This is an optimization exercise on Yosys and OpenROAD, whose aim is small area, not a production implementation. At most, simulation tests tie the RTL to the original design; equivalence was not proved. The series may have gaps, and a smaller design here may also do less where the tests do not look. Only the layout flow was run in runs 2 to 5, 9 and 10; the RTL was not checked for function there. The clock port is modelled as an ideal driver; clocking choices that lean on that would not hold on a real chip. Power is estimated from default activity; no workload was simulated.

==> flow/config.mk <==
export PLATFORM = sky130hd
export DESIGN_NAME = Tx8b10b
export DESIGN_NICKNAME = Tx8b10b
export VERILOG_FILES = /design/flow/design.v
export SDC_FILE = /design/flow/constraint.sdc
export NUM_CORES = 4
export LEC_CHECK = 0
export CAP_MARGIN = 20
export CORE_MARGIN = 2
export CORE_UTILIZATION = 40
export SLEW_MARGIN = 20
==> flow/constraint.sdc <==
create_clock -name core_clock -period 5.0 [get_ports {clk}]
set_input_delay 1.0000 -clock core_clock [delete_from_list [all_inputs] [get_ports {clk}]]
set_output_delay 1.0000 -clock core_clock [all_outputs]
set_load 0.01 [all_outputs]
==> flow/design.v <==
module Fifo #(
    parameter WIDTH      = 8,  
    parameter LOG2_DEPTH = 4   
)
(
    input clk,                        
    input rst,                        
    input write,                      
    input read,                       
    input [WIDTH-1:0] dataIn,         
    output wire [WIDTH-1:0] dataOut,  
    output reg dataPresent,           
    output wire halfFull,             
    output wire full                  
);
reg [WIDTH-1:0] memory[2**LOG2_DEPTH-1:0];
reg [LOG2_DEPTH-1:0] pointer;
wire zero;
integer i;
always @(posedge clk) begin
    if (write) begin
        memory[0] <= dataIn;
        for (i=1; i<(2**LOG2_DEPTH); i=i+1) begin
            memory[i] <= memory[i-1];
        end
    end
end
assign dataOut = memory[pointer];
always @(posedge clk) begin
    if (rst) begin
        pointer <= 'd0;
        dataPresent <= 1'b0;
    end
    else begin
        dataPresent <= write 
                     | (dataPresent & ~zero)
                     | (dataPresent &  zero & ~read);
        case ({read, write})
            2'b00 : pointer <= pointer;
            2'b01 : pointer <= (!full && dataPresent) ? pointer + 2'd1 : pointer;
            2'b10 : pointer <= (!zero)  ? pointer - 2'd1 : pointer;
            2'b11 : pointer <= pointer;
        endcase
    end
end
assign zero = ~|pointer;
assign halfFull = pointer[LOG2_DEPTH-1];  
assign full = &pointer;
endmodule
module Tx8b10b #(
    parameter FILL_WORD_RD0 = 10'b0011111010,  
    parameter FILL_WORD_RD1 = 10'b1100000101,  
    parameter FILL_WORD_FLIP = 1'b1,           
    parameter LOG2_DEPTH = 4                   
)
(
    input clk,           
    input rst,           
    input en,            
    input [7:0] dataIn,  
    input writeStrobe,   
    output dataPresent,  
    output halfFull,     
    output full,         
    output tx            
);
wire [7:0] dataToEncode;
reg [3:0] outCounter;
reg [1:9] shiftOut;
reg readStrobe;
reg runDisparity6b;  
reg runDisparity4b;  
reg useAlt;
reg dataPresentLatch;
reg busy;  
if (LOG2_DEPTH > 0) begin
    Fifo #(
        .WIDTH(8),               
        .LOG2_DEPTH(LOG2_DEPTH)  
    )
    txFifo
    (
        .clk(clk),                  
        .rst(rst),                  
        .write(writeStrobe),        
        .read(readStrobe),          
        .dataIn(dataIn),            
        .dataOut(dataToEncode),     
        .dataPresent(dataPresent),  
        .halfFull(halfFull),        
        .full(full)                 
    );
end
else begin
    assign dataToEncode = dataIn;
    always @(posedge clk) begin
        if (rst) begin
            busy <= 1'b0;
        end
        else begin
            busy <= busy ? (~readStrobe & busy) : writeStrobe;
        end
    end
end
assign tx = shiftOut[1];
always @(posedge clk) begin
    if (rst) begin
        readStrobe       <= 1'b0;
        runDisparity6b   <= 1'b0;
        runDisparity4b   <= 1'b0;
        outCounter       <= 'd0;
        shiftOut         <= 'd0;
        useAlt           <= 1'b0;
        dataPresentLatch <= 1'b0;
    end
    else if (en) begin
        if (outCounter == 'd0) begin
            readStrobe <= 1'b0;
            outCounter <= 'd9;
            shiftOut[7:9] <= {shiftOut[8:9], 1'b0};
            useAlt <= 1'b0;
            dataPresentLatch <= dataPresent;
            if (dataPresent) begin
                case ({dataToEncode[4:0], runDisparity6b})
                    6'b000000 : begin shiftOut[1:6] <= 6'b100111; runDisparity4b <= 1'b1; end
                    6'b000001 : begin shiftOut[1:6] <= 6'b011000; runDisparity4b <= 1'b0; end
                    6'b000010 : begin shiftOut[1:6] <= 6'b011101; runDisparity4b <= 1'b1; end
                    6'b000011 : begin shiftOut[1:6] <= 6'b100010; runDisparity4b <= 1'b0; end
                    6'b000100 : begin shiftOut[1:6] <= 6'b101101; runDisparity4b <= 1'b1; end
                    6'b000101 : begin shiftOut[1:6] <= 6'b010010; runDisparity4b <= 1'b0; end
                    6'b000110 : begin shiftOut[1:6] <= 6'b110001; runDisparity4b <= 1'b0; end
                    6'b000111 : begin shiftOut[1:6] <= 6'b110001; runDisparity4b <= 1'b1; end
                    6'b001000 : begin shiftOut[1:6] <= 6'b110101; runDisparity4b <= 1'b1; end
                    6'b001001 : begin shiftOut[1:6] <= 6'b001010; runDisparity4b <= 1'b0; end
                    6'b001010 : begin shiftOut[1:6] <= 6'b101001; runDisparity4b <= 1'b0; end
                    6'b001011 : begin shiftOut[1:6] <= 6'b101001; runDisparity4b <= 1'b1; end
                    6'b001100 : begin shiftOut[1:6] <= 6'b011001; runDisparity4b <= 1'b0; end
                    6'b001101 : begin shiftOut[1:6] <= 6'b011001; runDisparity4b <= 1'b1; end
                    6'b001110 : begin shiftOut[1:6] <= 6'b111000; runDisparity4b <= 1'b0; end
                    6'b001111 : begin shiftOut[1:6] <= 6'b000111; runDisparity4b <= 1'b1; end
                    6'b010000 : begin shiftOut[1:6] <= 6'b111001; runDisparity4b <= 1'b1; end
                    6'b010001 : begin shiftOut[1:6] <= 6'b000110; runDisparity4b <= 1'b0; end
                    6'b010010 : begin shiftOut[1:6] <= 6'b100101; runDisparity4b <= 1'b0; end
                    6'b010011 : begin shiftOut[1:6] <= 6'b100101; runDisparity4b <= 1'b1; end
                    6'b010100 : begin shiftOut[1:6] <= 6'b010101; runDisparity4b <= 1'b0; end
                    6'b010101 : begin shiftOut[1:6] <= 6'b010101; runDisparity4b <= 1'b1; end
                    6'b010110 : begin shiftOut[1:6] <= 6'b110100; runDisparity4b <= 1'b0; end
                    6'b010111 : begin shiftOut[1:6] <= 6'b110100; runDisparity4b <= 1'b1; useAlt <= 1'b1; end
                    6'b011000 : begin shiftOut[1:6] <= 6'b001101; runDisparity4b <= 1'b0; end
                    6'b011001 : begin shiftOut[1:6] <= 6'b001101; runDisparity4b <= 1'b1; end
                    6'b011010 : begin shiftOut[1:6] <= 6'b101100; runDisparity4b <= 1'b0; end
                    6'b011011 : begin shiftOut[1:6] <= 6'b101100; runDisparity4b <= 1'b1; useAlt <= 1'b1; end
                    6'b011100 : begin shiftOut[1:6] <= 6'b011100; runDisparity4b <= 1'b0; end
                    6'b011101 : begin shiftOut[1:6] <= 6'b011100; runDisparity4b <= 1'b1; useAlt <= 1'b1; end
                    6'b011110 : begin shiftOut[1:6] <= 6'b010111; runDisparity4b <= 1'b1; end
                    6'b011111 : begin shiftOut[1:6] <= 6'b101000; runDisparity4b <= 1'b0; end
                    6'b100000 : begin shiftOut[1:6] <= 6'b011011; runDisparity4b <= 1'b1; end
                    6'b100001 : begin shiftOut[1:6] <= 6'b100100; runDisparity4b <= 1'b0; end
                    6'b100010 : begin shiftOut[1:6] <= 6'b100011; runDisparity4b <= 1'b0; useAlt <= 1'b1; end
                    6'b100011 : begin shiftOut[1:6] <= 6'b100011; runDisparity4b <= 1'b1; end
                    6'b100100 : begin shiftOut[1:6] <= 6'b010011; runDisparity4b <= 1'b0; useAlt <= 1'b1; end
                    6'b100101 : begin shiftOut[1:6] <= 6'b010011; runDisparity4b <= 1'b1; end
                    6'b100110 : begin shiftOut[1:6] <= 6'b110010; runDisparity4b <= 1'b0; end
                    6'b100111 : begin shiftOut[1:6] <= 6'b110010; runDisparity4b <= 1'b1; end
                    6'b101000 : begin shiftOut[1:6] <= 6'b001011; runDisparity4b <= 1'b0; useAlt <= 1'b1; end
                    6'b101001 : begin shiftOut[1:6] <= 6'b001011; runDisparity4b <= 1'b1; end
                    6'b101010 : begin shiftOut[1:6] <= 6'b101010; runDisparity4b <= 1'b0; end
                    6'b101011 : begin shiftOut[1:6] <= 6'b101010; runDisparity4b <= 1'b1; end
                    6'b101100 : begin shiftOut[1:6] <= 6'b011010; runDisparity4b <= 1'b0; end
                    6'b101101 : begin shiftOut[1:6] <= 6'b011010; runDisparity4b <= 1'b1; end
                    6'b101110 : begin shiftOut[1:6] <= 6'b111010; runDisparity4b <= 1'b1; end
                    6'b101111 : begin shiftOut[1:6] <= 6'b000101; runDisparity4b <= 1'b0; end
                    6'b110000 : begin shiftOut[1:6] <= 6'b110011; runDisparity4b <= 1'b1; end
                    6'b110001 : begin shiftOut[1:6] <= 6'b001100; runDisparity4b <= 1'b0; end
                    6'b110010 : begin shiftOut[1:6] <= 6'b100110; runDisparity4b <= 1'b0; end
                    6'b110011 : begin shiftOut[1:6] <= 6'b100110; runDisparity4b <= 1'b1; end
                    6'b110100 : begin shiftOut[1:6] <= 6'b010110; runDisparity4b <= 1'b0; end
                    6'b110101 : begin shiftOut[1:6] <= 6'b010110; runDisparity4b <= 1'b1; end
                    6'b110110 : begin shiftOut[1:6] <= 6'b110110; runDisparity4b <= 1'b1; end
                    6'b110111 : begin shiftOut[1:6] <= 6'b001001; runDisparity4b <= 1'b0; end
                    6'b111000 : begin shiftOut[1:6] <= 6'b001110; runDisparity4b <= 1'b0; end
                    6'b111001 : begin shiftOut[1:6] <= 6'b001110; runDisparity4b <= 1'b1; end
                    6'b111010 : begin shiftOut[1:6] <= 6'b101110; runDisparity4b <= 1'b1; end
                    6'b111011 : begin shiftOut[1:6] <= 6'b010001; runDisparity4b <= 1'b0; end
                    6'b111100 : begin shiftOut[1:6] <= 6'b011110; runDisparity4b <= 1'b1; end
                    6'b111101 : begin shiftOut[1:6] <= 6'b100001; runDisparity4b <= 1'b0; end
                    6'b111110 : begin shiftOut[1:6] <= 6'b101011; runDisparity4b <= 1'b1; end
                    6'b111111 : begin shiftOut[1:6] <= 6'b010100; runDisparity4b <= 1'b0; end
                endcase
            end
            else begin
                shiftOut[1:6] <= (runDisparity4b) ? FILL_WORD_RD1[9:4] : FILL_WORD_RD0[9:4];
                runDisparity6b <= runDisparity4b;
            end
        end
        else if (outCounter == 'd9) begin
            outCounter <= outCounter - 2'd1;
            shiftOut[1:5] <= shiftOut[2:6];
            if (dataPresentLatch) begin
                readStrobe <= 1'b1;
                case ({dataToEncode[7:5], runDisparity4b})
                    4'b0000 : begin shiftOut[6:9] <= 4'b1011; runDisparity6b <= 1'b1; end
                    4'b0001 : begin shiftOut[6:9] <= 4'b0100; runDisparity6b <= 1'b0; end
                    4'b0010 : begin shiftOut[6:9] <= 4'b1001; runDisparity6b <= 1'b0; end
                    4'b0011 : begin shiftOut[6:9] <= 4'b1001; runDisparity6b <= 1'b1; end
                    4'b0100 : begin shiftOut[6:9] <= 4'b0101; runDisparity6b <= 1'b0; end
                    4'b0101 : begin shiftOut[6:9] <= 4'b0101; runDisparity6b <= 1'b1; end
                    4'b0110 : begin shiftOut[6:9] <= 4'b1100; runDisparity6b <= 1'b0; end
                    4'b0111 : begin shiftOut[6:9] <= 4'b0011; runDisparity6b <= 1'b1; end
                    4'b1000 : begin shiftOut[6:9] <= 4'b1101; runDisparity6b <= 1'b1; end
                    4'b1001 : begin shiftOut[6:9] <= 4'b0010; runDisparity6b <= 1'b0; end
                    4'b1010 : begin shiftOut[6:9] <= 4'b1010; runDisparity6b <= 1'b0; end
                    4'b1011 : begin shiftOut[6:9] <= 4'b1010; runDisparity6b <= 1'b1; end
                    4'b1100 : begin shiftOut[6:9] <= 4'b0110; runDisparity6b <= 1'b0; end
                    4'b1101 : begin shiftOut[6:9] <= 4'b0110; runDisparity6b <= 1'b1; end
                    4'b1110 : begin shiftOut[6:9] <= (useAlt) ? 4'b0111 : 4'b1110; runDisparity6b <= 1'b1; end
                    4'b1111 : begin shiftOut[6:9] <= (useAlt) ? 4'b1000 : 4'b0001; runDisparity6b <= 1'b0; end
                endcase
            end
            else begin
                readStrobe <= 1'b0;
                shiftOut[6:9] <= (runDisparity4b) ? FILL_WORD_RD1[3:0] : FILL_WORD_RD0[3:0];
                runDisparity4b <= FILL_WORD_FLIP ^ runDisparity6b;
            end
        end
        else begin
            readStrobe <= 1'b0;
            outCounter <= outCounter - 2'd1;
            shiftOut <= {shiftOut[2:9], 1'b0};
        end
    end
    else begin
        readStrobe <= 1'b0;
    end
end
endmodule
==> flow/run.sh <==
#!/bin/bash
# synth_recipe.tcl (not shown) runs the flow's synth.tcl, then flattens the netlist and writes it again
# the make line also repeats each setting of config.mk as NAME=value (left out here)
make -C /OpenROAD-flow-scripts/flow DESIGN_CONFIG=/design/flow/config.mk WORK_HOME=/design/flow/orfs CLKGATE_MAP_FILE= SYNTH_SCRIPT=/design/flow/synth_recipe.tcl finish
Figure 1. Metal layers overlaid (run 1).
Bar = 50 um. Only two layers are drawn.
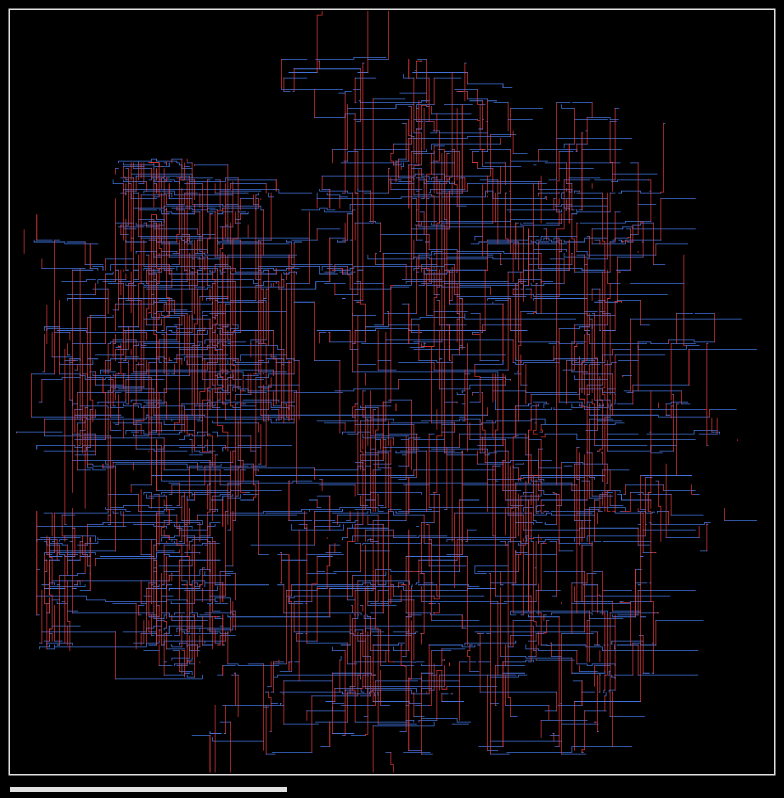
color	layer	wire length
blue	metal 1	7640 um
red	metal 2	7870 um
Wirelength per Cell: 20.0 um
GRT Total Usage: 18.9%

Figure 2. I/O nets highlighted (run 1).
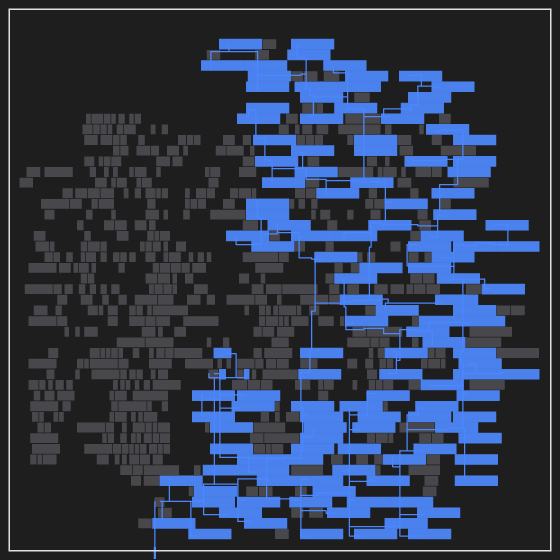
color	port	bits	direction	end cells	wire
blue	writeStrobe	1	input	131	1140 um

Figure 3. The whole layout, all layers (run 1).
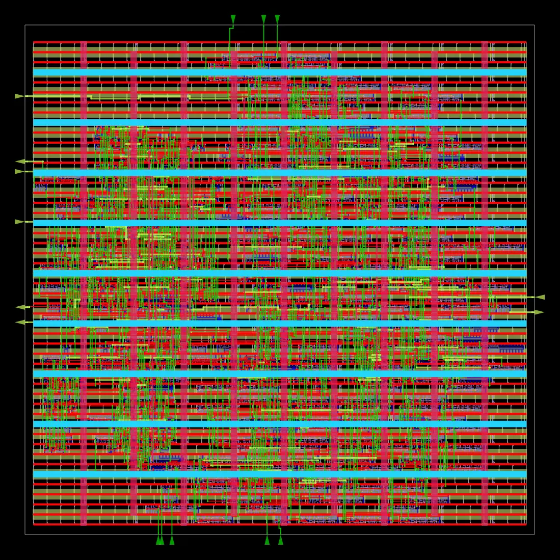
Post-Route WL: 16900 um
io pins: 16
Die W: 138 um

==> impl_results.md, run 1 <==
- R2r setup slk: 1.02 ns
- Clock share of power: 38.5%
- Worst r2r src: genblk1.txFifo.pointer[0]
- Min cycle time layout: 3.98 ns
- Antenna Nets Post-Route: 0
- Hold Buf Count CTS: 0
- CTS Buf Count: 17
- Slew headroom: 43.2%
- Final hold vios: 0
- Vias in the first global route: 5153
- Period utilization: 79.7%
- First-pass GRT wire length: 27400 um
- PwrDens: 432 nW/um2
- Non-filler cells, final: 844
- Die area: 19000 um2
- Final Max Slew Viols: 0
- Dominant synthesized flop cell: edfxtp_1
- Seq pwr share: 43.0%
- CTS tree: built
- Final setup fails: 0
- Clock tree root buffer cell: clkbuf_16
- Initial Utilization: 41.2%
- FF+latch area: 4300 um2
- Initial DRC Count: 493
- Area grow syn2layout: 13.4%
- Cell Area, Synth: 7180 um2
- Critical Path Fanout Max: 20
- Status: timing/DRC/antenna clean
- GP Congestion: 0.845
- Number of synthesized flops with an enable pin: 128
- NetSw: 1.03 mW
- Final net count: 625
- Layout cells sized above 1: 11.8%
- Synth Instances: 603
- # port buffers: 15
- Setup repair bufs after CTS: 0
- Clk_skew: 0.00726 ns
- Reg-to-Reg End: shiftOut[6]
- Rows: 48
- Worst hold endpoint: genblk1.txFifo.memory[7][7]
- CTS Sinks: 151
- Initial antenna violation count: 0
- Pre-antenna DRT Iters: 5
- Core area: 17400 um2
- Setup Crit Path Kind: reg -> reg
- H-tree depth: 4
- Worst-margin pin slew: 0.852 ns
- DRC Markers: 0
- Internal power: 2.49 mW
- Placed instance count: 812
- Worst Setup Start Kind: register
- Max clock buf depth: 2
- Worst path required time: 5.35 ns
- Inserted Diodes: 0
- Via Count: 5184
- Syn Area/Cell: 11.9 um2
- Clock insertion delay at the later pin of the skew report: 0.43 ns
- Worst vdd ir: 0.000332 V
- Fill count: 1602
- Fin Setup TNS: 0 ns
- Reg2reg path depth: 10
- Worst Path Arrival: 4.34 ns
- MaxCap Viol Count: 0
- Area of the multi-input gates: 2590 um2
- Leak: 2.70 nW
- Hold-critical path depth: 0
- Register area share after synthesis: 60.0%
- Asr flop ratio synth: 0%
- Hold Crit Class: reg -> reg
- Vias/cell: 6.14
- Netlist cell types: 71
- Min-Delay Startpoint: genblk1.txFifo.memory[6][7]
- Dpl hpwl: 10900 um
- Worst-path clk slew: 0.07 ns
- Register bit total from synthesis: 151
- PostCTS Resize Cnt: 0
- RSZ-0062 raised after global routing: false
- YS warnings: 3
- Largest net degree at the start of global routing: 69
- Synth Net Count: 622
- Congestion Overflow GR: 0
- Max Clock Freq: 251 MHz
- Sw Ratio: 29.2%
- Logic pwr share: 18.5%
- CP endpoint kind: register
## run 1: power groups by stage
| stage | Clock, mW | Sequential, mW | Combinational, mW |
|---|---|---|---|
| 2_1_floorplan | 0 | 1.51 | 0.479 |
| 3_3_place_gp | 0 | 1.53 | 0.641 |
| 3_5_place_dp | 0 | 1.54 | 0.637 |
| 4_1_cts | 1.38 | 1.51 | 0.639 |
| 5_1_grt | 1.42 | 1.52 | 0.711 |
| 6_report | 1.35 | 1.51 | 0.648 |
## run 1: registers in the layout, summed over array words and instances (netlist names), 4 cells and up
| name | flops |
|---|---|
| genblk1.txFifo.memory | 128 |
| shiftOut | 9 |
| outCounter | 4 |
| genblk1.txFifo.pointer | 4 |
## run 1: stage by stage
stage	hold WS (ns)	power (mW)	worst slack [ns]	area [um2]	utilization [%]
5_1_grt	0.454	3.66	0.727	8130	46.7
2_1_floorplan	0.418	1.99	1.95	7180	-
3_3_place_gp	0.425	2.17	1.10	7500	43.1
3_5_place_dp	0.431	2.17	0.989	7500	43.1
6_report	0.446	3.51	1.02	8130	46.7
4_1_cts	0.447	3.53	0.990	8130	46.7
## run 1: critical path, stage by stage, from the launching register on
cell and delay (ns):
dfxtp_1 0.44, inv_1 0.13, ha_1 0.46, a2111o_1 0.78, nor2_1 0.30, a41o_1 0.55, nor2_1 0.16, a32o_1 0.28
a311o_1 0.29, o32a_1 0.37, a41oi_2 0.14
## run 1: cell families (layout without fill, tap and decap cells)
kind of cell / after synthesis / after routing / share of synthesized area (%)
mux: 17 / 17 / 3.02
compound gates: 202 / 202 / 20.5
flops: 151 / 151 / 60.0
xor+xnor: 8 / 8 / 0.976
buf+inv: 61 / 77 / 3.98
simple gates: 156 / 156 / 10.2
fa+ha+maj: 8 / 8 / 1.36
## run 1: cell usage after synthesis (11+ instances only)
cell | count | area [um2]
inv_1 | 11 | 41.3
clkbuf_1 | 15 | 56.3
buf_2 | 27 | 135
a221oi_1 | 16 | 140
a22oi_1 | 25 | 188
nor2_1 | 45 | 169
o21ai_0 | 25 | 125
edfxtp_1 | 128 | 3840
a31oi_1 | 12 | 75.1
nand3_1 | 17 | 85.1
nand2_1 | 47 | 176
a21oi_1 | 39 | 195
dfxtp_1 | 23 | 460
## run 1: cell usage in the layout (no fill, tap or decap), types with 8 or more instances in the layout
master / n
nor2_1: 45
clkdlybuf4s50_1: 14
a221oi_1: 16
edfxtp_1: 128
a21oi_1: 39
a22oi_1: 25
a31oi_1: 12
nand2_1: 47
nor3_1: 9
dfxtp_1: 23
nand3_1: 17
a22o_1: 8
o21ai_0: 25
clkbuf_16: 17
buf_4: 20
a222oi_1: 8
inv_1: 11
nor2b_1: 9
## run 1: area by class of cell
cell class	instances	share of cell area (%)
clock inverter	14	2.40
multi-input combinational	391	31.9
inverter	11	0.508
tap	225	3.46
clock buffer	18	5.28
sequential	151	52.9
timing repair buffer	34	3.57
## run 1: how the worst max path moves through the flow
stage	start	endpoint	slack (ns)	cells after the start
2_1_floorplan	genblk1.txFifo.pointer[0]	shiftOut[6]	1.95	13
3_3_place_gp	genblk1.txFifo.pointer[0]	shiftOut[6]	1.10	11
3_5_place_dp	genblk1.txFifo.pointer[0]	shiftOut[6]	0.99	11
4_1_cts	genblk1.txFifo.pointer[0]	shiftOut[6]	0.99	11
5_1_grt	genblk1.txFifo.pointer[0]	shiftOut[1]	0.73	11
6_report	genblk1.txFifo.pointer[0]	shiftOut[6]	1.02	10
## run 1: routing by layer
| metal | global-route usage, % | wire [um] | vias to the layer above |
|---|---|---|---|
| li1 | - | - | 2394 |
| met1 | 25.7 | 7640 | 2581 |
| met2 | 29.3 | 7870 | 181 |
| met3 | 3.84 | 916 | 28 |
| met4 | 8.45 | 425 | 0 |
| met5 | 0 | 0 | - |
==> run 2: a larger rewrite; changed files in full <==
removed: flow/run.sh
==> flow/design.v <==
module Fifo(input clk, input rst, input write, input read, input [7:0] dataIn,
 output [7:0] dataOut, output reg dataPresent, output halfFull, output full);
reg [7:0] memory[15:0];
reg [3:0] pointer;
wire zero = ~|pointer;
integer i;
always @(posedge clk) if (write) begin memory[0] <= dataIn; for (i=1;i<16;i=i+1) memory[i] <= memory[i-1]; end
always @(posedge clk) begin
  if (rst) begin pointer <= 0; dataPresent <= 0; end
  else begin
    dataPresent <= write | (dataPresent & ~(zero & read));
    case ({read, write})
      2'b01: if (!full && dataPresent) pointer <= pointer + 1'b1;
      2'b10: if (!zero) pointer <= pointer - 1'b1;
      default: ;
    endcase
  end
end
assign halfFull = pointer[3];
assign full = &pointer;
reg [7:0] rd; always @* begin rd=0; for (i=0;i<16;i=i+1) rd = rd | (memory[i] & {8{pointer==i}}); end
assign dataOut=rd;
endmodule
module Tx8b10b (
    input clk,
    input rst,
    input en,
    input [7:0] dataIn,
    input writeStrobe,
    output dataPresent,
    output halfFull,
    output full,
    output tx
);
wire [7:0] d;
reg readStrobe;
Fifo txFifo (
    .clk(clk), .rst(rst), .write(writeStrobe), .read(readStrobe), .dataIn(dataIn),
    .dataOut(d), .dataPresent(dataPresent), .halfFull(halfFull), .full(full)
);
reg [3:0] cnt;       
reg [1:9] s;         
reg rd6;             
reg rd4;             
wire c0 = (cnt == 4'd0);
wire c9 = (cnt == 4'd9);
reg [5:0] base6;    
always @* begin
    case (d[4:0])
        5'd0 : base6 = 6'b100111;  5'd1 : base6 = 6'b011101;
        5'd2 : base6 = 6'b101101;  5'd3 : base6 = 6'b110001;
        5'd4 : base6 = 6'b110101;  5'd5 : base6 = 6'b101001;
        5'd6 : base6 = 6'b011001;  5'd7 : base6 = 6'b111000;
        5'd8 : base6 = 6'b111001;  5'd9 : base6 = 6'b100101;
        5'd10: base6 = 6'b010101;  5'd11: base6 = 6'b110100;
        5'd12: base6 = 6'b001101;  5'd13: base6 = 6'b101100;
        5'd14: base6 = 6'b011100;  5'd15: base6 = 6'b010111;
        5'd16: base6 = 6'b011011;  5'd17: base6 = 6'b100011;
        5'd18: base6 = 6'b010011;  5'd19: base6 = 6'b110010;
        5'd20: base6 = 6'b001011;  5'd21: base6 = 6'b101010;
        5'd22: base6 = 6'b011010;  5'd23: base6 = 6'b111010;
        5'd24: base6 = 6'b110011;  5'd25: base6 = 6'b100110;
        5'd26: base6 = 6'b010110;  5'd27: base6 = 6'b110110;
        5'd28: base6 = 6'b001110;  5'd29: base6 = 6'b101110;
        5'd30: base6 = 6'b011110;  default: base6 = 6'b101011;
    endcase
end
wire [31:0] NN6 = 32'he9818117;    
wire [31:0] CP6 = 32'he9818197;    
wire nn6 = NN6[d[4:0]];
wire flip6 = rd6 & CP6[d[4:0]];
wire [5:0] code6 = base6 ^ {6{flip6}};
wire [5:0] fill6 = rd4 ? 6'b110000 : 6'b001111;
wire dpLatch = ~((s[3] == s[4]) & (s[4] == s[5]) & (s[5] == s[6]));
wire useAlt = (s[5] == s[6]) & (s[6] != rd4);
reg [3:0] base4;    
always @* begin
    case (d[7:5])
        3'd0: base4 = 4'b1011;  3'd1: base4 = 4'b1001;
        3'd2: base4 = 4'b0101;  3'd3: base4 = 4'b1100;
        3'd4: base4 = 4'b1101;  3'd5: base4 = 4'b1010;
        3'd6: base4 = 4'b0110;  default: base4 = useAlt ? 4'b0111 : 4'b1110;
    endcase
end
wire nn4 = (d[7:5] == 3'd0) | (d[7:5] == 3'd4) | (d[7:5] == 3'd7);
wire flip4 = rd4 & (nn4 | (d[7:5] == 3'd3));
wire [3:0] code4 = base4 ^ {4{flip4}};
wire [3:0] fill4 = rd4 ? 4'b0101 : 4'b1010;
reg [3:0] cntDec;
always @* begin
    case (cnt)
        4'd8: cntDec = 4'd7;  4'd7: cntDec = 4'd6;  4'd6: cntDec = 4'd5;
        4'd5: cntDec = 4'd4;  4'd4: cntDec = 4'd3;  4'd3: cntDec = 4'd2;
        4'd2: cntDec = 4'd1;  default: cntDec = 4'd0;
    endcase
end
assign tx = s[1];
always @(posedge clk) begin
    if (rst) begin
        readStrobe <= 1'b0;
        rd6 <= 1'b0;
        rd4 <= 1'b0;
        cnt <= 4'd0;
        s <= 9'd0;
    end
    else begin
        readStrobe <= en & c9 & dpLatch;
        if (en) begin
            if (c0) begin
                cnt <= 4'd9;
                s[1:6] <= dataPresent ? code6 : fill6;
                s[7:9] <= 3'b000;
                if (dataPresent) rd4 <= rd6 ^ nn6;
                else rd6 <= rd4;
            end
            else if (c9) begin
                cnt <= 4'd8;
                s[1:5] <= s[2:6];
                s[6:9] <= dpLatch ? code4 : fill4;
                if (dpLatch) rd6 <= rd4 ^ nn4;
                else rd4 <= ~rd4;
            end
            else begin
                cnt <= cntDec;
                s <= {s[2:9], 1'b0};
            end
        end
    end
end
endmodule
==> flow/flow/run.sh <==
#!/bin/bash
# Own flow: the standard ORFS flow, with synthesis using an area-oriented ABC script
# (flow/abc.script) and no half-adder extraction, and a leaner clock tree.
set -euo pipefail
W=$PWD
export OWN_ABC_SCRIPT=$W/flow/abc.script
bash standard.sh synth SYNTH_SCRIPT=$W/flow/my_synth.tcl > $W/own_synth.log 2>&1
export CTS_ARGS="-sink_clustering_enable -repair_clock_nets -dont_use_dummy_load"
bash standard.sh > $W/own_flow.log 2>&1
==> flow/flow/abc.script <==
&get -n
&st
&dch -f
&nf -R 1000
&put
==> flow/flow/my_synth.tcl <==
proc synth {args} { yosys synth -nofsm -noshare {*}$args }
proc abc {args} {
  set i [lsearch -exact $args -script]
  if { $i >= 0 } { lset args [expr {$i + 1}] $::env(OWN_ABC_SCRIPT) }
  puts "own abc: [lindex $args [expr {$i + 1}]]"
  yosys abc {*}$args
}
proc extract_fa {args} { puts "extract_fa skipped" }
source $::env(SCRIPTS_DIR)/synth.tcl
# left out here: clear keep_hierarchy, flatten, clean up, hide names made inside functions, write 1_2_yosys.v
==> flow/standard.sh <==
#!/bin/bash
# synth_recipe.tcl (not shown) runs the flow's synth.tcl, then flattens the netlist and writes it again
# the make line also repeats each setting of config.mk as NAME=value (left out here)
make -C /OpenROAD-flow-scripts/flow DESIGN_CONFIG=/design/flow/config.mk WORK_HOME=/design/flow/orfs CLKGATE_MAP_FILE= SYNTH_SCRIPT=/design/flow/synth_recipe.tcl "${@:-finish}"
Figure 4. The whole layout, all layers (run 2).
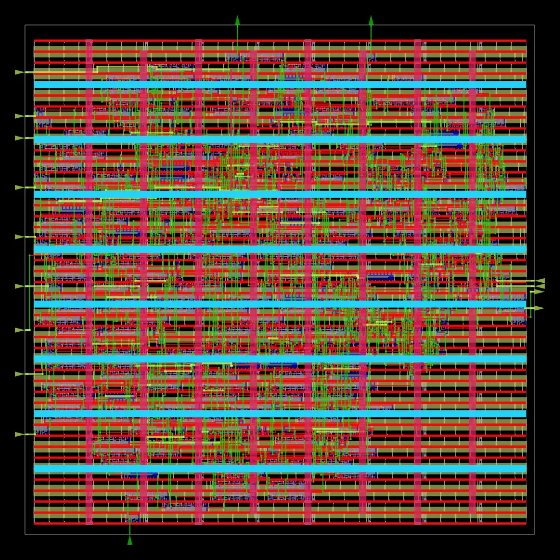
die area: 15900 um2
Design Area, Final: 6870 um2
Die W: 126 um
non-filler cells, final: 676

Figure 5. Metal layers overlaid (run 2).
Bar = 50 um. Only two layers are drawn.
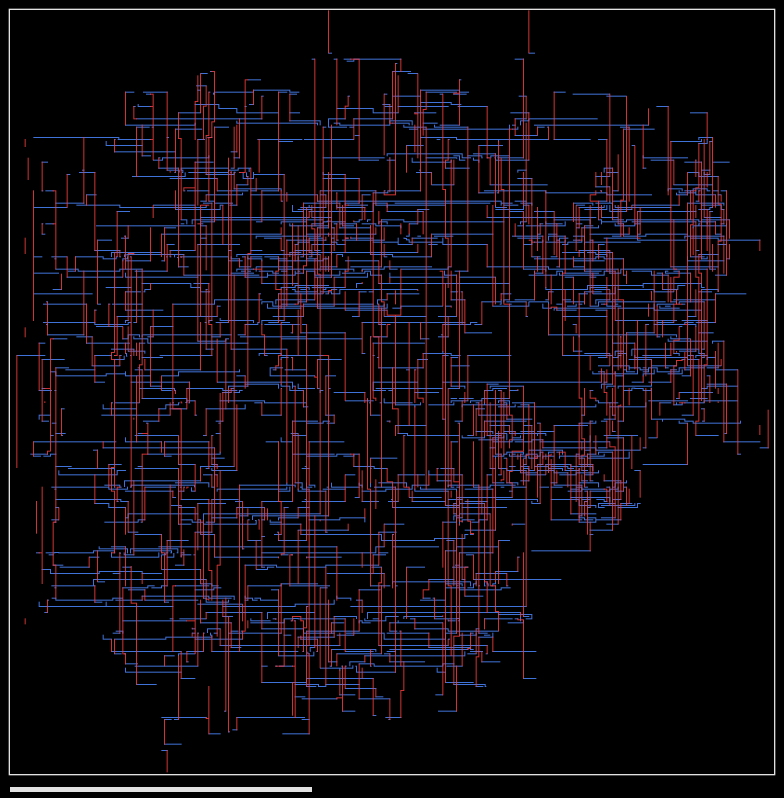
color	layer	wire length
red	metal 2	5500 um
blue	metal 1	5560 um
Via Count: 3843
Post-Route WL: 11600 um

Figure 6. Register map, names as in the netlist (run 2).
Bar = 50 um.
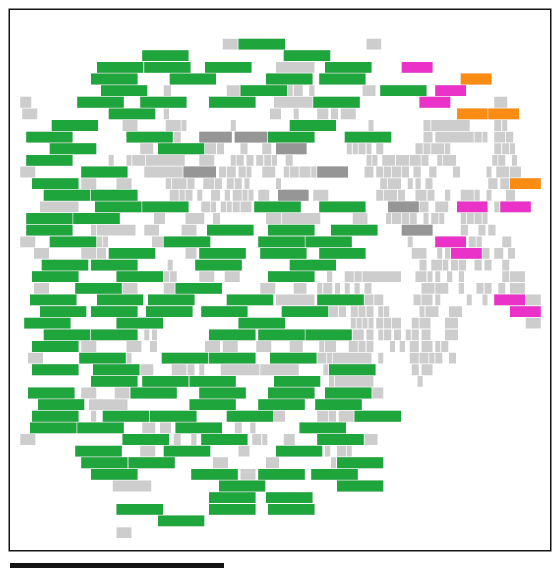
color	signal	flops
green	txFifo.memory	128
magenta	s	9
orange	cnt	4
Seq. pwr: 1.48 mW
fraction of area in registers: 62.1%

==> impl_results.md, run 2 <==
- Status: timing/DRC/antenna clean
- Reg2reg path depth: 22
- Wirelength per Cell: 17.2 um
- CTS Sinks: 149
- CP top delay family: compound AO/OA/AOI/OAI gates
- Netlist cell types: 33
- Worst vdd ir: 0.000260 V
- Leak: 2.28 nW
- Met1 WL: 5560 um
- Post-layout util: 47.1%
- Dominant synthesized flop cell: edfxtp_1
- Area of the multi-input gates: 1700 um2
- Worst hold endpoint: txFifo.memory[14][2]
- Syn Area/Cell: 13.3 um2
- Worst Path Arrival: 4.78 ns
- Largest area contributor in the netlist: edfxtp_1
- Largest net degree at the start of global routing: 81
- Synth Net Count: 463
- Met2 routed WL: 5500 um
- Post-synth top area share: 64.3%
- Congestion Overflow GR: 0
- CTS tree: built
- Hold-critical path depth: 0
- Register bit total from synthesis: 149
- Core area: 14600 um2
- Register area share after synthesis: 71.3%
- Clock tree root buffer cell: clkbuf_16
- Min cycle time layout: 4.47 ns
- Worst path required time: 5.31 ns
- Vias in the first global route: 3704
- CP endpoint kind: register
- Final hold vios: 0
- Inserted Diodes: 0
- Setup Crit Path Kind: reg -> reg
- Worst-path clk slew: 0.05 ns
- Top sig layer: met4
- YS warnings: 3
- Asr flop ratio synth: 0%
- Max clock buf depth: 2
- # port buffers: 15
- Pre-antenna DRT Iters: 6
- Most common cell after layout, fill and taps aside: edfxtp_1
- Antenna Nets Post-Route: 0
- Final net count: 506
- Setup repair bufs after CTS: 0
- R2r setup slk: 0.53 ns
- Max Clock Freq: 224 MHz
- Largest cells by area after synthesis: edfxtp_1 64%, dfxtp_1 7.0%, nand2_1 3.1%, nor2_1 2.7%, a21oi_1 2.7%
- H-tree depth: 4
- Initial antenna violation count: 0
- Number of synthesized flops with an enable pin: 128
- Min-Delay Startpoint: txFifo.memory[13][2]
- Layout cells sized above 1: 6.71%
- Rows: 44
- Critical Path Fanout Max: 10
- FF+latch area: 4270 um2
- Vias/cell: 5.68
- Synth Instances: 451
- CTS Buf Count: 17
- Worst Setup Start Kind: register
- Max reg flops: 128
- Dpl hpwl: 7620 um
- Io pins: 16
- Fill count: 1269
- Worst-margin pin slew: 1.05 ns
- Most flop-heavy register: txFifo.memory
- Final setup fails: 0
- MaxCap Viol Count: 0
- Hold Buf Count CTS: 0
- Period utilization: 89.4%
- DRC Markers: 0
- Initial DRC Count: 459
- Final Max Slew Viols: 0
- Tot Pwr: 2.74 mW
- Post-synth top cells: 128 x edfxtp_1, 50 x nand2_1, 43 x nor2_1
- Clock insertion delay at the later pin of the skew report: 0.42 ns
- Fin Setup TNS: 0 ns
- Area grow syn2layout: 14.9%
- RSZ-0062 raised after global routing: false
- Initial Utilization: 41.0%
- Largest regs: txFifo.memory x128, s x9
- Hold Crit Class: reg -> reg
- Worst r2r src: txFifo.pointer[0]
- CP peak stage delay: 0.36 ns
- Reg-to-Reg End: s[6]
- CP Buf/Inv Count: 3
- Slew headroom: 29.5%
- Worst-path cell chain: buf_4 -> nand2b_1 -> nor3_2 -> a222oi_1 -> nand3_1 -> a221o_1 -> a221o_1 -> a221o_1 -> a221oi_1 -> nand4_1 -> or2_0 -> clkinv_1 -> o21ai_0 -> and2_0 -> o21a_1 -> a21oi_1 -> buf_4 -> xnor2_1 -> nand2_1 -> nand2_1 -> nand2_1 -> a211oi_1
- First-pass GRT wire length: 19300 um
- Cell Area, Synth: 5980 um2
- Crit-path slowest cell: or2_0
- GP Congestion: 0.768
- PwrDens: 398 nW/um2
- Highest-count cells in the layout ignoring fill and taps: 128 x edfxtp_1, 50 x nand2_1, 43 x nor2_1, 32 x a21oi_1, 22 x o21ai_0
- Metal3 WL: 479 um
- Clk_skew: 0.0151 ns
- Count leader, synth: edfxtp_1
- GRT Total Usage: 15.3%
-- run 2: metrics by stage --
step | cell area (um2) | std cells | hold WS [ns] | worst slack, ns
after floorplan | 5980 | 451 | 0.425 | 0.601
after global placement | 6430 | 659 | 0.429 | 0.552
after detailed placement | 6430 | 659 | 0.434 | 0.338
after CTS | 6860 | 676 | 0.441 | 0.313
after global routing | 6870 | 676 | 0.444 | 0.00323
final | 6870 | 676 | 0.445 | 0.531
-- run 2: worst max-delay path by stage --
stage / end / slack, ns / depth (start not counted) / startpoint
finish: s[6] / 0.53 / 22 / txFifo.pointer[0]
global placement: s[6] / 0.55 / 21 / txFifo.pointer[1]
detailed placement: s[6] / 0.34 / 22 / txFifo.pointer[1]
floorplan: s[6] / 0.60 / 20 / txFifo.pointer[0]
CTS: s[6] / 0.31 / 22 / txFifo.pointer[1]
global route: s[3] / 0.003 / 22 / txFifo.pointer[0]
-- run 2: area by class of cell --
class / instances / share of cell area [%]
Sequential cell: 149 / 62.1
Multi-Input combinational cell: 293 / 24.7
Clock buffer: 17 / 6.19
Tap cell: 184 / 3.35
Timing Repair Buffer: 24 / 3.13
Inverter: 9 / 0.492
-- run 2: logic make-up (layout without fill, tap and decap cells) --
family | count (synthesis) | count (layout) | share of synthesized area [%]
simple gates | 161 | 161 | 12.2
flops | 149 | 149 | 71.3
compound gates | 117 | 117 | 13.7
xor+xnor | 14 | 14 | 2.05
buf+inv | 9 | 50 | 0.565
mux | 1 | 1 | 0.167
-- run 2: power by group --
part	switching [mW]	total (mW)	internal, mW
sequential	0.0439	1.48	1.43
combinational	0.158	0.260	0.102
clock	0.412	1.00	0.587
total	0.614	2.74	2.12
-- run 2: timing repair --
action / CTS / global route
endpoints found under the setup margin: 0 / 6
resized for setup: 0 / 6
endpoints found under the hold margin: 0 / 0
-- run 2: metal layers --
| metal | up-vias | GRT usage [%] |
|---|---|---|
| met3 | 10 | 4.51 |
| met4 | 0 | 4.85 |
| met5 | - | 0 |
| met2 | 89 | 23.6 |
| met1 | 1880 | 21.1 |
| li1 | 1864 | - |
## Run 3: what changed since run 2
--- a/flow/flow/run.sh
+++ b/flow/flow/run.sh
@@ -5,5 +5,6 @@
 W=$PWD
 export OWN_ABC_SCRIPT=$W/flow/abc.script
 bash standard.sh synth SYNTH_SCRIPT=$W/flow/my_synth.tcl > $W/own_synth.log 2>&1
-export CTS_ARGS="-sink_clustering_enable -repair_clock_nets -dont_use_dummy_load"
+export CTS_ARGS="-sink_clustering_enable -repair_clock_nets -dont_use_dummy_load -buf_list sky130_fd_sc_hd__clkbuf_8"
+export BUFFER_PORTS_ARGS="-buffer_cell sky130_fd_sc_hd__buf_1"
 bash standard.sh > $W/own_flow.log 2>&1
Figure 7. Metal 3 (run 3).
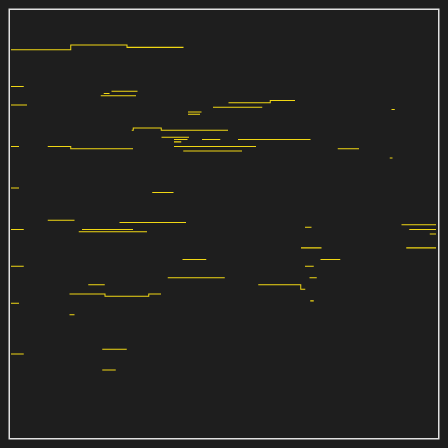
nets with wire on the layer	37
wire length on this layer	475 um
longest straight run	23.9 um
share of all routed wire	4.1%
Post-Route WL: 11700 um
met3 Track Usage GR: 4.13%

Figure 8. Metal layers overlaid (run 3).
Bar = 50 um. Only two layers are drawn.
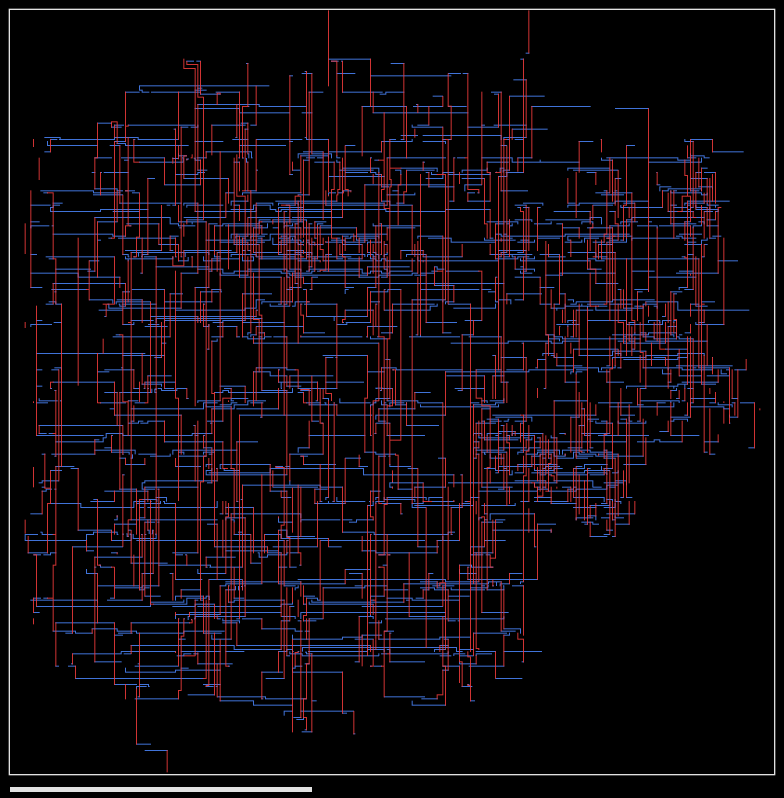
color	layer	wire length
red	metal 2	5710 um
blue	metal 1	5350 um

Figure 9. The whole layout, all layers (run 3).
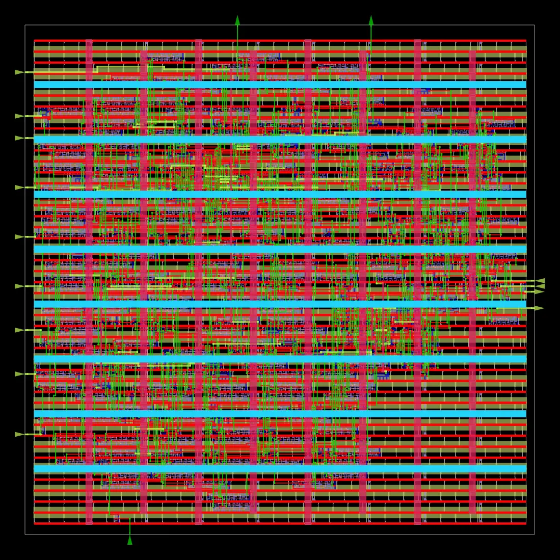
Die Ht: 126 um
Design Area, Final: 6610 um2

==> impl_results.md, run 3 <==
- Status: timing/DRC/antenna clean
- Post-Synth Simple-Gate Area: 12.2%
- Worst hold endpoint: txFifo.memory[8][3]
- GP Congestion: 0.785
- Period utilization: 92.4%
- Setup Crit Path Kind: reg -> reg
- Worst-margin pin slew: 0.985 ns
- Congestion Overflow GR: 0
- Initial Utilization: 41.0%
- Largest net degree at the start of global routing: 80
- YS warnings: 3
- Inserted Diodes: 0
- Internal power: 1.83 mW
- CP peak stage delay: 0.59 ns
- Clk_skew: 0.0310 ns
- Final net count: 509
- Hold Crit Class: reg -> reg
- Mux cell area share after synthesis: 0.167%
- Largest cells by area after synthesis: edfxtp_1 64%, dfxtp_1 7.0%, nand2_1 3.1%, nor2_1 2.7%, a21oi_1 2.7%
- H-tree depth: 4
- CP top delay family: compound AO/OA/AOI/OAI gates
- Slew headroom: 33.8%
- Synth Net Count: 463
- XOR/XNOR Fraction of Synth Area: 2.05%
- Post-layout util: 45.3%
- Hold WS: 0.440 ns
- # port buffers: 15
- Placed instance count: 660
- MaxCap Viol Count: 0
- Vias in the first global route: 3746
- GRT Total Usage: 15.2%
- Largest regs: txFifo.memory x128, s x9
- Seq pwr share: 61.3%
- Die W: 126 um
- Non-filler cells, final: 679
- Number of synthesized flops with an enable pin: 128
- Reg2reg path depth: 21
- Antenna Nets Post-Route: 0
- Largest area contributor in the netlist: edfxtp_1
- Worst vdd ir: 0.000213 V
- Die area: 15900 um2
- Pre-antenna DRT Iters: 5
- Compound-Gate Fraction of Synth Area: 13.7%
- Final setup fails: 0
- Fill count: 1286
- Fin Setup TNS: 0 ns
- Max Clock Freq: 216 MHz
- Main combinational cell family by area after synthesis: compound AO/OA/AOI/OAI gates
- CP endpoint kind: register
- Core area: 14600 um2
- Register bit total from synthesis: 149
- Hold-critical path depth: 0
- Syn Area/Cell: 13.3 um2
- Highest-count cells in the layout ignoring fill and taps: 128 x edfxtp_1, 50 x nand2_1, 43 x nor2_1, 32 x a21oi_1, 22 x o21ai_0
- Io pins: 16
- Final Max Slew Viols: 0
- Dominant synthesized flop cell: edfxtp_1
- PwrDens: 364 nW/um2
- Max clock buf depth: 2
- NetSw: 0.576 mW
- Worst r2r src: txFifo.pointer[3]
- R2r setup slk: 0.38 ns
- Synth Instances: 451
- Asr flop ratio synth: 0%
- Most common cell after layout, fill and taps aside: edfxtp_1
- Final hold vios: 0
- Initial antenna violation count: 0
- Worst-path cell chain: nor3_1 -> a222oi_1 -> nand3_1 -> a221o_1 -> a221o_1 -> a221o_1 -> a221oi_1 -> nand4_1 -> or2_4 -> clkinv_1 -> o21ai_0 -> nor3_1 -> a31oi_1 -> o21ai_1 -> a21oi_1 -> buf_4 -> xnor2_1 -> nand2_1 -> nand2_1 -> nand2_1 -> a211oi_1
- CP Buf/Inv Count: 2
- Worst path required time: 5.33 ns
- Tot Pwr: 2.41 mW
- CTS Buf Count: 17
- Crit-path slowest cell: dfxtp_1
- Register area share after synthesis: 71.3%
- Max reg flops: 128
- First-pass GRT wire length: 19200 um
- Post-Synth Adder-Cell Area: 0%
- Dpl hpwl: 7710 um
- Wirelength per Cell: 17.2 um
- DRC Markers: 0
- Logic pwr share: 10.7%
- Post-synth top area share: 64.3%
- Worst Setup Start Kind: register
- Cell Area, Synth: 5980 um2
- Min-Delay Startpoint: txFifo.memory[7][3]
- Worst-path clk slew: 0.09 ns
- Leak: 2.16 nW
- Critical Path Fanout Max: 11
- Initial DRC Count: 408
- Netlist cell types: 33
- FF+latch area: 4270 um2
- CTS Sinks: 149
- Post-synth top cells: 128 x edfxtp_1, 50 x nand2_1, 43 x nor2_1
- Count leader, synth: edfxtp_1
- CTS tree: built
- Most flop-heavy register: txFifo.memory
- Layout cells sized above 1: 7.07%
- Rows: 44
- Area of the multi-input gates: 1700 um2
- Via Count: 3899
- Clock tree root buffer cell: clkbuf_8
- Clock share of power: 28.0%
- Reg-to-Reg End: s[6]
- Sw Ratio: 23.9%
[run 3: cell counts after synthesis]
Identical to the previous run, type by type.
[run 3: kinds of logic after synthesis]
family / after synthesis
flip-flops: 149
AND/OR/NAND/NOR: 161
multiplexers: 1
buffers and inverters: 9
XOR/XNOR: 14
AO/OA/AOI/OAI: 117
[run 3: how the worst max path moves through the flow]
| stage | from | to | cells after the start |
|---|---|---|---|
| after floorplan | txFifo.pointer[0] | s[6] | 20 |
| after global placement | txFifo.pointer[1] | s[6] | 21 |
| after detailed placement | txFifo.pointer[0] | s[6] | 23 |
| after CTS | txFifo.pointer[1] | s[6] | 22 |
| after global routing | txFifo.pointer[3] | s[5] | 21 |
| final | txFifo.pointer[3] | s[6] | 21 |
[run 3: per-layer routing]
layer  vias to the layer above  track usage (%)  part of all wire, %
li1                       1868                -                    -
met4                         0             5.30                  1.2
met5                         -                0                    0
met3                        11             4.13                  4.1
met1                      1935             20.1                   46
met2                        85             24.3                   49
[run 3: worst register-to-register path, stage by stage, from the launching register on]
cell	delay, ns
dfxtp_1	0.59
nor3_1	0.27
a222oi_1	0.40
nand3_1	0.13
a221o_1	0.27
a221o_1	0.26
a221o_1	0.26
a221oi_1	0.24
nand4_1	0.26
or2_4	0.34
clkinv_1	0.06
o21ai_0	0.10
nor3_1	0.23
a31oi_1	0.10
o21ai_1	0.23
a21oi_1	0.06
buf_4	0.17
xnor2_1	0.15
nand2_1	0.07
nand2_1	0.08
nand2_1	0.05
a211oi_1	0.21
[run 3: power by group through the flow]
stage | logic, mW | registers, mW | clock network, mW
2_1_floorplan | 0.175 | 1.49 | 0
3_3_place_gp | 0.245 | 1.50 | 0
3_5_place_dp | 0.252 | 1.50 | 0
4_1_cts | 0.253 | 1.48 | 0.704
5_1_grt | 0.292 | 1.48 | 0.749
6_report | 0.258 | 1.48 | 0.673
[run 3: stage by stage]
step                      setup WS (ns)  instance area [um2]
after floorplan                   0.601                 5980
after global placement            0.568                 6350
after detailed placement          0.295                 6350
after CTS                         0.281                 6590
after global routing            -0.0291                 6610
final                             0.378                 6610
[run 3: repair_timing]
action                     4_1_cts  5_1_grt
gates resized for setup          0        6
setup endpoints to repair        0        6
setup buffers                    0        2
[run 3: final cells by class]
cell class | count | share of cell area (%)
inverters | 9 | 0.511
clock buffers | 17 | 3.54
repair buffers | 27 | 2.27
multi-input cells | 293 | 25.7
flip-flops and latches | 149 | 64.5
well taps | 184 | 3.48
## Run 4: what changed since run 3
--- a/flow/design.v
+++ b/flow/design.v
@@ -95,36 +95,39 @@
     endcase
 end
 assign tx = s[1];
+wire [1:6] L6 = dataPresent ? code6 : fill6;
+wire [6:9] L4 = dpLatch ? code4 : fill4;
 always @(posedge clk) begin
     if (rst) begin
-        readStrobe <= 1'b0;
         rd6 <= 1'b0;
         rd4 <= 1'b0;
         cnt <= 4'd0;
-        s <= 9'd0;
+        s[1] <= 1'b0;
     end
-    else begin
-        readStrobe <= en & c9 & dpLatch;
-        if (en) begin
-            if (c0) begin
-                cnt <= 4'd9;
-                s[1:6] <= dataPresent ? code6 : fill6;
-                s[7:9] <= 3'b000;
-                if (dataPresent) rd4 <= rd6 ^ nn6;
-                else rd6 <= rd4;
-            end
-            else if (c9) begin
-                cnt <= 4'd8;
-                s[1:5] <= s[2:6];
-                s[6:9] <= dpLatch ? code4 : fill4;
-                if (dpLatch) rd6 <= rd4 ^ nn4;
-                else rd4 <= ~rd4;
-            end
-            else begin
-                cnt <= cntDec;
-                s <= {s[2:9], 1'b0};
-            end
+    else if (en) begin
+        s[1] <= c0 ? L6[1] : s[2];
+        if (c0) begin
+            cnt <= 4'd9;
+            if (dataPresent) rd4 <= rd6 ^ nn6;
+            else rd6 <= rd4;
+        end
+        else if (c9) begin
+            cnt <= 4'd8;
+            if (dpLatch) rd6 <= rd4 ^ nn4;
+            else rd4 <= ~rd4;
+        end
+        else begin
+            cnt <= cntDec;
         end
     end
 end
+always @(posedge clk) begin
+    readStrobe <= en & c9 & dpLatch;
+    if (en) begin
+        s[2:5] <= c0 ? L6[2:5] : s[3:6];
+        s[6]   <= c0 ? L6[6] : c9 ? L4[6] : s[7];
+        s[7:8] <= c9 ? L4[7:8] : s[8:9];
+        s[9]   <= L4[9];
+    end
+end
 endmodule
--- a/flow/flow/run.sh
+++ b/flow/flow/run.sh
@@ -5,6 +5,6 @@
 W=$PWD
 export OWN_ABC_SCRIPT=$W/flow/abc.script
 bash standard.sh synth SYNTH_SCRIPT=$W/flow/my_synth.tcl > $W/own_synth.log 2>&1
-export CTS_ARGS="-sink_clustering_enable -repair_clock_nets -dont_use_dummy_load -buf_list sky130_fd_sc_hd__clkbuf_8"
+export CTS_ARGS="-sink_clustering_enable -repair_clock_nets -dont_use_dummy_load -buf_list {sky130_fd_sc_hd__clkbuf_4 sky130_fd_sc_hd__clkbuf_8}"
 export BUFFER_PORTS_ARGS="-buffer_cell sky130_fd_sc_hd__buf_1"
 bash standard.sh > $W/own_flow.log 2>&1
Figure 10. The whole layout, all layers (run 4).
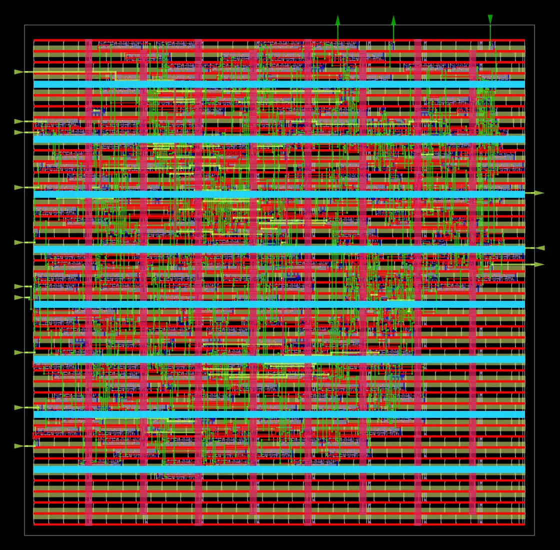
die area: 15900 um2
Post-Route WL: 11800 um
non-filler cells, final: 657
Design Area, Final: 6600 um2

Figure 11. The metal 4 layer (run 4).
Bar = 50 um. Supply wires on this layer in gray.
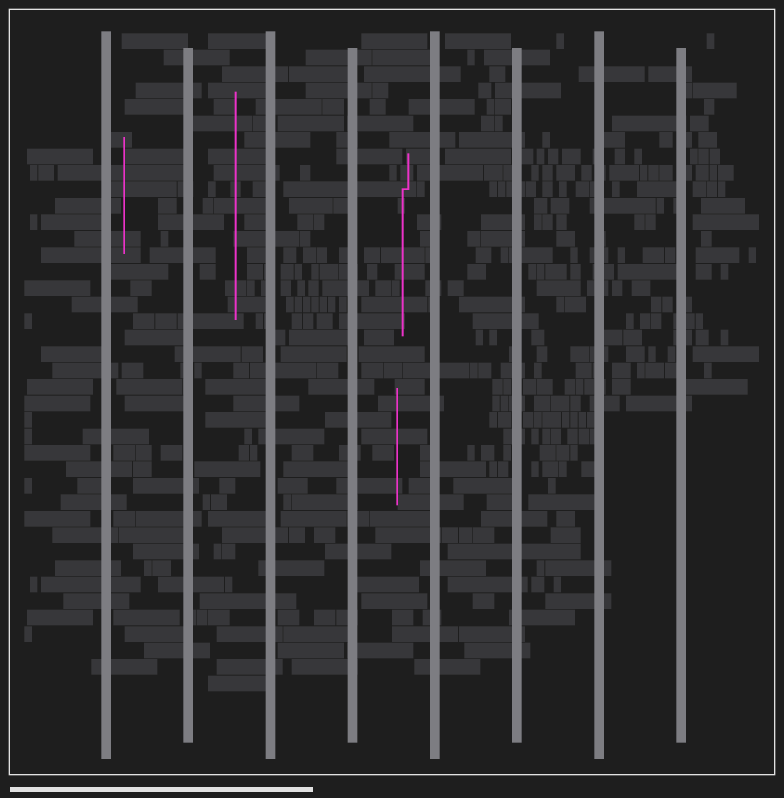
main direction	vertical
share of all routed wire	0.90%
nets with wire on the layer	2
wire length on this layer	106 um
longest straight run	37.4 um

Figure 12. Metal layers overlaid (run 4).
Bar = 50 um. Only two layers are drawn.
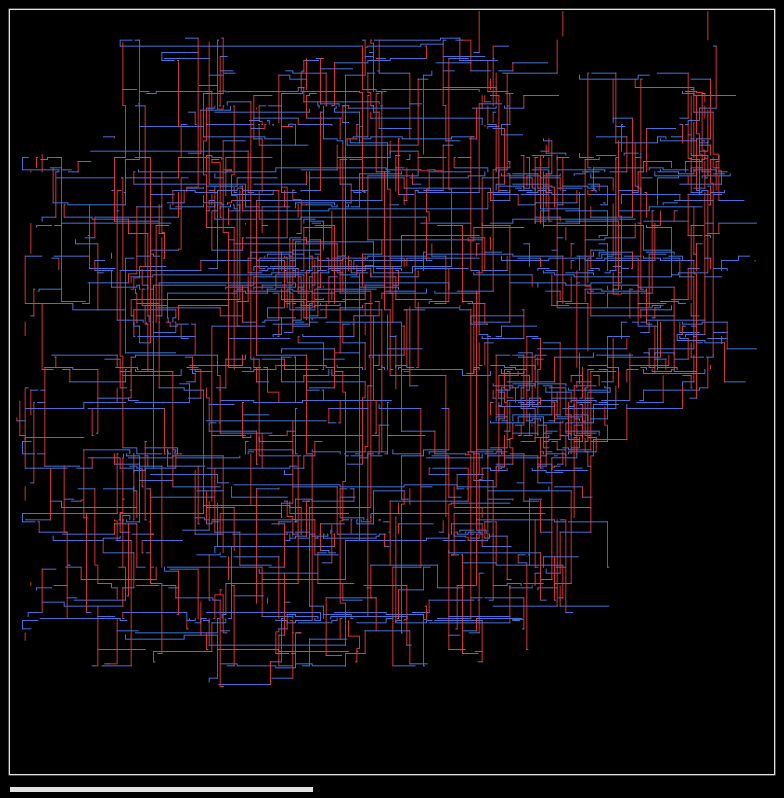
color	layer	wire length
blue	metal 1	5530 um
red	metal 2	5510 um
Via Count: 3795
Wirelength per Cell: 17.9 um
GRT Total Usage: 15.2%

==> impl_results.md, run 4 <==
- Worst-margin pin slew: 1.11 ns
- Post-synth top cells: 136 x edfxtp_1, 50 x nand2_1, 45 x nor2_1
- CP endpoint kind: register
- GP Congestion: 0.801
- Netlist cell types: 36
- Dominant synthesized flop cell: edfxtp_1
- Synth Net Count: 441
- Dpl hpwl: 7710 um
- Worst-path cell chain: nand2b_1 -> nor3_1 -> a222oi_1 -> nand3_1 -> a221o_1 -> a221o_1 -> a221o_1 -> a221oi_1 -> nand4_1 -> or2_0 -> nor2_1 -> nor2_1 -> o21ai_0 -> and3_2 -> xor2_1 -> nand2_1 -> a32oi_1 -> o21ai_0
- Io pins: 16
- Max reg flops: 128
- Min cycle time layout: 4.64 ns
- Most common cell after layout, fill and taps aside: edfxtp_1
- Count leader, synth: edfxtp_1
- Setup Crit Path Kind: reg -> reg
- Register bit total from synthesis: 149
- Vias in the first global route: 3563
- Crit-path slowest cell: dfxtp_2
- Congestion Overflow GR: 0
- XOR/XNOR Fraction of Synth Area: 1.91%
- Crit-path most repeated cell: a221o_1
- Hold Buf Count CTS: 0
- Inserted Diodes: 0
- Leak: 2.20 nW
- Antenna Nets Post-Route: 0
- Status: timing/DRC/antenna clean
- Worst Setup Start Kind: register
- Largest regs: txFifo.memory x128, s x9
- PwrDens: 371 nW/um2
- Clock share of power: 27.8%
- Worst path required time: 5.18 ns
- CTS Buf Count: 17
- Worst-path clk slew: 0.09 ns
- Compound-Gate Fraction of Synth Area: 12.9%
- Largest area contributor in the netlist: edfxtp_1
- Core area: 14500 um2
- Rows: 44
- Logic pwr share: 10.7%
- DRC Markers: 0
- FF+latch area: 4350 um2
- Initial Utilization: 41.1%
- Hold Crit Class: reg -> reg
- Asr flop ratio synth: 0%
- NetSw: 0.590 mW
- Cell Area, Synth: 5970 um2
- Clock tree root buffer cell: clkbuf_8
- Largest net degree at the start of global routing: 92
- Most flop-heavy register: txFifo.memory
- Clock insertion delay at the later pin of the skew report: 0.45 ns
- Mux cell area share after synthesis: 0.671%
- Period utilization: 92.7%
- CP peak stage delay: 0.45 ns
- Layout cells sized above 1: 7.40%
- MaxCap Viol Count: 0
- Final net count: 487
- Number of synthesized flops with an enable pin: 136
- Register area share after synthesis: 72.8%
- Max Clock Freq: 216 MHz
- Worst Path Arrival: 4.81 ns
- Slew headroom: 25.3%
- Syn Area/Cell: 13.9 um2
- Worst vdd ir: 0.000205 V
- Final hold vios: 0
- Highest-count cells in the layout ignoring fill and taps: 136 x edfxtp_1, 50 x nand2_1, 45 x nor2_1, 22 x a21oi_1, 21 x o21ai_0
- Initial antenna violation count: 0
- Pre-antenna DRT Iters: 6
- Main combinational cell family by area after synthesis: compound AO/OA/AOI/OAI gates
- Internal power: 1.86 mW
- Final setup fails: 0
- Seq pwr share: 61.5%
- Area grow syn2layout: 10.6%
- Post-Synth Simple-Gate Area: 11.3%
- Synth Instances: 429
- Fill count: 1321
- YS warnings: 3
- First-pass GRT wire length: 18900 um
- Sw Ratio: 24.1%
- CTS tree: built
- Initial DRC Count: 449
- Max clock buf depth: 2
- Hold WS: 0.438 ns
- Area of the multi-input gates: 1610 um2
- H-tree depth: 4
- CP top delay family: simple AND/OR/NAND/NOR gates
- Post-synth top area share: 68.4%
- Tot Pwr: 2.45 mW
- Post-Synth Adder-Cell Area: 0%
- Fin Setup TNS: 0 ns
- Die Ht: 126 um
- RSZ-0062 raised after global routing: false
- CTS Sinks: 149
- CP Buf/Inv Count: 0
- Critical Path Fanout Max: 12
- Largest cells by area after synthesis: edfxtp_1 68%, dfxtp_1 4.4%, nand2_1 3.1%, nor2_1 2.8%, a222oi_1 2.7%
- Die W: 126 um
[run 4: logic make-up after synthesis]
family / after synthesis
DFF: 149
and+or+nand+nor: 149
AOI/OAI and AO/OA: 106
xor gates and xnor gates: 13
buffers and inverters: 8
muxes: 4
[run 4: worst paths after layout]
check	startpoint	endpoint	cells past startpoint	slack (ns)
worst max-delay path	txFifo.pointer[0]	s[6]	18	0.36
worst max register to register	txFifo.pointer[0]	s[6]	18	0.36
worst min register to register	txFifo.memory[5][1]	txFifo.memory[6][1]	0	0.44
worst min-delay path	txFifo.memory[5][1]	txFifo.memory[6][1]	0	0.44
[run 4: power by group through the flow]
stage          Combinational, mW  Sequential (mW)  Clock (mW)
5_1_grt                    0.297             1.52       0.747
4_1_cts                    0.259             1.51       0.703
6_report                   0.262             1.51       0.681
3_3_place_gp               0.252             1.53           0
3_5_place_dp               0.258             1.53           0
2_1_floorplan              0.183             1.51           0
[run 4: per-layer routing]
layer	up-vias	part of all wire (%)	GRT usage [%]
met5	-	0	0
met4	0	0.90	4.46
met3	11	5.4	4.63
met2	112	47	23.4
met1	1876	47	20.9
li1	1796	-	-
[run 4: area by class of cell]
type,count,area share [%]
inverters,8,0.455
multi-input cells,272,24.4
flip-flops and latches,149,65.8
clock buffers,17,3.54
well taps,184,3.49
repair buffers,27,2.33
[run 4: what timing repair did]
| action | 4_1_cts | 5_1_grt |
|---|---|---|
| setup endpoints to repair | 0 | 6 |
| setup buffers | 0 | 1 |
| gates resized for setup | 0 | 4 |
[run 4: through the flow]
stage	instances	setup WS [ns]	instance area [um2]	util [%]
floorplan	429	0.601	5970	-
global placement	639	0.401	6350	43.7
detailed placement	639	0.211	6350	43.7
CTS	656	0.192	6580	45.3
global route	657	0.00922	6600	45.4
finish	657	0.364	6600	45.4
## Run 5: what changed since run 4
==> flow/flow/run.sh (replaced) <==
#!/bin/bash
# Own flow: the standard ORFS flow, with synthesis using an area-oriented ABC script
# (flow/abc.script) and no half-adder extraction, and a leaner clock tree.
set -euo pipefail
W=$PWD
export OWN_ABC_SCRIPT=$W/flow/abc.script
bash standard.sh synth SYNTH_SCRIPT=$W/flow/my_synth.tcl > $W/own_synth.log 2>&1
export CTS_ARGS="-sink_clustering_enable -repair_clock_nets -dont_use_dummy_load -buf_list sky130_fd_sc_hd__clkbuf_4 -root_buf sky130_fd_sc_hd__clkbuf_8"
export BUFFER_PORTS_ARGS="-buffer_cell sky130_fd_sc_hd__buf_1"
bash standard.sh > $W/own_flow.log 2>&1
--- a/flow/config.mk
+++ b/flow/config.mk
@@ -7,5 +7,5 @@
 export LEC_CHECK = 0
 export CAP_MARGIN = 20
 export CORE_MARGIN = 2
-export CORE_UTILIZATION = 40
+export CORE_UTILIZATION = 60
 export SLEW_MARGIN = 20
Figure 13. Metal 3 (run 5).
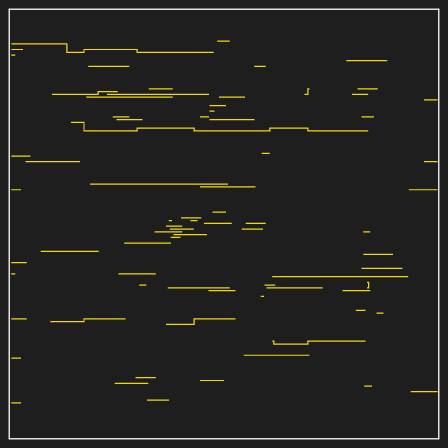
main direction	horizontal
longest straight run	33.1 um
share of all routed wire	5.7%
wire length on this layer	652 um
nets with wire on the layer	57
Post-Route WL: 11400 um
met3 Track Usage GR: 6.73%
Via Count: 3819

Figure 14. I/O nets highlighted (run 5).
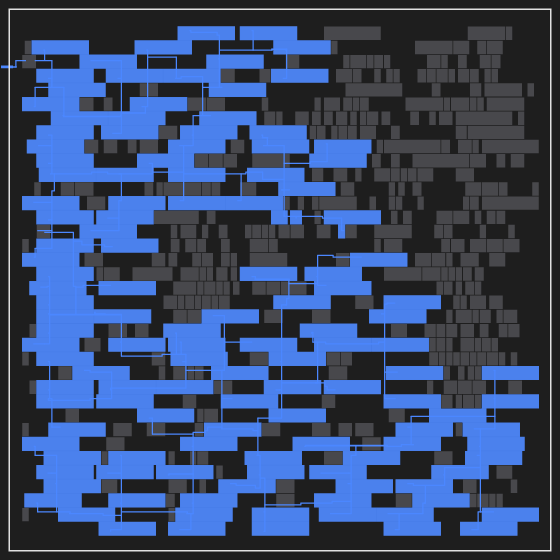
color	port	bits	direction	end cells	wire
blue	writeStrobe	1	input	131	979 um
# port buffers: 15

Figure 15. Register map, names as in the netlist (run 5).
Bar = 20 um.
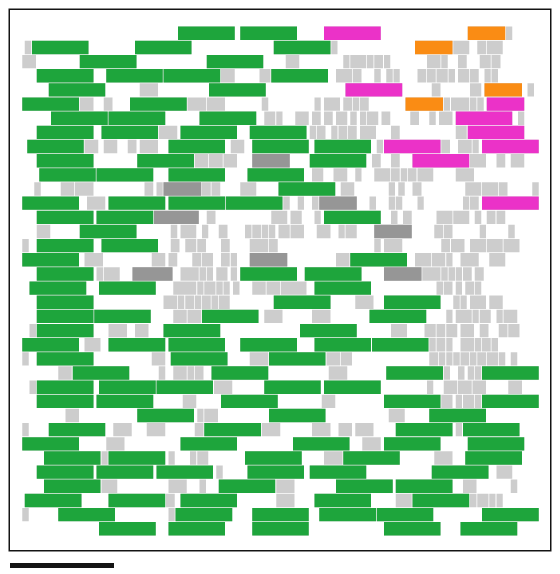
color	signal	flops	where
magenta	s	9	top right
orange	cnt	4	top right
green	txFifo.memory	128	spread over the die
not colored	8

==> impl_results.md, run 5 <==
- CP top delay family: compound AO/OA/AOI/OAI gates
- Post-synth top cells: 136 x edfxtp_1, 50 x nand2_1, 45 x nor2_1
- Slew headroom: 31.6%
- H-tree depth: 4
- Post-layout util: 66.4%
- Final hold vios: 0
- Max reg flops: 128
- DRC Markers: 0
- Worst hold endpoint: txFifo.memory[15][5]
- Non-filler cells, final: 608
- Asr flop ratio synth: 0%
- Placed instance count: 588
- Most common cell after layout, fill and taps aside: edfxtp_1
- CTS Buf Count: 17
- Final net count: 489
- GRT Total Usage: 22.3%
- Initial antenna violation count: 0
- Crit-path slowest cell: dfxtp_4
- CTS tree: built
- Vias/cell: 6.28
- Reg-to-Reg End: s[6]
- Post-synth top area share: 68.4%
- Inserted Diodes: 0
- Status: timing/DRC/antenna clean
- Die W: 104 um
- Met1 WL: 5180 um
- Fill count: 729
- PwrDens: 352 nW/um2
- Vias in the first global route: 3589
- Min-Delay Startpoint: txFifo.memory[14][5]
- Largest net degree at the start of global routing: 85
- Wirelength per Cell: 18.7 um
- Clock tree root buffer cell: clkbuf_8
- Count leader, synth: edfxtp_1
- First-pass GRT wire length: 18300 um
- CP endpoint kind: register
- Design Area, Final: 6460 um2
- Io pins: 16
- Max Clock Freq: 224 MHz
- Period utilization: 89.5%
- Synth Net Count: 441
- Worst vdd ir: 0.000246 V
- Syn Area/Cell: 13.9 um2
- Dpl hpwl: 7650 um
- Antenna Nets Post-Route: 0
- Hold WS: 0.449 ns
- Largest cells by area after synthesis: edfxtp_1 68%, dfxtp_1 4.4%, nand2_1 3.1%, nor2_1 2.8%, a222oi_1 2.7%
- Largest area contributor in the netlist: edfxtp_1
- Layout cells sized above 1: 8.00%
- Worst path required time: 5.12 ns
- Initial DRC Count: 314
- Worst r2r src: txFifo.pointer[0]
- CP peak stage delay: 0.43 ns
- Met2 routed WL: 5420 um
- Register bit total from synthesis: 149
- Cell Area, Synth: 5970 um2
- Highest-count cells in the layout ignoring fill and taps: 136 x edfxtp_1, 50 x nand2_1, 45 x nor2_1, 22 x a21oi_1, 21 x o21ai_0
- Top sig layer: met4
- CP Buf/Inv Count: 0
- Leak: 2.17 nW
- Worst Setup Start Kind: register
- Worst-path clk slew: 0.12 ns
- Hold-critical path depth: 0
- Area grow syn2layout: 8.15%
- Core area: 9730 um2
- R2r setup slk: 0.53 ns
- Crit-path most repeated cell: a221o_1
- YS warnings: 3
- Min cycle time layout: 4.47 ns
- Critical Path Stages: 18
- Final Max Slew Viols: 0
- Critical Path Fanout Max: 12
- Rows: 36
- Largest regs: txFifo.memory x128, s x9
- Metal3 WL: 652 um
- Dominant synthesized flop cell: edfxtp_1
- RSZ-0062 raised after global routing: false
- Clk_skew: 0.0465 ns
- MaxCap Viol Count: 0
- GP Congestion: 0.871
- Clock insertion delay at the later pin of the skew report: 0.42 ns
- Worst-margin pin slew: 1.03 ns
- CTS Sinks: 149
- Final setup fails: 0
- Placed cell area: 6290 um2
- Initial Utilization: 61.4%
- Max clock buf depth: 2
- Number of synthesized flops with an enable pin: 136
- Hold Buf Count CTS: 0
- Setup Crit Path Kind: reg -> reg
- Worst-path cell chain: nand2b_1 -> nor3_1 -> a222oi_1 -> nand3_1 -> a221o_1 -> a221o_1 -> a221o_1 -> a221oi_1 -> nand4_1 -> or2_0 -> nor2_1 -> nor2_1 -> o21ai_0 -> and3_2 -> xor2_1 -> nand2_1 -> a32oi_1 -> o21ai_0
- Area of the multi-input gates: 1610 um2
- Pre-antenna DRT Iters: 5
- Reg2reg path depth: 18
- Fin Setup TNS: 0 ns
- Most flop-heavy register: txFifo.memory
- FF+latch area: 4350 um2
- Congestion Overflow GR: 0
- Hold Crit Class: reg -> reg
- Die area: 10800 um2
- Die Ht: 104 um
- Synth Instances: 429
- Netlist cell types: 36
- Worst Path Arrival: 4.59 ns
- Register area share after synthesis: 72.8%
## run 5: logic make-up after synthesis
logic type | count (synthesis) | synth area share (%)
compound gates | 106 | 12.9
xor+xnor | 13 | 1.91
buf+inv | 8 | 0.503
flops | 149 | 72.8
mux | 4 | 0.671
simple gates | 149 | 11.3
## run 5: metrics by stage
step / setup slack (ns) / power, mW
after floorplan: 0.601 / 1.70
after global placement: 0.416 / 1.78
after detailed placement: 0.169 / 1.79
after CTS: 0.0864 / 2.29
after global routing: 0.0247 / 2.38
final: 0.526 / 2.28
## run 5: how the worst max path moves through the flow
stage	start	to
after floorplan	txFifo.pointer[1]	s[6]
after CTS	txFifo.pointer[0]	s[6]
after detailed placement	txFifo.pointer[0]	s[6]
final	txFifo.pointer[0]	s[6]
after global placement	txFifo.pointer[0]	s[6]
after global routing	txFifo.pointer[0]	s[1]
## run 5: layer usage
layer / vias to the layer above / global-route usage (%)
met1: 1872 / 30.5
met3: 12 / 6.73
met5: - / 0
met4: 0 / 7.24
li1: 1798 / -
met2: 137 / 34.7
## run 5: worst reg2reg max path, cell delays in order, from the launching register on
cell	delay, ns
dfxtp_4	0.43
nand2b_1	0.21
nor3_1	0.18
a222oi_1	0.43
nand3_1	0.17
a221o_1	0.28
a221o_1	0.26
a221o_1	0.26
a221oi_1	0.21
nand4_1	0.19
or2_0	0.31
nor2_1	0.19
nor2_1	0.11
o21ai_0	0.14
and3_2	0.30
xor2_1	0.17
nand2_1	0.07
a32oi_1	0.15
o21ai_0	0.10
## run 5: repair_timing
item                                    CTS  global route
setup buffers                             0             3
resized for setup                         0             5
endpoints found under the setup margin    0             6
## run 5: report_power, final
group / internal [mW] / switching, mW / leakage, nW / total [mW]
logic: 0.108 / 0.160 / 0.653 / 0.268
clock network: 0.167 / 0.336 / 0.0808 / 0.503
registers: 1.45 / 0.0496 / 1.44 / 1.50
total: 1.73 / 0.546 / 2.17 / 2.28
## run 5: area by class of cell
type                       instances  share of cell area [%]
sequential                       149                    67.4
timing repair buffer              29                    2.56
clock buffer                      17                    2.07
tap                              133                    2.58
inverter                           8                   0.465
multi-input combinational        272                    25.0
## Run 6: what changed since run 5
--- a/flow/design.v
+++ b/flow/design.v
@@ -38,12 +38,14 @@
     .clk(clk), .rst(rst), .write(writeStrobe), .read(readStrobe), .dataIn(dataIn),
     .dataOut(d), .dataPresent(dataPresent), .halfFull(halfFull), .full(full)
 );
-reg [3:0] cnt;       
-reg [1:9] s;         
+reg line;
+reg [8:0] t;
+reg ph;              
+reg idle;            
 reg rd6;             
 reg rd4;             
-wire c0 = (cnt == 4'd0);
-wire c9 = (cnt == 4'd9);
+wire c9 = ph;
+wire c0 = idle | (~ph & ~|t[7:0]);
 reg [5:0] base6;    
 always @* begin
     case (d[4:0])
@@ -71,8 +73,8 @@
 wire flip6 = rd6 & CP6[d[4:0]];
 wire [5:0] code6 = base6 ^ {6{flip6}};
 wire [5:0] fill6 = rd4 ? 6'b110000 : 6'b001111;
-wire dpLatch = ~((s[3] == s[4]) & (s[4] == s[5]) & (s[5] == s[6]));
-wire useAlt = (s[5] == s[6]) & (s[6] != rd4);
+wire dpLatch = ~((t[7] == t[6]) & (t[6] == t[5]) & (t[5] == t[4]));
+wire useAlt = (t[5] == t[4]) & (t[4] != rd4);
 reg [3:0] base4;    
 always @* begin
     case (d[7:5])
@@ -86,48 +88,38 @@
 wire flip4 = rd4 & (nn4 | (d[7:5] == 3'd3));
 wire [3:0] code4 = base4 ^ {4{flip4}};
 wire [3:0] fill4 = rd4 ? 4'b0101 : 4'b1010;
-reg [3:0] cntDec;
-always @* begin
-    case (cnt)
-        4'd8: cntDec = 4'd7;  4'd7: cntDec = 4'd6;  4'd6: cntDec = 4'd5;
-        4'd5: cntDec = 4'd4;  4'd4: cntDec = 4'd3;  4'd3: cntDec = 4'd2;
-        4'd2: cntDec = 4'd1;  default: cntDec = 4'd0;
-    endcase
-end
-assign tx = s[1];
-wire [1:6] L6 = dataPresent ? code6 : fill6;
-wire [6:9] L4 = dpLatch ? code4 : fill4;
+assign tx = line;
+wire [5:0] L6 = dataPresent ? code6 : fill6;    
+wire [3:0] L4 = dpLatch ? code4 : fill4;        
 always @(posedge clk) begin
     if (rst) begin
         rd6 <= 1'b0;
         rd4 <= 1'b0;
-        cnt <= 4'd0;
-        s[1] <= 1'b0;
+        ph <= 1'b0;
+        idle <= 1'b1;
+        line <= 1'b0;
     end
     else if (en) begin
-        s[1] <= c0 ? L6[1] : s[2];
+        idle <= 1'b0;
+        ph <= c0;
+        line <= c0 ? L6[5] : t[8];
         if (c0) begin
-            cnt <= 4'd9;
             if (dataPresent) rd4 <= rd6 ^ nn6;
             else rd6 <= rd4;
         end
         else if (c9) begin
-            cnt <= 4'd8;
             if (dpLatch) rd6 <= rd4 ^ nn4;
             else rd4 <= ~rd4;
-        end
-        else begin
-            cnt <= cntDec;
         end
     end
 end
 always @(posedge clk) begin
     readStrobe <= en & c9 & dpLatch;
     if (en) begin
-        s[2:5] <= c0 ? L6[2:5] : s[3:6];
-        s[6]   <= c0 ? L6[6] : c9 ? L4[6] : s[7];
-        s[7:8] <= c9 ? L4[7:8] : s[8:9];
-        s[9]   <= L4[9];
+        t[8:5] <= c0 ? L6[4:1] : t[7:4];
+        t[4]   <= c0 ? L6[0] : c9 ? L4[3] : t[3];
+        t[3:1] <= c9 ? L4[2:0] : t[2:0];
+        t[0]   <= c9;
     end
 end
 endmodule
==> flow/flow/abc.script (replaced) <==
&get -n
&st
&dc2
&dc2
&dch -f
&nf -R 1000 -p -C 32 -F 8
&put
Figure 16. I/O nets highlighted (run 6).
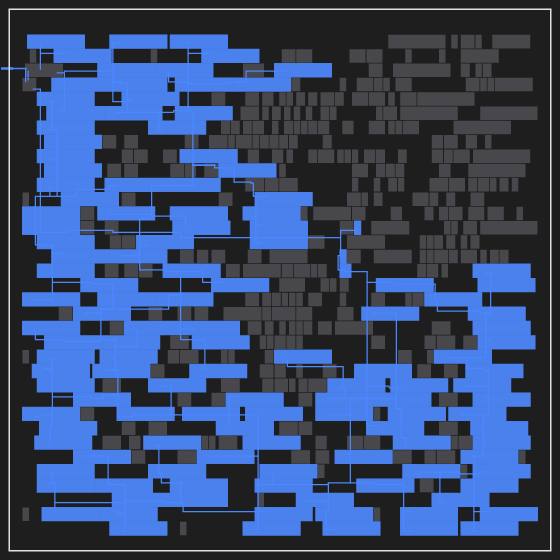
color	port	bits	direction	end cells	wire
blue	writeStrobe	1	input	131	1050 um

Figure 17. Metal 3 (run 6).
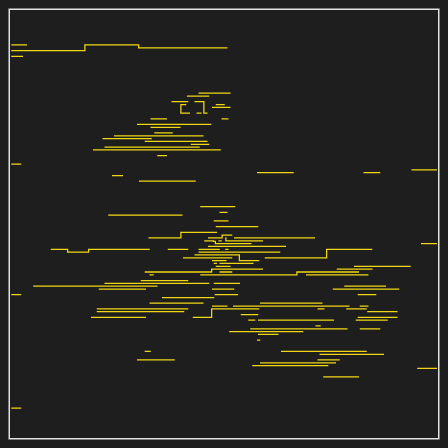
share of all routed wire	8.8%
wire length on this layer	1100 um
longest straight run	30.4 um
met3 Track Usage GR: 6.10%
Post-Route WL: 12500 um

Figure 18. The whole layout, all layers (run 6).
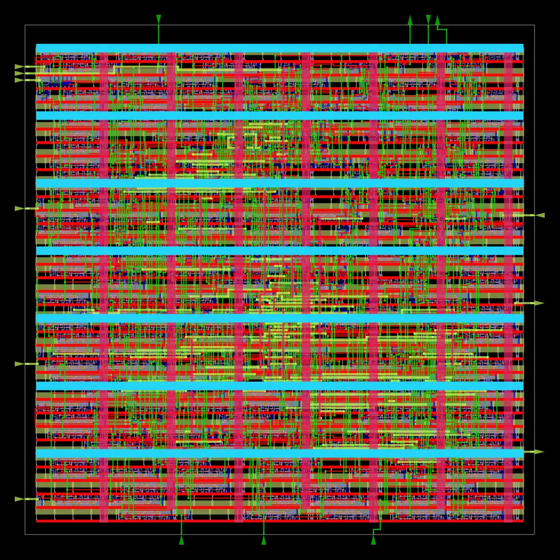
Rows: 35
Die W: 103 um
Design Area, Final: 6270 um2

==> impl_results.md, run 6 <==
- Status: timing/DRC/antenna clean
- Initial antenna violation count: 0
- Io pins: 16
- Initial DRC Count: 588
- DRC Markers: 0
- Layout cells sized above 1: 6.47%
- Max Clock Freq: 238 MHz
- CP peak stage delay: 0.80 ns
- Worst vdd ir: 0.000235 V
- Clock insertion delay at the later pin of the skew report: 0.41 ns
- PostCTS Resize Cnt: 0
- Syn Area/Cell: 14.9 um2
- RSZ-0062 raised after global routing: false
- Core area: 9330 um2
- Worst-path clk slew: 0.11 ns
- Worst path required time: 5.17 ns
- CTS Buf Count: 17
- Worst-margin pin slew: 0.989 ns
- Hold Buf Count CTS: 0
- Met1 usage: 35.5%
- CP endpoint kind: register
- Most Crowded Layer GR: met2
- Register area share after synthesis: 74.4%
- Number of synthesized flops with an enable pin: 137
- Inserted Diodes: 0
- Area of the multi-input gates: 1480 um2
- Initial Utilization: 62.5%
- Final hold vios: 0
- YS warnings: 3
- Fin Setup TNS: 0 ns
- Cell Area, Synth: 5830 um2
- Vias in the first global route: 3569
- Final setup fails: 0
- Final net count: 447
- Antenna Nets Post-Route: 0
- Largest area contributor in the netlist: edfxtp_1
- Max clock buf depth: 2
- Register bit total from synthesis: 148
- Min cycle time layout: 4.21 ns
- Dominant synthesized flop cell: edfxtp_1
- Area grow syn2layout: 7.58%
- Placed instance count: 545
- Netlist cell types: 39
- Synth Net Count: 404
- Largest cells by area after synthesis: edfxtp_1 71%, a22oi_1 4.0%, dfxtp_1 3.8%, a222oi_1 3.4%, nor2_1 2.3%
- PwrDens: 356 nW/um2
- Hold Crit Class: reg -> reg
- Count leader, synth: edfxtp_1
- Most flop-heavy register: txFifo.memory
- Worst Path Arrival: 4.37 ns
- Most common cell after layout, fill and taps aside: edfxtp_1
- Max reg flops: 128
- Congestion Overflow GR: 0
- Highest-count cells in the layout ignoring fill and taps: 137 x edfxtp_1, 36 x nor2_1, 31 x a22oi_1, 26 x nand2_1, 20 x a222oi_1
- MaxCap Viol Count: 0
- CP Buf/Inv Count: 1
- # port buffers: 15
- Leak: 2.07 nW
- Non-filler cells, final: 562
- XOR/XNOR Fraction of Synth Area: 1.80%
- Final Max Slew Viols: 0
- CTS Sinks: 148
- Post-synth top cells: 137 x edfxtp_1, 36 x nor2_1, 31 x a22oi_1
- Clk_skew: 0.0354 ns
- Asr flop ratio synth: 0%
- Via Count: 3736
- GRT Total Usage: 25.5%
- Period utilization: 84.1%
-- run 6: per-layer routing --
| layer | wire length, um | vias up |
|---|---|---|
| met3 | 1100 | 24 |
| met5 | 0 | - |
| met4 | 199 | 0 |
| met2 | 5880 | 198 |
| li1 | - | 1702 |
| met1 | 5330 | 1812 |
-- run 6: stage by stage --
| stage | worst slack (ns) | util [%] | total power [mW] | area [um2] | hold WS (ns) |
|---|---|---|---|---|---|
| floorplan | 1.37 | - | 1.66 | 5830 | 0.425 |
| detailed placement | 0.870 | 65.8 | 1.75 | 6140 | 0.434 |
| global route | 0.440 | 67.2 | 2.34 | 6270 | 0.455 |
| finish | 0.793 | 67.2 | 2.23 | 6270 | 0.438 |
| global placement | 1.00 | 65.8 | 1.75 | 6140 | 0.431 |
| CTS | 0.876 | 67.2 | 2.25 | 6270 | 0.443 |
-- run 6: path summary, 6_finish.rpt --
| check | startpoint | endpoint | slack (ns) | cells past startpoint |
|---|---|---|---|---|
| max reg2reg | txFifo.pointer[0] | t[8] | 0.79 | 14 |
| min | txFifo.memory[2][0] | txFifo.memory[3][0] | 0.44 | 0 |
| min reg2reg | txFifo.memory[2][0] | txFifo.memory[3][0] | 0.44 | 0 |
| max | txFifo.pointer[0] | t[8] | 0.79 | 14 |
-- run 6: layout make-up --
class / count / share of cell area [%]
clock buffers: 17 / 2.13
inverters: 7 / 0.419
multi-input cells: 237 / 23.5
flip-flops and latches: 148 / 69.1
well taps: 129 / 2.57
repair buffers: 24 / 2.23
-- run 6: logic make-up (layout without fill, tap and decap cells) --
family,after synthesis,after routing
AO/OA/AOI/OAI,117,117
XOR/XNOR,12,12
buffers and inverters,7,48
flip-flops,148,148
multiplexers,1,1
AND/OR/NAND/NOR,107,107
-- run 6: worst register-to-register path: stages (launching register included) --
cell,delay (ns)
dfxtp_1,0.58
nand2_1,0.19
nor2_1,0.80
a222oi_1,0.23
nand3_1,0.25
nor2_1,0.13
nor3_1,0.27
clkinv_1,0.17
a21oi_1,0.15
or3b_1,0.13
nand2_1,0.05
a31oi_1,0.56
xor2_1,0.21
a21oi_1,0.09
a21o_1,0.17
-- run 6: power by group --
group / internal (mW) / leakage (nW) / total (mW) / switching (mW)
Clock: 0.167 / 0.0808 / 0.505 / 0.338
Combinational: 0.0897 / 0.557 / 0.237 / 0.147
Sequential: 1.44 / 1.43 / 1.49 / 0.0509
Total: 1.70 / 2.07 / 2.23 / 0.536
## Run 7: what changed since run 6
==> flow/flow/abc.script (replaced) <==
&get -n
&st
&dch -f
&nf -R 1000
&put
Figure 19. The whole layout, all layers (run 7).
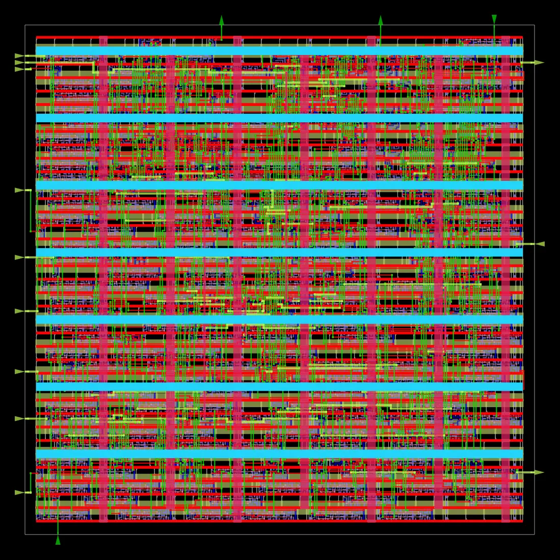
Die Ht: 103 um
die area: 10600 um2

Figure 20. I/O nets highlighted (run 7).
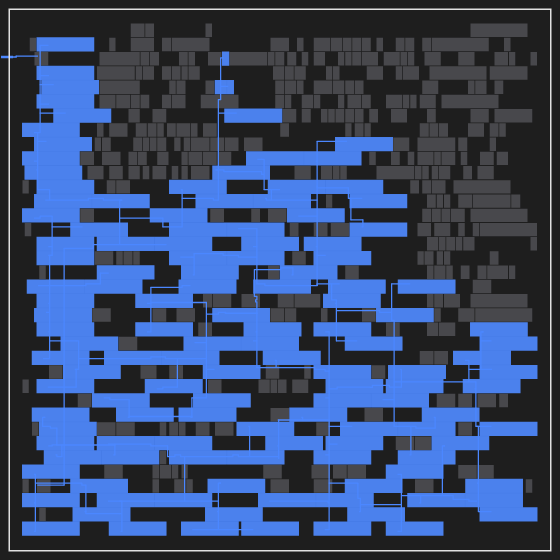
color	port	bits	direction	end cells	wire
blue	writeStrobe	1	input	131	1050 um

Figure 21. The metal 4 layer (run 7).
Bar = 20 um. Supply wires on this layer in gray.
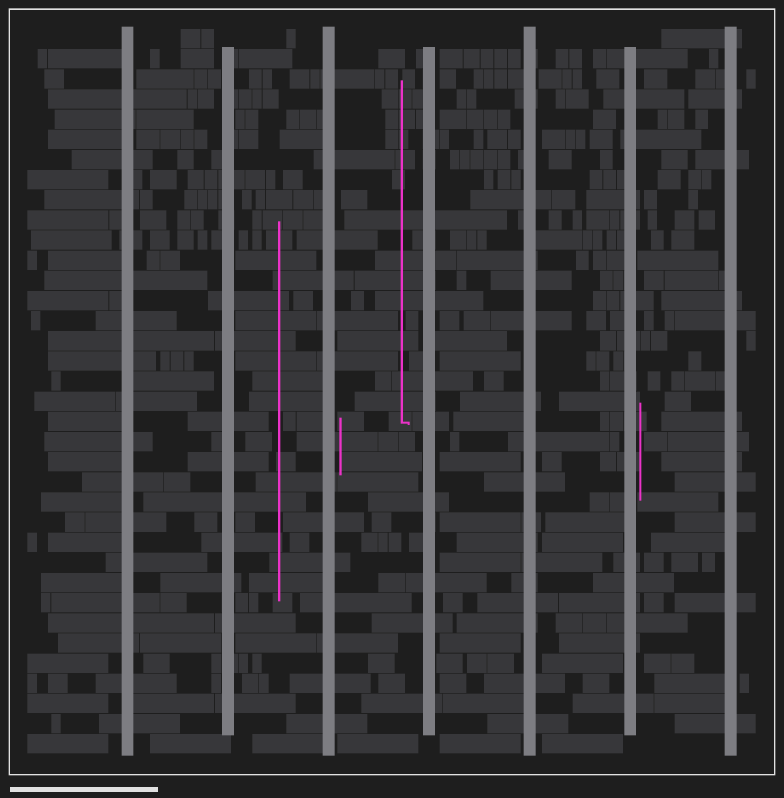
wire length on this layer	119 um
longest straight run	51.0 um
main direction	vertical

==> impl_results.md, run 7 <==
- Inserted Diodes: 0
- Worst Path Arrival: 4.70 ns
- Worst-path cell chain: nand2b_1 -> nor3_1 -> a222oi_1 -> nand3_1 -> a221o_1 -> a221o_1 -> a221o_1 -> a221oi_1 -> nand4_1 -> nor2_2 -> nor2_1 -> nor2_1 -> nor2_1 -> or4_1 -> nand3_1 -> xor2_1 -> nand2_1 -> a22o_1
- Tot Pwr: 2.25 mW
- Hold WS: 0.415 ns
- Synth Instances: 409
- PwrDens: 354 nW/um2
- Worst r2r src: txFifo.pointer[1]
- Initial DRC Count: 329
- CTS tree: built
- CTS Buf Count: 17
- Initial Utilization: 61.2%
- YS warnings: 3
- First-pass GRT wire length: 17600 um
- Final hold vios: 0
- Status: timing/DRC/antenna clean
- Fin Setup TNS: 0 ns
- Max clock buf depth: 2
- CP endpoint kind: register
- Max Clock Freq: 221 MHz
- Count leader, synth: edfxtp_1
- Final net count: 467
- Hold-critical path depth: 0
- Io pins: 16
- Post-Synth Adder-Cell Area: 0%
- R2r setup slk: 0.46 ns
- Most flop-heavy register: txFifo.memory
- Synth Net Count: 421
- Antenna Nets Post-Route: 0
- Worst Setup Start Kind: register
- Area grow syn2layout: 7.83%
- Post-synth top area share: 69.7%
- Worst vdd ir: 0.000235 V
- Max reg flops: 128
- Reg-to-Reg End: t[5]
- Post-Route WL: 11200 um
- Post-synth top cells: 137 x edfxtp_1, 38 x nand2_1, 35 x nor2_1
- Most common cell after layout, fill and taps aside: edfxtp_1
- CTS Sinks: 148
- Main combinational cell family by area after synthesis: compound AO/OA/AOI/OAI gates
- Largest cells by area after synthesis: edfxtp_1 70%, dfxtp_1 3.7%, a221o_1 3.1%, nand2_1 2.4%, nor2_1 2.2%
- Largest regs: txFifo.memory x128, t x9, txFifo.pointer x4
- H-tree depth: 4
- GRT Total Usage: 22.7%
- Wirelength per Cell: 19.1 um
- Via Count: 3631
- Netlist cell types: 34
- Critical Path Fanout Max: 12
- Worst-margin pin slew: 1.03 ns
- Pre-antenna DRT Iters: 6
- Worst path required time: 5.17 ns
- Number of synthesized flops with an enable pin: 137
- Vias in the first global route: 3415
- Setup Crit Path Kind: reg -> reg
- Largest net degree at the start of global routing: 75
- XOR/XNOR Fraction of Synth Area: 1.63%
- MaxCap Viol Count: 0
- CP peak stage delay: 0.49 ns
- Largest area contributor in the netlist: edfxtp_1
- Syn Area/Cell: 14.4 um2
- Initial antenna violation count: 0
- Asr flop ratio synth: 0%
- Slew headroom: 30.8%
- Rows: 36
- Period utilization: 90.7%
- Dpl hpwl: 7650 um
- Fin worst setup slack: 0.465 ns
- Register bit total from synthesis: 148
- Worst hold endpoint: txFifo.memory[7][1]
- Min-Delay Startpoint: txFifo.memory[6][1]
- DRC Markers: 0
- Clk_skew: 0.0351 ns
- Worst-path clk slew: 0.12 ns
- Layout cells sized above 1: 7.51%
- Dpl ws: 0.346 ns
- Hold Crit Class: reg -> reg
- Compound-Gate Fraction of Synth Area: 14.5%
- Leak: 2.09 nW
- Min cycle time layout: 4.54 ns
- Core area: 9640 um2
- Cell Area, Synth: 5900 um2
- Vias/cell: 6.20
- GP Congestion: 0.869
- Congestion Overflow GR: 0
- Hold Buf Count CTS: 0
- Highest-count cells in the layout ignoring fill and taps: 137 x edfxtp_1, 38 x nand2_1, 34 x nor2_1, 26 x a21oi_1, 19 x o21ai_0
- Clock tree root buffer cell: clkbuf_8
- Mux cell area share after synthesis: 0.361%
- Final Max Slew Viols: 0
- Crit-path slowest cell: or4_1
- Register area share after synthesis: 73.5%
- Final setup fails: 0
- Placed instance count: 569
- Post-Synth Simple-Gate Area: 9.52%
- Die W: 103 um
- Dominant synthesized flop cell: edfxtp_1
- Reg2reg path depth: 18
- Non-filler cells, final: 586
- # port buffers: 15
- Clock insertion delay at the later pin of the skew report: 0.42 ns
- RSZ-0062 raised after global routing: false
[run 7: cells by family after synthesis]
group	Yosys count
flops	148
simple gates	124
compound gates	116
xor+xnor	11
buf+inv	8
mux	2
[run 7: final cells by class]
| cell class | count | area, um2 |
|---|---|---|
| sequential | 148 | 4340 |
| clock buffer | 17 | 134 |
| inverter | 8 | 30.0 |
| tap | 133 | 166 |
| fill | 733 | 3280 |
| multi-input combinational | 253 | 1540 |
| timing repair buffer | 27 | 150 |
[run 7: report_power, final]
group | switching (mW) | leakage, nW | internal [mW]
Combinational | 0.157 | 0.574 | 0.107
Clock | 0.331 | 0.0808 | 0.167
Sequential | 0.0480 | 1.43 | 1.44
[run 7: timing repair]
action / 4_1_cts / 5_1_grt
gates resized for setup: 0 / 3
setup buffers: 0 / 0
setup endpoints to repair: 0 / 5
[run 7: per-layer routing]
metal | part of all wire, % | up-vias | track usage [%]
met5 | 0 | - | 0
met4 | 1.1 | 0 | 6.58
met3 | 5.7 | 11 | 5.97
met2 | 48 | 132 | 35.5
met1 | 45 | 1746 | 31.8
li1 | - | 1742 | -
[run 7: how the worst max path moves through the flow]
stage / startpoint / end / slack [ns] / cells past startpoint
after global placement: txFifo.pointer[0] / t[5] / 0.47 / 18
after CTS: txFifo.pointer[1] / t[5] / 0.31 / 18
after global routing: txFifo.pointer[2] / t[4] / 0.1 / 17
after detailed placement: txFifo.pointer[1] / t[5] / 0.35 / 18
final: txFifo.pointer[1] / t[5] / 0.46 / 18
after floorplan: txFifo.pointer[1] / t[5] / 0.78 / 18
[run 7: per-stage QoR]
step | instance area [um2] | util [%]
after floorplan | 5900 | -
after global placement | 6220 | 64.5
after detailed placement | 6220 | 64.5
after CTS | 6350 | 65.9
after global routing | 6360 | 66.0
final | 6360 | 66.0
[run 7: worst max-delay path, delay by kind of cell, from the launching register on]
kind                      cells  cell delay [ns]
DFF                           1             0.46
xor gates and xnor gates      1             0.18
and+or+nand+nor              11             2.11
AOI/OAI and AO/OA             6             1.52
## Run 8: what changed since run 7
==> flow/flow/abc.script (replaced) <==
&get -n
&st
&dc2
&dc2
&dch -f
&nf -R 1000 -p -C 32 -F 8
&put
--- a/flow/config.mk
+++ b/flow/config.mk
@@ -7,5 +7,5 @@
 export LEC_CHECK = 0
 export CAP_MARGIN = 20
 export CORE_MARGIN = 2
-export CORE_UTILIZATION = 60
+export CORE_UTILIZATION = 75
 export SLEW_MARGIN = 20
Figure 22. I/O nets highlighted (run 8).
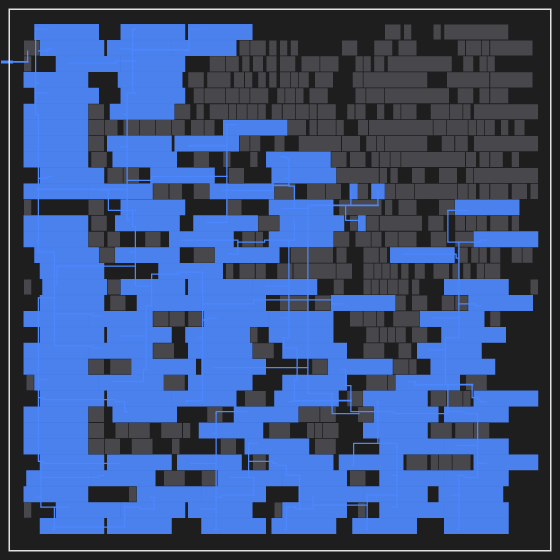
color	port	bits	direction	end cells	wire
blue	writeStrobe	1	input	131	947 um

Figure 23. Metal layers overlaid (run 8).
Bar = 20 um. Only two layers are drawn.
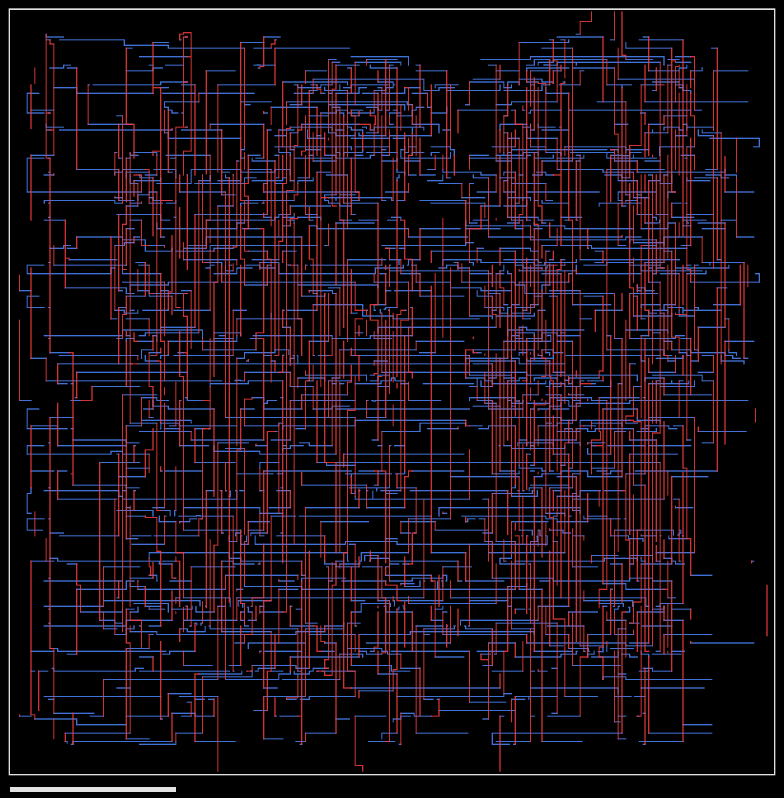
color	layer	wire length
red	metal 2	5800 um
blue	metal 1	4940 um
Wirelength per Cell: 23.4 um
GRT Total Usage: 31.4%
Post-Route WL: 12500 um
Via Count: 3879

Figure 24. The whole layout, all layers (run 8).
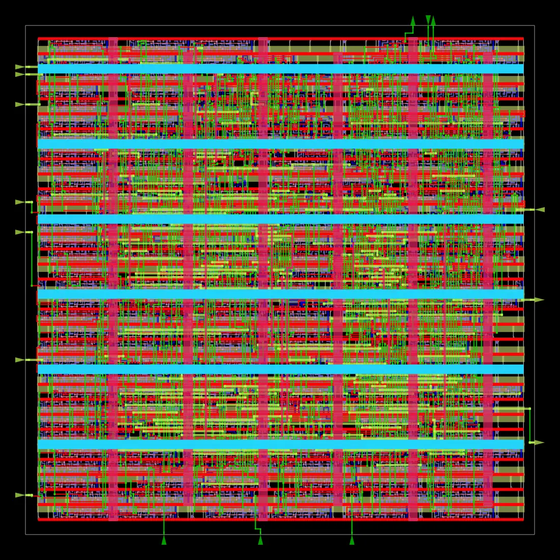
Die Ht: 92.2 um
Design Area, Final: 6220 um2
post-layout util: 81.3%
Rows: 32

==> impl_results.md, run 8 <==
- Register bit total from synthesis: 148
- Slew headroom: 34.2%
- Hold Buf Count CTS: 0
- PwrDens: 360 nW/um2
- Clock tree root buffer cell: clkbuf_8
- Die area: 8490 um2
- Leak: 2.06 nW
- Core area: 7650 um2
- Logic pwr share: 10.8%
- Worst vdd ir: 0.000326 V
- Largest net degree at the start of global routing: 70
- CP peak stage delay: 0.72 ns
- Final net count: 446
- Max Clock Freq: 237 MHz
- Most common cell after layout, fill and taps aside: edfxtp_1
- GP Congestion: 0.828
- Internal power: 1.70 mW
- Worst-path cell chain: nand2_1 -> nor2_1 -> a222oi_1 -> nand4_1 -> nor2_1 -> nor3_1 -> clkinv_1 -> a21oi_1 -> or3b_1 -> nand2_1 -> a31oi_1 -> xor2_1 -> nand2_1 -> a22o_1
- Congestion Overflow GR: 0
- Die W: 92.2 um
- Setup repair bufs after CTS: 0
- Cell Area, Synth: 5830 um2
- Initial antenna violation count: 0
- Critical Path Fanout Max: 11
- Status: timing/DRC/antenna clean
- H-tree depth: 4
- Post-synth top cells: 137 x edfxtp_1, 36 x nor2_1, 31 x a22oi_1
- Sw Ratio: 24.1%
- Max clock buf depth: 2
- Most flop-heavy register: txFifo.memory
- # port buffers: 15
- Asr flop ratio synth: 0%
- Min cycle time layout: 4.22 ns
- Layout cells sized above 1: 6.25%
- First-pass GRT wire length: 19400 um
- Largest cells by area after synthesis: edfxtp_1 71%, a22oi_1 4.0%, dfxtp_1 3.8%, a222oi_1 3.4%, nor2_1 2.3%
- CTS Buf Count: 17
- Period utilization: 84.4%
- NetSw: 0.540 mW
- Critical Path Stages: 14
- CTS tree: built
- Clk_skew: 0.0446 ns
- MaxCap Viol Count: 0
- Initial Utilization: 76.2%
- CP top delay family: simple AND/OR/NAND/NOR gates
- Vias/cell: 7.26
- RSZ-0062 raised after global routing: false
- Worst Path Arrival: 4.36 ns
- Vias in the first global route: 3631
- Final Max Slew Viols: 0
- Pre-antenna DRT Iters: 5
- Crit-path slowest cell: nor2_1
- Io pins: 16
- Crit-path most repeated cell: nand2_1
- Final setup fails: 0
- Clock insertion delay at the later pin of the skew report: 0.43 ns
- Area grow syn2layout: 6.65%
- Highest-count cells in the layout ignoring fill and taps: 137 x edfxtp_1, 36 x nor2_1, 31 x a22oi_1, 26 x nand2_1, 20 x a222oi_1
- CP Buf/Inv Count: 1
- Fin Setup TNS: 0 ns
- Number of synthesized flops with an enable pin: 137
- DRC Markers: 0
- Hold WS: 0.446 ns
- Hold-critical path depth: 0
- YS warnings: 3
- Hold Crit Class: reg -> reg
- Worst-path clk slew: 0.11 ns
- Syn Area/Cell: 14.9 um2
- Largest area contributor in the netlist: edfxtp_1
- Largest regs: txFifo.memory x128, t x9, txFifo.pointer x4
- FF+latch area: 4330 um2
- Post-synth top area share: 70.6%
- Worst path required time: 5.14 ns
- Reg2reg path depth: 14
- Seq pwr share: 66.8%
- Area of the multi-input gates: 1480 um2
- Inserted Diodes: 0
- Setup Crit Path Kind: reg -> reg
- Fill count: 405
- Register area share after synthesis: 74.4%
- Initial DRC Count: 568
- Tot Pwr: 2.24 mW
- Netlist cell types: 39
- Count leader, synth: edfxtp_1
- Max reg flops: 128
- Synth Instances: 392
- Final hold vios: 0
- Dpl hpwl: 8190 um
- CTS Sinks: 148
- Worst Setup Start Kind: register
- CP endpoint kind: register
- PostCTS Resize Cnt: 0
- Dominant synthesized flop cell: edfxtp_1
- Antenna Nets Post-Route: 0
- Clock share of power: 22.4%
- Synth Net Count: 404
- Worst-margin pin slew: 0.983 ns
-- run 8: changes by cell type after synthesis, moves of 3 or more --
cell / previous run / this run
a222oi_1: 13 / 20
nand2_1: 38 / 26
a221o_1: 18 / 0
a22oi_1: 13 / 31
a21o_1: 2 / 5
nor2b_1: 5 / 2
o22ai_1: 0 / 4
a21oi_1: 26 / 12
a221oi_1: 6 / 1
nand4_1: 5 / 11
nand3_1: 10 / 3
-- run 8: routing by layer --
| metal | wire [um] | share of wire [%] | GRT usage [%] | vias to the layer above |
|---|---|---|---|---|
| li1 | - | - | - | 1700 |
| met4 | 308 | 2.5 | 11.1 | 0 |
| met2 | 5800 | 46 | 47.4 | 299 |
| met3 | 1470 | 12 | 9.70 | 29 |
| met5 | 0 | 0 | 0 | - |
| met1 | 4940 | 39 | 44.4 | 1851 |
-- run 8: cell families (layout without fill, tap and decap cells) --
family          count (synthesis)  after routing  share of synthesized area, %
flops                         148            148                          74.4
compound gates                117            117                          14.8
xor+xnor                       12             12                          1.80
simple gates                  107            107                          8.41
mux                             1              1                         0.193
buf+inv                         7             47                         0.451
-- run 8: final timing paths --
check	slack (ns)	startpoint	to
setup reg to reg	0.78	txFifo.pointer[0]	t[7]
hold reg to reg	0.45	txFifo.memory[9][5]	txFifo.memory[10][5]
setup / recovery	0.78	txFifo.pointer[0]	t[7]
hold / removal	0.45	txFifo.memory[9][5]	txFifo.memory[10][5]
-- run 8: power by group through the flow --
stage / Combinational (mW) / Sequential [mW] / Clock [mW]
6_report: 0.242 / 1.49 / 0.501
5_1_grt: 0.270 / 1.50 / 0.548
4_1_cts: 0.237 / 1.49 / 0.505
3_5_place_dp: 0.237 / 1.52 / 0
3_3_place_gp: 0.227 / 1.51 / 0
2_1_floorplan: 0.163 / 1.50 / 0
-- run 8: worst reg2reg max path, stage by stage, from the launching register on --
cell and delay, ns:
dfxtp_1 0.56, nand2_1 0.20, nor2_1 0.72, a222oi_1 0.27, nand4_1 0.25, nor2_1 0.13
nor3_1 0.28, clkinv_1 0.18, a21oi_1 0.16, or3b_1 0.13, nand2_1 0.05, a31oi_1 0.54
xor2_1 0.20, nand2_1 0.08, a22o_1 0.21
-- run 8: layout make-up --
class / instances / share of cell area (%)
inverter: 7 / 0.423
multi-input combinational: 237 / 23.7
sequential: 148 / 69.7
tap: 102 / 2.05
timing repair buffer: 23 / 1.93
clock buffer: 17 / 2.15
-- run 8: stage by stage --
step / setup WS [ns] / cells / utilization (%) / cell area (um2)
final: 0.782 / 534 / 81.3 / 6220
after floorplan: 1.37 / 392 / - / 5830
after global placement: 1.05 / 517 / 79.5 / 6080
after detailed placement: 0.865 / 517 / 79.5 / 6080
after global routing: 0.370 / 534 / 81.3 / 6220
after CTS: 0.854 / 534 / 81.3 / 6220
## Run 9: what changed since run 8
--- a/flow/design.v
+++ b/flow/design.v
@@ -75,22 +75,23 @@
 wire [5:0] fill6 = rd4 ? 6'b110000 : 6'b001111;
 wire dpLatch = ~((t[7] == t[6]) & (t[6] == t[5]) & (t[5] == t[4]));
 wire useAlt = (t[5] == t[4]) & (t[4] != rd4);
+wire [2:0] x4 = dpLatch ? d[7:5] : {~rd4, rd4, ~rd4};
 reg [3:0] base4;    
 always @* begin
-    case (d[7:5])
+    case (x4)
         3'd0: base4 = 4'b1011;  3'd1: base4 = 4'b1001;
         3'd2: base4 = 4'b0101;  3'd3: base4 = 4'b1100;
         3'd4: base4 = 4'b1101;  3'd5: base4 = 4'b1010;
         3'd6: base4 = 4'b0110;  default: base4 = useAlt ? 4'b0111 : 4'b1110;
     endcase
 end
-wire nn4 = (d[7:5] == 3'd0) | (d[7:5] == 3'd4) | (d[7:5] == 3'd7);
-wire flip4 = rd4 & (nn4 | (d[7:5] == 3'd3));
+wire nn4 = (x4 == 3'd0) | (x4 == 3'd4) | (x4 == 3'd7);
+wire flip4 = rd4 & (nn4 | (x4 == 3'd3));
 wire [3:0] code4 = base4 ^ {4{flip4}};
 wire [3:0] fill4 = rd4 ? 4'b0101 : 4'b1010;
 assign tx = line;
-wire [5:0] L6 = dataPresent ? code6 : fill6;    
-wire [3:0] L4 = dpLatch ? code4 : fill4;        
+wire [5:0] L6 = (dataPresent ? base6 : 6'b001111) ^ {6{dataPresent ? flip6 : rd4}};    
+wire [3:0] L4 = code4;        
 always @(posedge clk) begin
     if (rst) begin
         rd6 <= 1'b0;
@@ -108,8 +109,8 @@
             else rd6 <= rd4;
         end
         else if (c9) begin
-            if (dpLatch) rd6 <= rd4 ^ nn4;
-            else rd4 <= ~rd4;
+            rd6 <= rd4 ^ nn4;
+            if (~dpLatch) rd4 <= ~rd4;
         end
     end
 end
--- a/flow/flow/run.sh
+++ b/flow/flow/run.sh
@@ -6,5 +6,7 @@
 export OWN_ABC_SCRIPT=$W/flow/abc.script
 bash standard.sh synth SYNTH_SCRIPT=$W/flow/my_synth.tcl > $W/own_synth.log 2>&1
 export CTS_ARGS="-sink_clustering_enable -repair_clock_nets -dont_use_dummy_load -buf_list sky130_fd_sc_hd__clkbuf_4 -root_buf sky130_fd_sc_hd__clkbuf_8"
+export POST_CTS_TCL=$W/flow/post_cts.tcl
+export OWN_CLK_SLEW=0.112
 export BUFFER_PORTS_ARGS="-buffer_cell sky130_fd_sc_hd__buf_1"
 bash standard.sh > $W/own_flow.log 2>&1
==> flow/flow/post_cts.tcl (new file) <==
estimate_parasitics -placement
proc own_load_slew { inst } {
  set worst 0
  set out [get_pins -of_objects $inst -filter "direction == output"]
  foreach pin [get_pins -of_objects [get_nets -of_objects $out]] {
    if { [get_property $pin direction] == "output" } { continue }
    set s [get_property $pin slew_max]
    if { $s > $worst } { set worst $s }
  }
  return $worst
}
set own_sizes {sky130_fd_sc_hd__clkbuf_4 sky130_fd_sc_hd__clkbuf_8 sky130_fd_sc_hd__clkbuf_16}
set n 0
foreach inst [get_cells clkbuf_*] {
  set leaf 1
  set out [get_pins -of_objects $inst -filter "direction == output"]
  foreach pin [get_pins -of_objects [get_nets -of_objects $out]] {
    if { [get_property $pin direction] == "output" } { continue }
    if { [string match "clkbuf_*" [get_full_name [get_cells -of_objects $pin]]] } { set leaf 0 }
  }
  if { !$leaf } { continue }
  set cur [lsearch -exact $own_sizes [get_property $inst ref_name]]
  if { $cur < 0 } { continue }
  while { [own_load_slew $inst] > $::env(OWN_CLK_SLEW) && $cur < [llength $own_sizes] - 1 } {
    incr cur
    replace_cell $inst [lindex $own_sizes $cur]
    incr n
  }
}
puts "post_cts: upsized clock buffers $n times"
if { $n > 0 } {
  detailed_placement
  estimate_parasitics -placement
}
--- a/flow/config.mk
+++ b/flow/config.mk
@@ -7,5 +7,5 @@
 export LEC_CHECK = 0
 export CAP_MARGIN = 20
 export CORE_MARGIN = 2
-export CORE_UTILIZATION = 75
+export CORE_UTILIZATION = 70
 export SLEW_MARGIN = 20
Figure 25. Metal 3 (run 9).
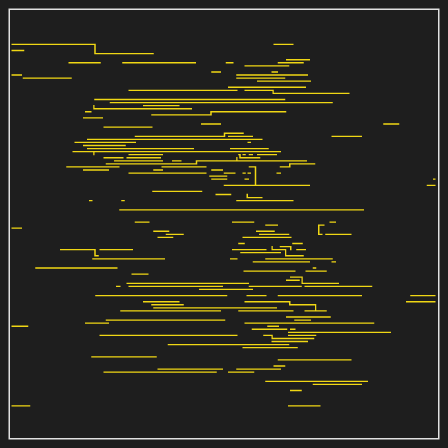
wire length on this layer	1600 um
share of all routed wire	12%
main direction	horizontal
nets with wire on the layer	99
longest straight run	54.1 um
met3 Track Usage GR: 9.33%
Via Count: 3883
Post-Route WL: 13000 um

Figure 26. The whole layout, all layers (run 9).
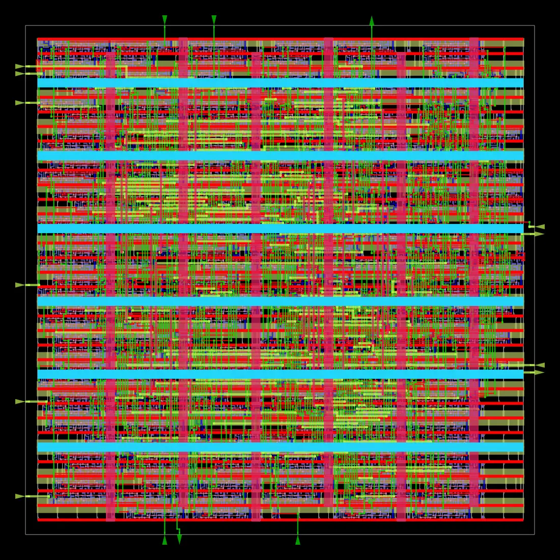
post-layout util: 77.0%
Rows: 33

Figure 27. Metal layers overlaid (run 9).
Bar = 20 um. Only two layers are drawn.
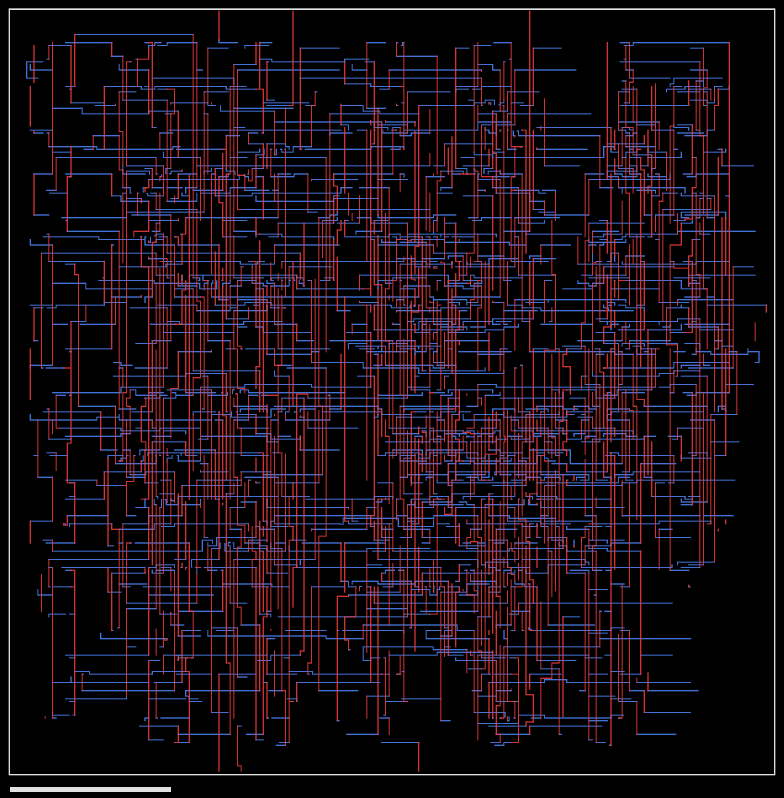
color	layer	wire length
blue	metal 1	4810 um
red	metal 2	6100 um

==> impl_results.md, run 9 <==
- YS warnings: 3
- Post-Synth Simple-Gate Area: 9.30%
- Io pins: 16
- Hold Crit Class: reg -> reg
- Largest area contributor in the netlist: edfxtp_1
- Most common cell after layout, fill and taps aside: edfxtp_1
- GRT Total Usage: 30.6%
- Final hold vios: 0
- Die Ht: 95.0 um
- Register area share after synthesis: 74.7%
- Max reg flops: 128
- PwrDens: 362 nW/um2
- Syn Area/Cell: 14.9 um2
- Period utilization: 83.3%
- RSZ-0062 raised after global routing: false
- Congestion Overflow GR: 0
- Antenna Nets Post-Route: 0
- Synth Instances: 390
- Leak: 2.07 nW
- Worst-margin pin slew: 1.03 ns
- Final net count: 451
- Largest regs: txFifo.memory x128, t x9, txFifo.pointer x4
- Die area: 9030 um2
- Worst path required time: 5.14 ns
- MaxCap Viol Count: 0
- CTS tree: built
- NetSw: 0.549 mW
- Synth Net Count: 402
- Inserted Diodes: 0
- Register bit total from synthesis: 148
- Max Clock Freq: 240 MHz
- Dpl hpwl: 8640 um
- Dominant synthesized flop cell: edfxtp_1
- Min cycle time layout: 4.17 ns
- Netlist cell types: 38
- Highest-count cells in the layout ignoring fill and taps: 137 x edfxtp_1, 47 x nor2_1, 28 x a22oi_1, 22 x nand2_1, 22 x a222oi_1
- Layout cells sized above 1: 7.78%
- Area grow syn2layout: 7.98%
- Worst-path clk slew: 0.10 ns
- Critical Path Fanout Max: 10
- Seq pwr share: 66.1%
- Placed instance count: 525
- Initial Utilization: 71.3%
- Worst Setup Start Kind: register
- Non-filler cells, final: 542
- Dpl ws: 0.960 ns
- Hold WS: 0.452 ns
- Setup Crit Path Kind: reg -> reg
- Number of synthesized flops with an enable pin: 137
- First-pass GRT wire length: 19600 um
- Wirelength per Cell: 24.0 um
- DRC Markers: 0
- Worst vdd ir: 0.000265 V
- Count leader, synth: edfxtp_1
- Tot Pwr: 2.27 mW
- Slew headroom: 31.4%
- Initial DRC Count: 532
- Die W: 95.0 um
- Compound-Gate Fraction of Synth Area: 13.6%
- Asr flop ratio synth: 0%
- Worst Path Arrival: 4.31 ns
- Post-synth top area share: 70.9%
- Vias/cell: 7.16
- Status: timing/DRC/antenna clean
- Clock insertion delay at the later pin of the skew report: 0.41 ns
- Post-Synth Adder-Cell Area: 0%
- Largest net degree at the start of global routing: 88
- Clock share of power: 23.6%
- Final setup fails: 0
- Pre-antenna DRT Iters: 6
- Cell Area, Synth: 5800 um2
- Post-synth top cells: 137 x edfxtp_1, 47 x nor2_1, 28 x a22oi_1
- Most flop-heavy register: txFifo.memory
- CP endpoint kind: register
- Vias in the first global route: 3633
- XOR/XNOR Fraction of Synth Area: 1.51%
- Logic pwr share: 10.2%
- Core area: 8130 um2
- # port buffers: 15
- CTS Sinks: 148
- GP Congestion: 0.978
- Fin worst setup slack: 0.833 ns
- Sw Ratio: 24.2%
- Final Max Slew Viols: 0
- Mux cell area share after synthesis: 0.518%
- Clk_skew: 0.0320 ns
- Main combinational cell family by area after synthesis: compound AO/OA/AOI/OAI gates
- Internal power: 1.72 mW
- Fin Setup TNS: 0 ns
- Largest cells by area after synthesis: edfxtp_1 71%, a222oi_1 3.8%, dfxtp_1 3.8%, a22oi_1 3.6%, nor2_1 3.0%
- Initial antenna violation count: 0
## run 9: cell count changes after synthesis, moves of 3 or more
cell	change
a21o_1	-4
nor2_1	+11
o22ai_1	-3
mux2i_1	+3
nor3_1	-5
nand2_1	-4
o21ai_0	-3
a22oi_1	-3
a22o_1	-4
a21oi_1	+7
## run 9: path summary, 6_finish.rpt
kind / start / end / cells after the start / slack [ns]
worst max register to register: txFifo.pointer[3] / t[5] / 13 / 0.83
worst max-delay path: txFifo.pointer[3] / t[5] / 13 / 0.83
worst min-delay path: txFifo.memory[7][7] / txFifo.memory[8][7] / 0 / 0.45
worst min register to register: txFifo.memory[7][7] / txFifo.memory[8][7] / 0 / 0.45
## run 9: cell type report
class | instances | area (um2)
clock buffer | 17 | 153
fill | 478 | 1870
sequential | 148 | 4330
multi-input combinational | 237 | 1450
inverter | 5 | 18.8
tap | 105 | 131
timing repair buffer | 30 | 173
## run 9: power by group through the flow
stage                     Combinational, mW  Clock, mW  Sequential [mW]
after detailed placement              0.227          0             1.52
after global placement                0.215          0             1.52
final                                 0.232      0.536             1.50
after global routing                  0.257      0.587             1.50
after floorplan                       0.151          0             1.50
## run 9: kinds of logic after synthesis
group,after synthesis
multiplexers,3
AO/OA/AOI/OAI,108
flip-flops,148
buffers and inverters,5
AND/OR/NAND/NOR,116
XOR/XNOR,10
## run 9: critical path, stage by stage (launching register included)
cell and delay [ns]:
dfxtp_1 0.52, nand2b_1 0.17, nor2_1 0.82, a22oi_1 0.25, nand4_1 0.17, nor2_1 0.12, nor2_1 0.22, nor2_1 0.10
nor3_1 0.25, o21ai_0 0.15, o2111ai_1 0.32, o21ai_0 0.39, xnor2_1 0.31, a21oi_1 0.10
## run 9: through the flow
stage               util (%)  area (um2)
finish                  77.0        6260
global placement        75.1        6110
global route            77.0        6260
detailed placement      75.1        6110
floorplan                  -        5800
## run 9: metal layers
layer	up-vias	routed length [um]	GRT usage [%]
met4	0	481	14.5
li1	1697	-	-
met1	1852	4810	41.0
met3	48	1600	9.33
met5	-	0	0
met2	286	6100	46.6
## Run 10: what changed since run 9
--- a/flow/config.mk
+++ b/flow/config.mk
@@ -7,5 +7,5 @@
 export LEC_CHECK = 0
 export CAP_MARGIN = 20
 export CORE_MARGIN = 2
-export CORE_UTILIZATION = 70
+export CORE_UTILIZATION = 75
 export SLEW_MARGIN = 20
Figure 28. I/O nets highlighted (run 10).
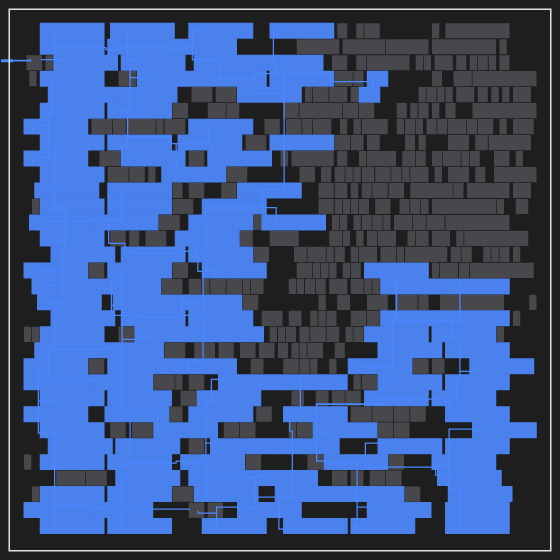
color	port	bits	direction	end cells	wire
blue	writeStrobe	1	input	131	873 um

Figure 29. The whole layout, all layers (run 10).
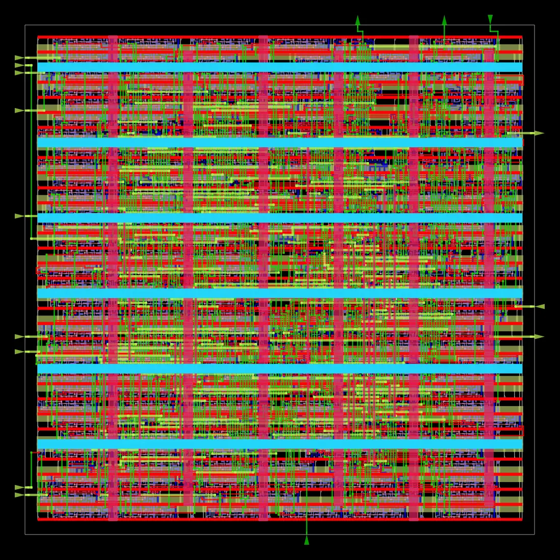
Post-Route WL: 12800 um
Die W: 91.9 um

Figure 30. Metal layers overlaid (run 10).
Bar = 20 um. Only two layers are drawn.
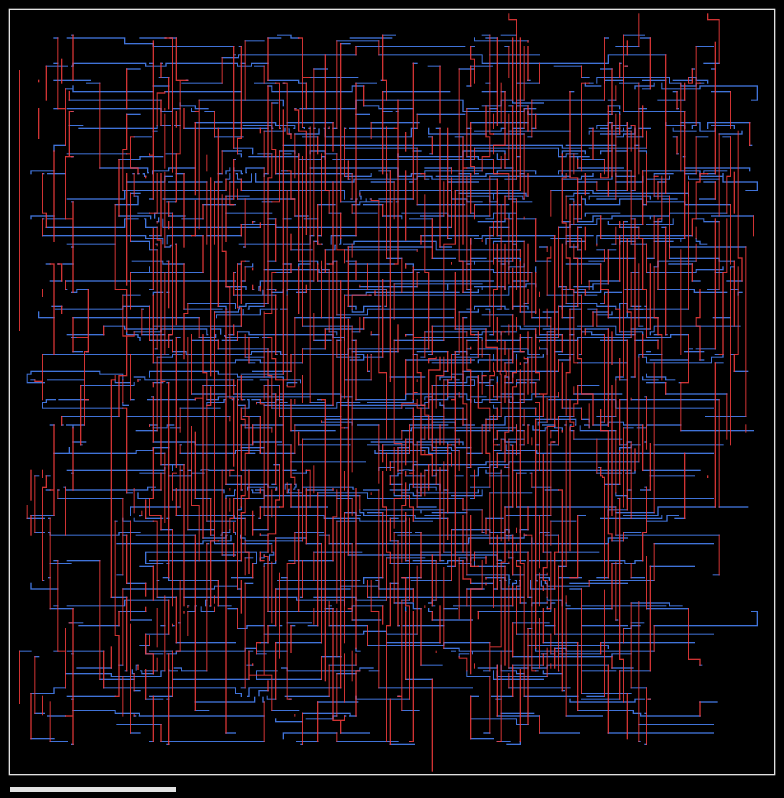
color	layer	wire length
red	metal 2	5890 um
blue	metal 1	4910 um

==> impl_results.md, run 10 <==
- Max reg flops: 128
- Max Clock Freq: 244 MHz
- Inserted Diodes: 0
- CTS Sinks: 148
- Largest regs: txFifo.memory x128, t x9, txFifo.pointer x4
- Crit path from: txFifo.pointer[0]
- Rows: 32
- Cell Area, Synth: 5800 um2
- Critical Path Fanout Max: 10
- Setup Crit Path Kind: reg -> reg
- Post-synth top cells: 137 x edfxtp_1, 47 x nor2_1, 28 x a22oi_1
- Final Max Slew Viols: 0
- Worst-margin pin slew: 0.965 ns
- First-pass GRT wire length: 19900 um
- Final setup fails: 0
- Number of synthesized flops with an enable pin: 137
- Pre-antenna DRT Iters: 6
- RSZ-0062 raised after global routing: false
- Fin Setup TNS: 0 ns
- Register area share after synthesis: 74.7%
- Vias/cell: 7.22
- NetSw: 0.541 mW
- Antenna Nets Post-Route: 0
- Worst path required time: 5.12 ns
- Min cycle time layout: 4.10 ns
- Most common cell after layout, fill and taps aside: edfxtp_1
- Clk_skew: 0.0351 ns
- Largest net degree at the start of global routing: 78
- Clock share of power: 23.5%
- CP top delay family: simple AND/OR/NAND/NOR gates
- Initial Utilization: 76.2%
- Post-synth top area share: 70.9%
- CP Buf/Inv Count: 0
- Logic pwr share: 10.2%
- Most flop-heavy register: txFifo.memory
- Seq pwr share: 66.3%
- Initial antenna violation count: 0
- Netlist cell types: 38
- PwrDens: 361 nW/um2
- Reg2reg path depth: 12
- Congestion Overflow GR: 0
- Dpl hpwl: 8470 um
- Initial DRC Count: 630
- Count leader, synth: edfxtp_1
- Dpl ws: 1.00 ns
- CP endpoint kind: register
- Highest-count cells in the layout ignoring fill and taps: 137 x edfxtp_1, 47 x nor2_1, 28 x a22oi_1, 22 x nand2_1, 22 x a222oi_1
- DRC Markers: 0
- Wirelength per Cell: 23.8 um
- CTS tree: built
- Worst-path clk slew: 0.11 ns
- GP Congestion: 1.02
- Hold-critical path depth: 0
- Leak: 2.06 nW
- Largest area contributor in the netlist: edfxtp_1
- Worst Path Arrival: 4.22 ns
- Final net count: 450
- Status: timing/DRC/antenna clean
- Core area: 7610 um2
- Die area: 8450 um2
- Vias in the first global route: 3693
- Crit-path slowest cell: dfxtp_1
- Sw Ratio: 24.0%
- Asr flop ratio synth: 0%
- Synth Net Count: 402
- MaxCap Viol Count: 0
- Final hold vios: 0
- # port buffers: 15
- Synth Instances: 390
- YS warnings: 3
- Io pins: 16
- Via Count: 3884
- Hold Crit Class: reg -> reg
- Layout cells sized above 1: 7.57%
- Syn Area/Cell: 14.9 um2
- Fin worst setup slack: 0.899 ns
- Internal power: 1.72 mW
- Register bit total from synthesis: 148
- Area grow syn2layout: 7.79%
- Worst vdd ir: 0.000308 V
- CP peak stage delay: 0.54 ns
- Clock insertion delay at the later pin of the skew report: 0.42 ns
- Worst-path cell chain: nand2b_1 -> nor2_1 -> a222oi_1 -> nand3_1 -> nor2_1 -> nor3_1 -> nor2b_1 -> o21ai_0 -> o2111ai_1 -> o21ai_0 -> xnor2_1 -> a21oi_1
- GRT Total Usage: 32.4%
- Critical Path Stages: 12
- Worst Setup Start Kind: register
- Slew headroom: 35.7%
- Min-Delay Startpoint: txFifo.memory[11][6]
- Dominant synthesized flop cell: edfxtp_1
- Fill count: 396
- Largest cells by area after synthesis: edfxtp_1 71%, a222oi_1 3.8%, dfxtp_1 3.8%, a22oi_1 3.6%, nor2_1 3.0%
- Period utilization: 82.0%
- Worst r2r src: txFifo.pointer[0]
==> run 10: power by group through the flow <==
stage | logic, mW | clock network (mW) | registers (mW)
finish | 0.230 | 0.530 | 1.50
global route | 0.254 | 0.583 | 1.50
detailed placement | 0.223 | 0 | 1.52
global placement | 0.217 | 0 | 1.52
floorplan | 0.151 | 0 | 1.50
==> run 10: stage by stage <==
stage | util [%] | power, mW | cells | cell area (um2) | hold WS [ns]
after global placement | 80.2 | 1.74 | 521 | 6100 | 0.429
after detailed placement | 80.2 | 1.75 | 521 | 6100 | 0.434
after global routing | 82.2 | 2.34 | 538 | 6250 | 0.448
after floorplan | - | 1.65 | 390 | 5800 | 0.425
final | 82.2 | 2.26 | 538 | 6250 | 0.440
==> run 10: cells by family after synthesis <==
group,synth area share [%]
AOI/OAI and AO/OA,13.6
xor gates and xnor gates,1.51
buffers and inverters,0.324
DFF,74.7
muxes,0.518
and+or+nand+nor,9.30
==> run 10: worst register-to-register path: stages, from the launching register on <==
cell,delay (ns)
dfxtp_1,0.54
nand2b_1,0.26
nor2_1,0.23
a222oi_1,0.42
nand3_1,0.19
nor2_1,0.50
nor3_1,0.18
nor2b_1,0.25
o21ai_0,0.15
o2111ai_1,0.32
o21ai_0,0.40
xnor2_1,0.29
a21oi_1,0.09
==> run 10: layout make-up <==
type / count / area, um2 / area share (%)
clock buffers: 17 / 153 / 2.44
inverters: 5 / 18.8 / 0.300
multi-input cells: 237 / 1450 / 23.2
flip-flops and latches: 148 / 4330 / 69.3
repair buffers: 29 / 165 / 2.64
well taps: 102 / 128 / 2.04
==> run 10: final timing paths <==
kind,end,slack (ns)
worst max-delay path,t[6],0.90
worst max register to register,t[6],0.90
worst min register to register,txFifo.memory[12][6],0.44
worst min-delay path,txFifo.memory[12][6],0.44
==> run 10: metal layers <==
layer	GRT usage, %	vias up	wire length [um]
li1	-	1696	-
met1	45.4	1841	4910
met2	49.0	286	5890
met3	9.61	61	1570
met4	12.6	0	437
met5	0	-	0

what the ideal ports hide:
How much do the figures lean on ideal ports? The routed layouts below were timed once more, with nothing changed but the port constraints. Step 1 sets driving cells, clkbuf_16 on the clock port and buf_2 on the other inputs (assumed; they add their load-dependent delay and slew). Step 2 moves the port delays by t, midway between the first and last clock arrival at a register: inputs arrive t later, outputs are due t later. That takes back most of the time a late clock gives input paths. Three values: ideal, step 1, step 2; two values: the first two.
run	t, ns	setup WS [ns]	worst register clock-pin slew, ns
run 1	0.463	1.015 / 1.015 / 1.015	0.07 / 0.07
run 2	0.448	0.531 / 0.531 / 0.531	0.06 / 0.06
run 3	0.463	0.378 / 0.378 / 0.378	0.09 / 0.09
run 4	0.466	0.364 / 0.364 / 0.364	0.09 / 0.09
run 5	0.427	0.526 / 0.526 / 0.526	0.12 / 0.12
run 6	0.435	0.793 / 0.793 / 0.793	0.12 / 0.12
run 7	0.431	0.465 / 0.465 / 0.465	0.12 / 0.12
run 8	0.440	0.782 / 0.782 / 0.782	0.12 / 0.12
run 9	0.429	0.833 / 0.833 / 0.833	0.11 / 0.11
run 10	0.431	0.899 / 0.899 / 0.899	0.12 / 0.12
After both steps every run listed still meets setup and hold.
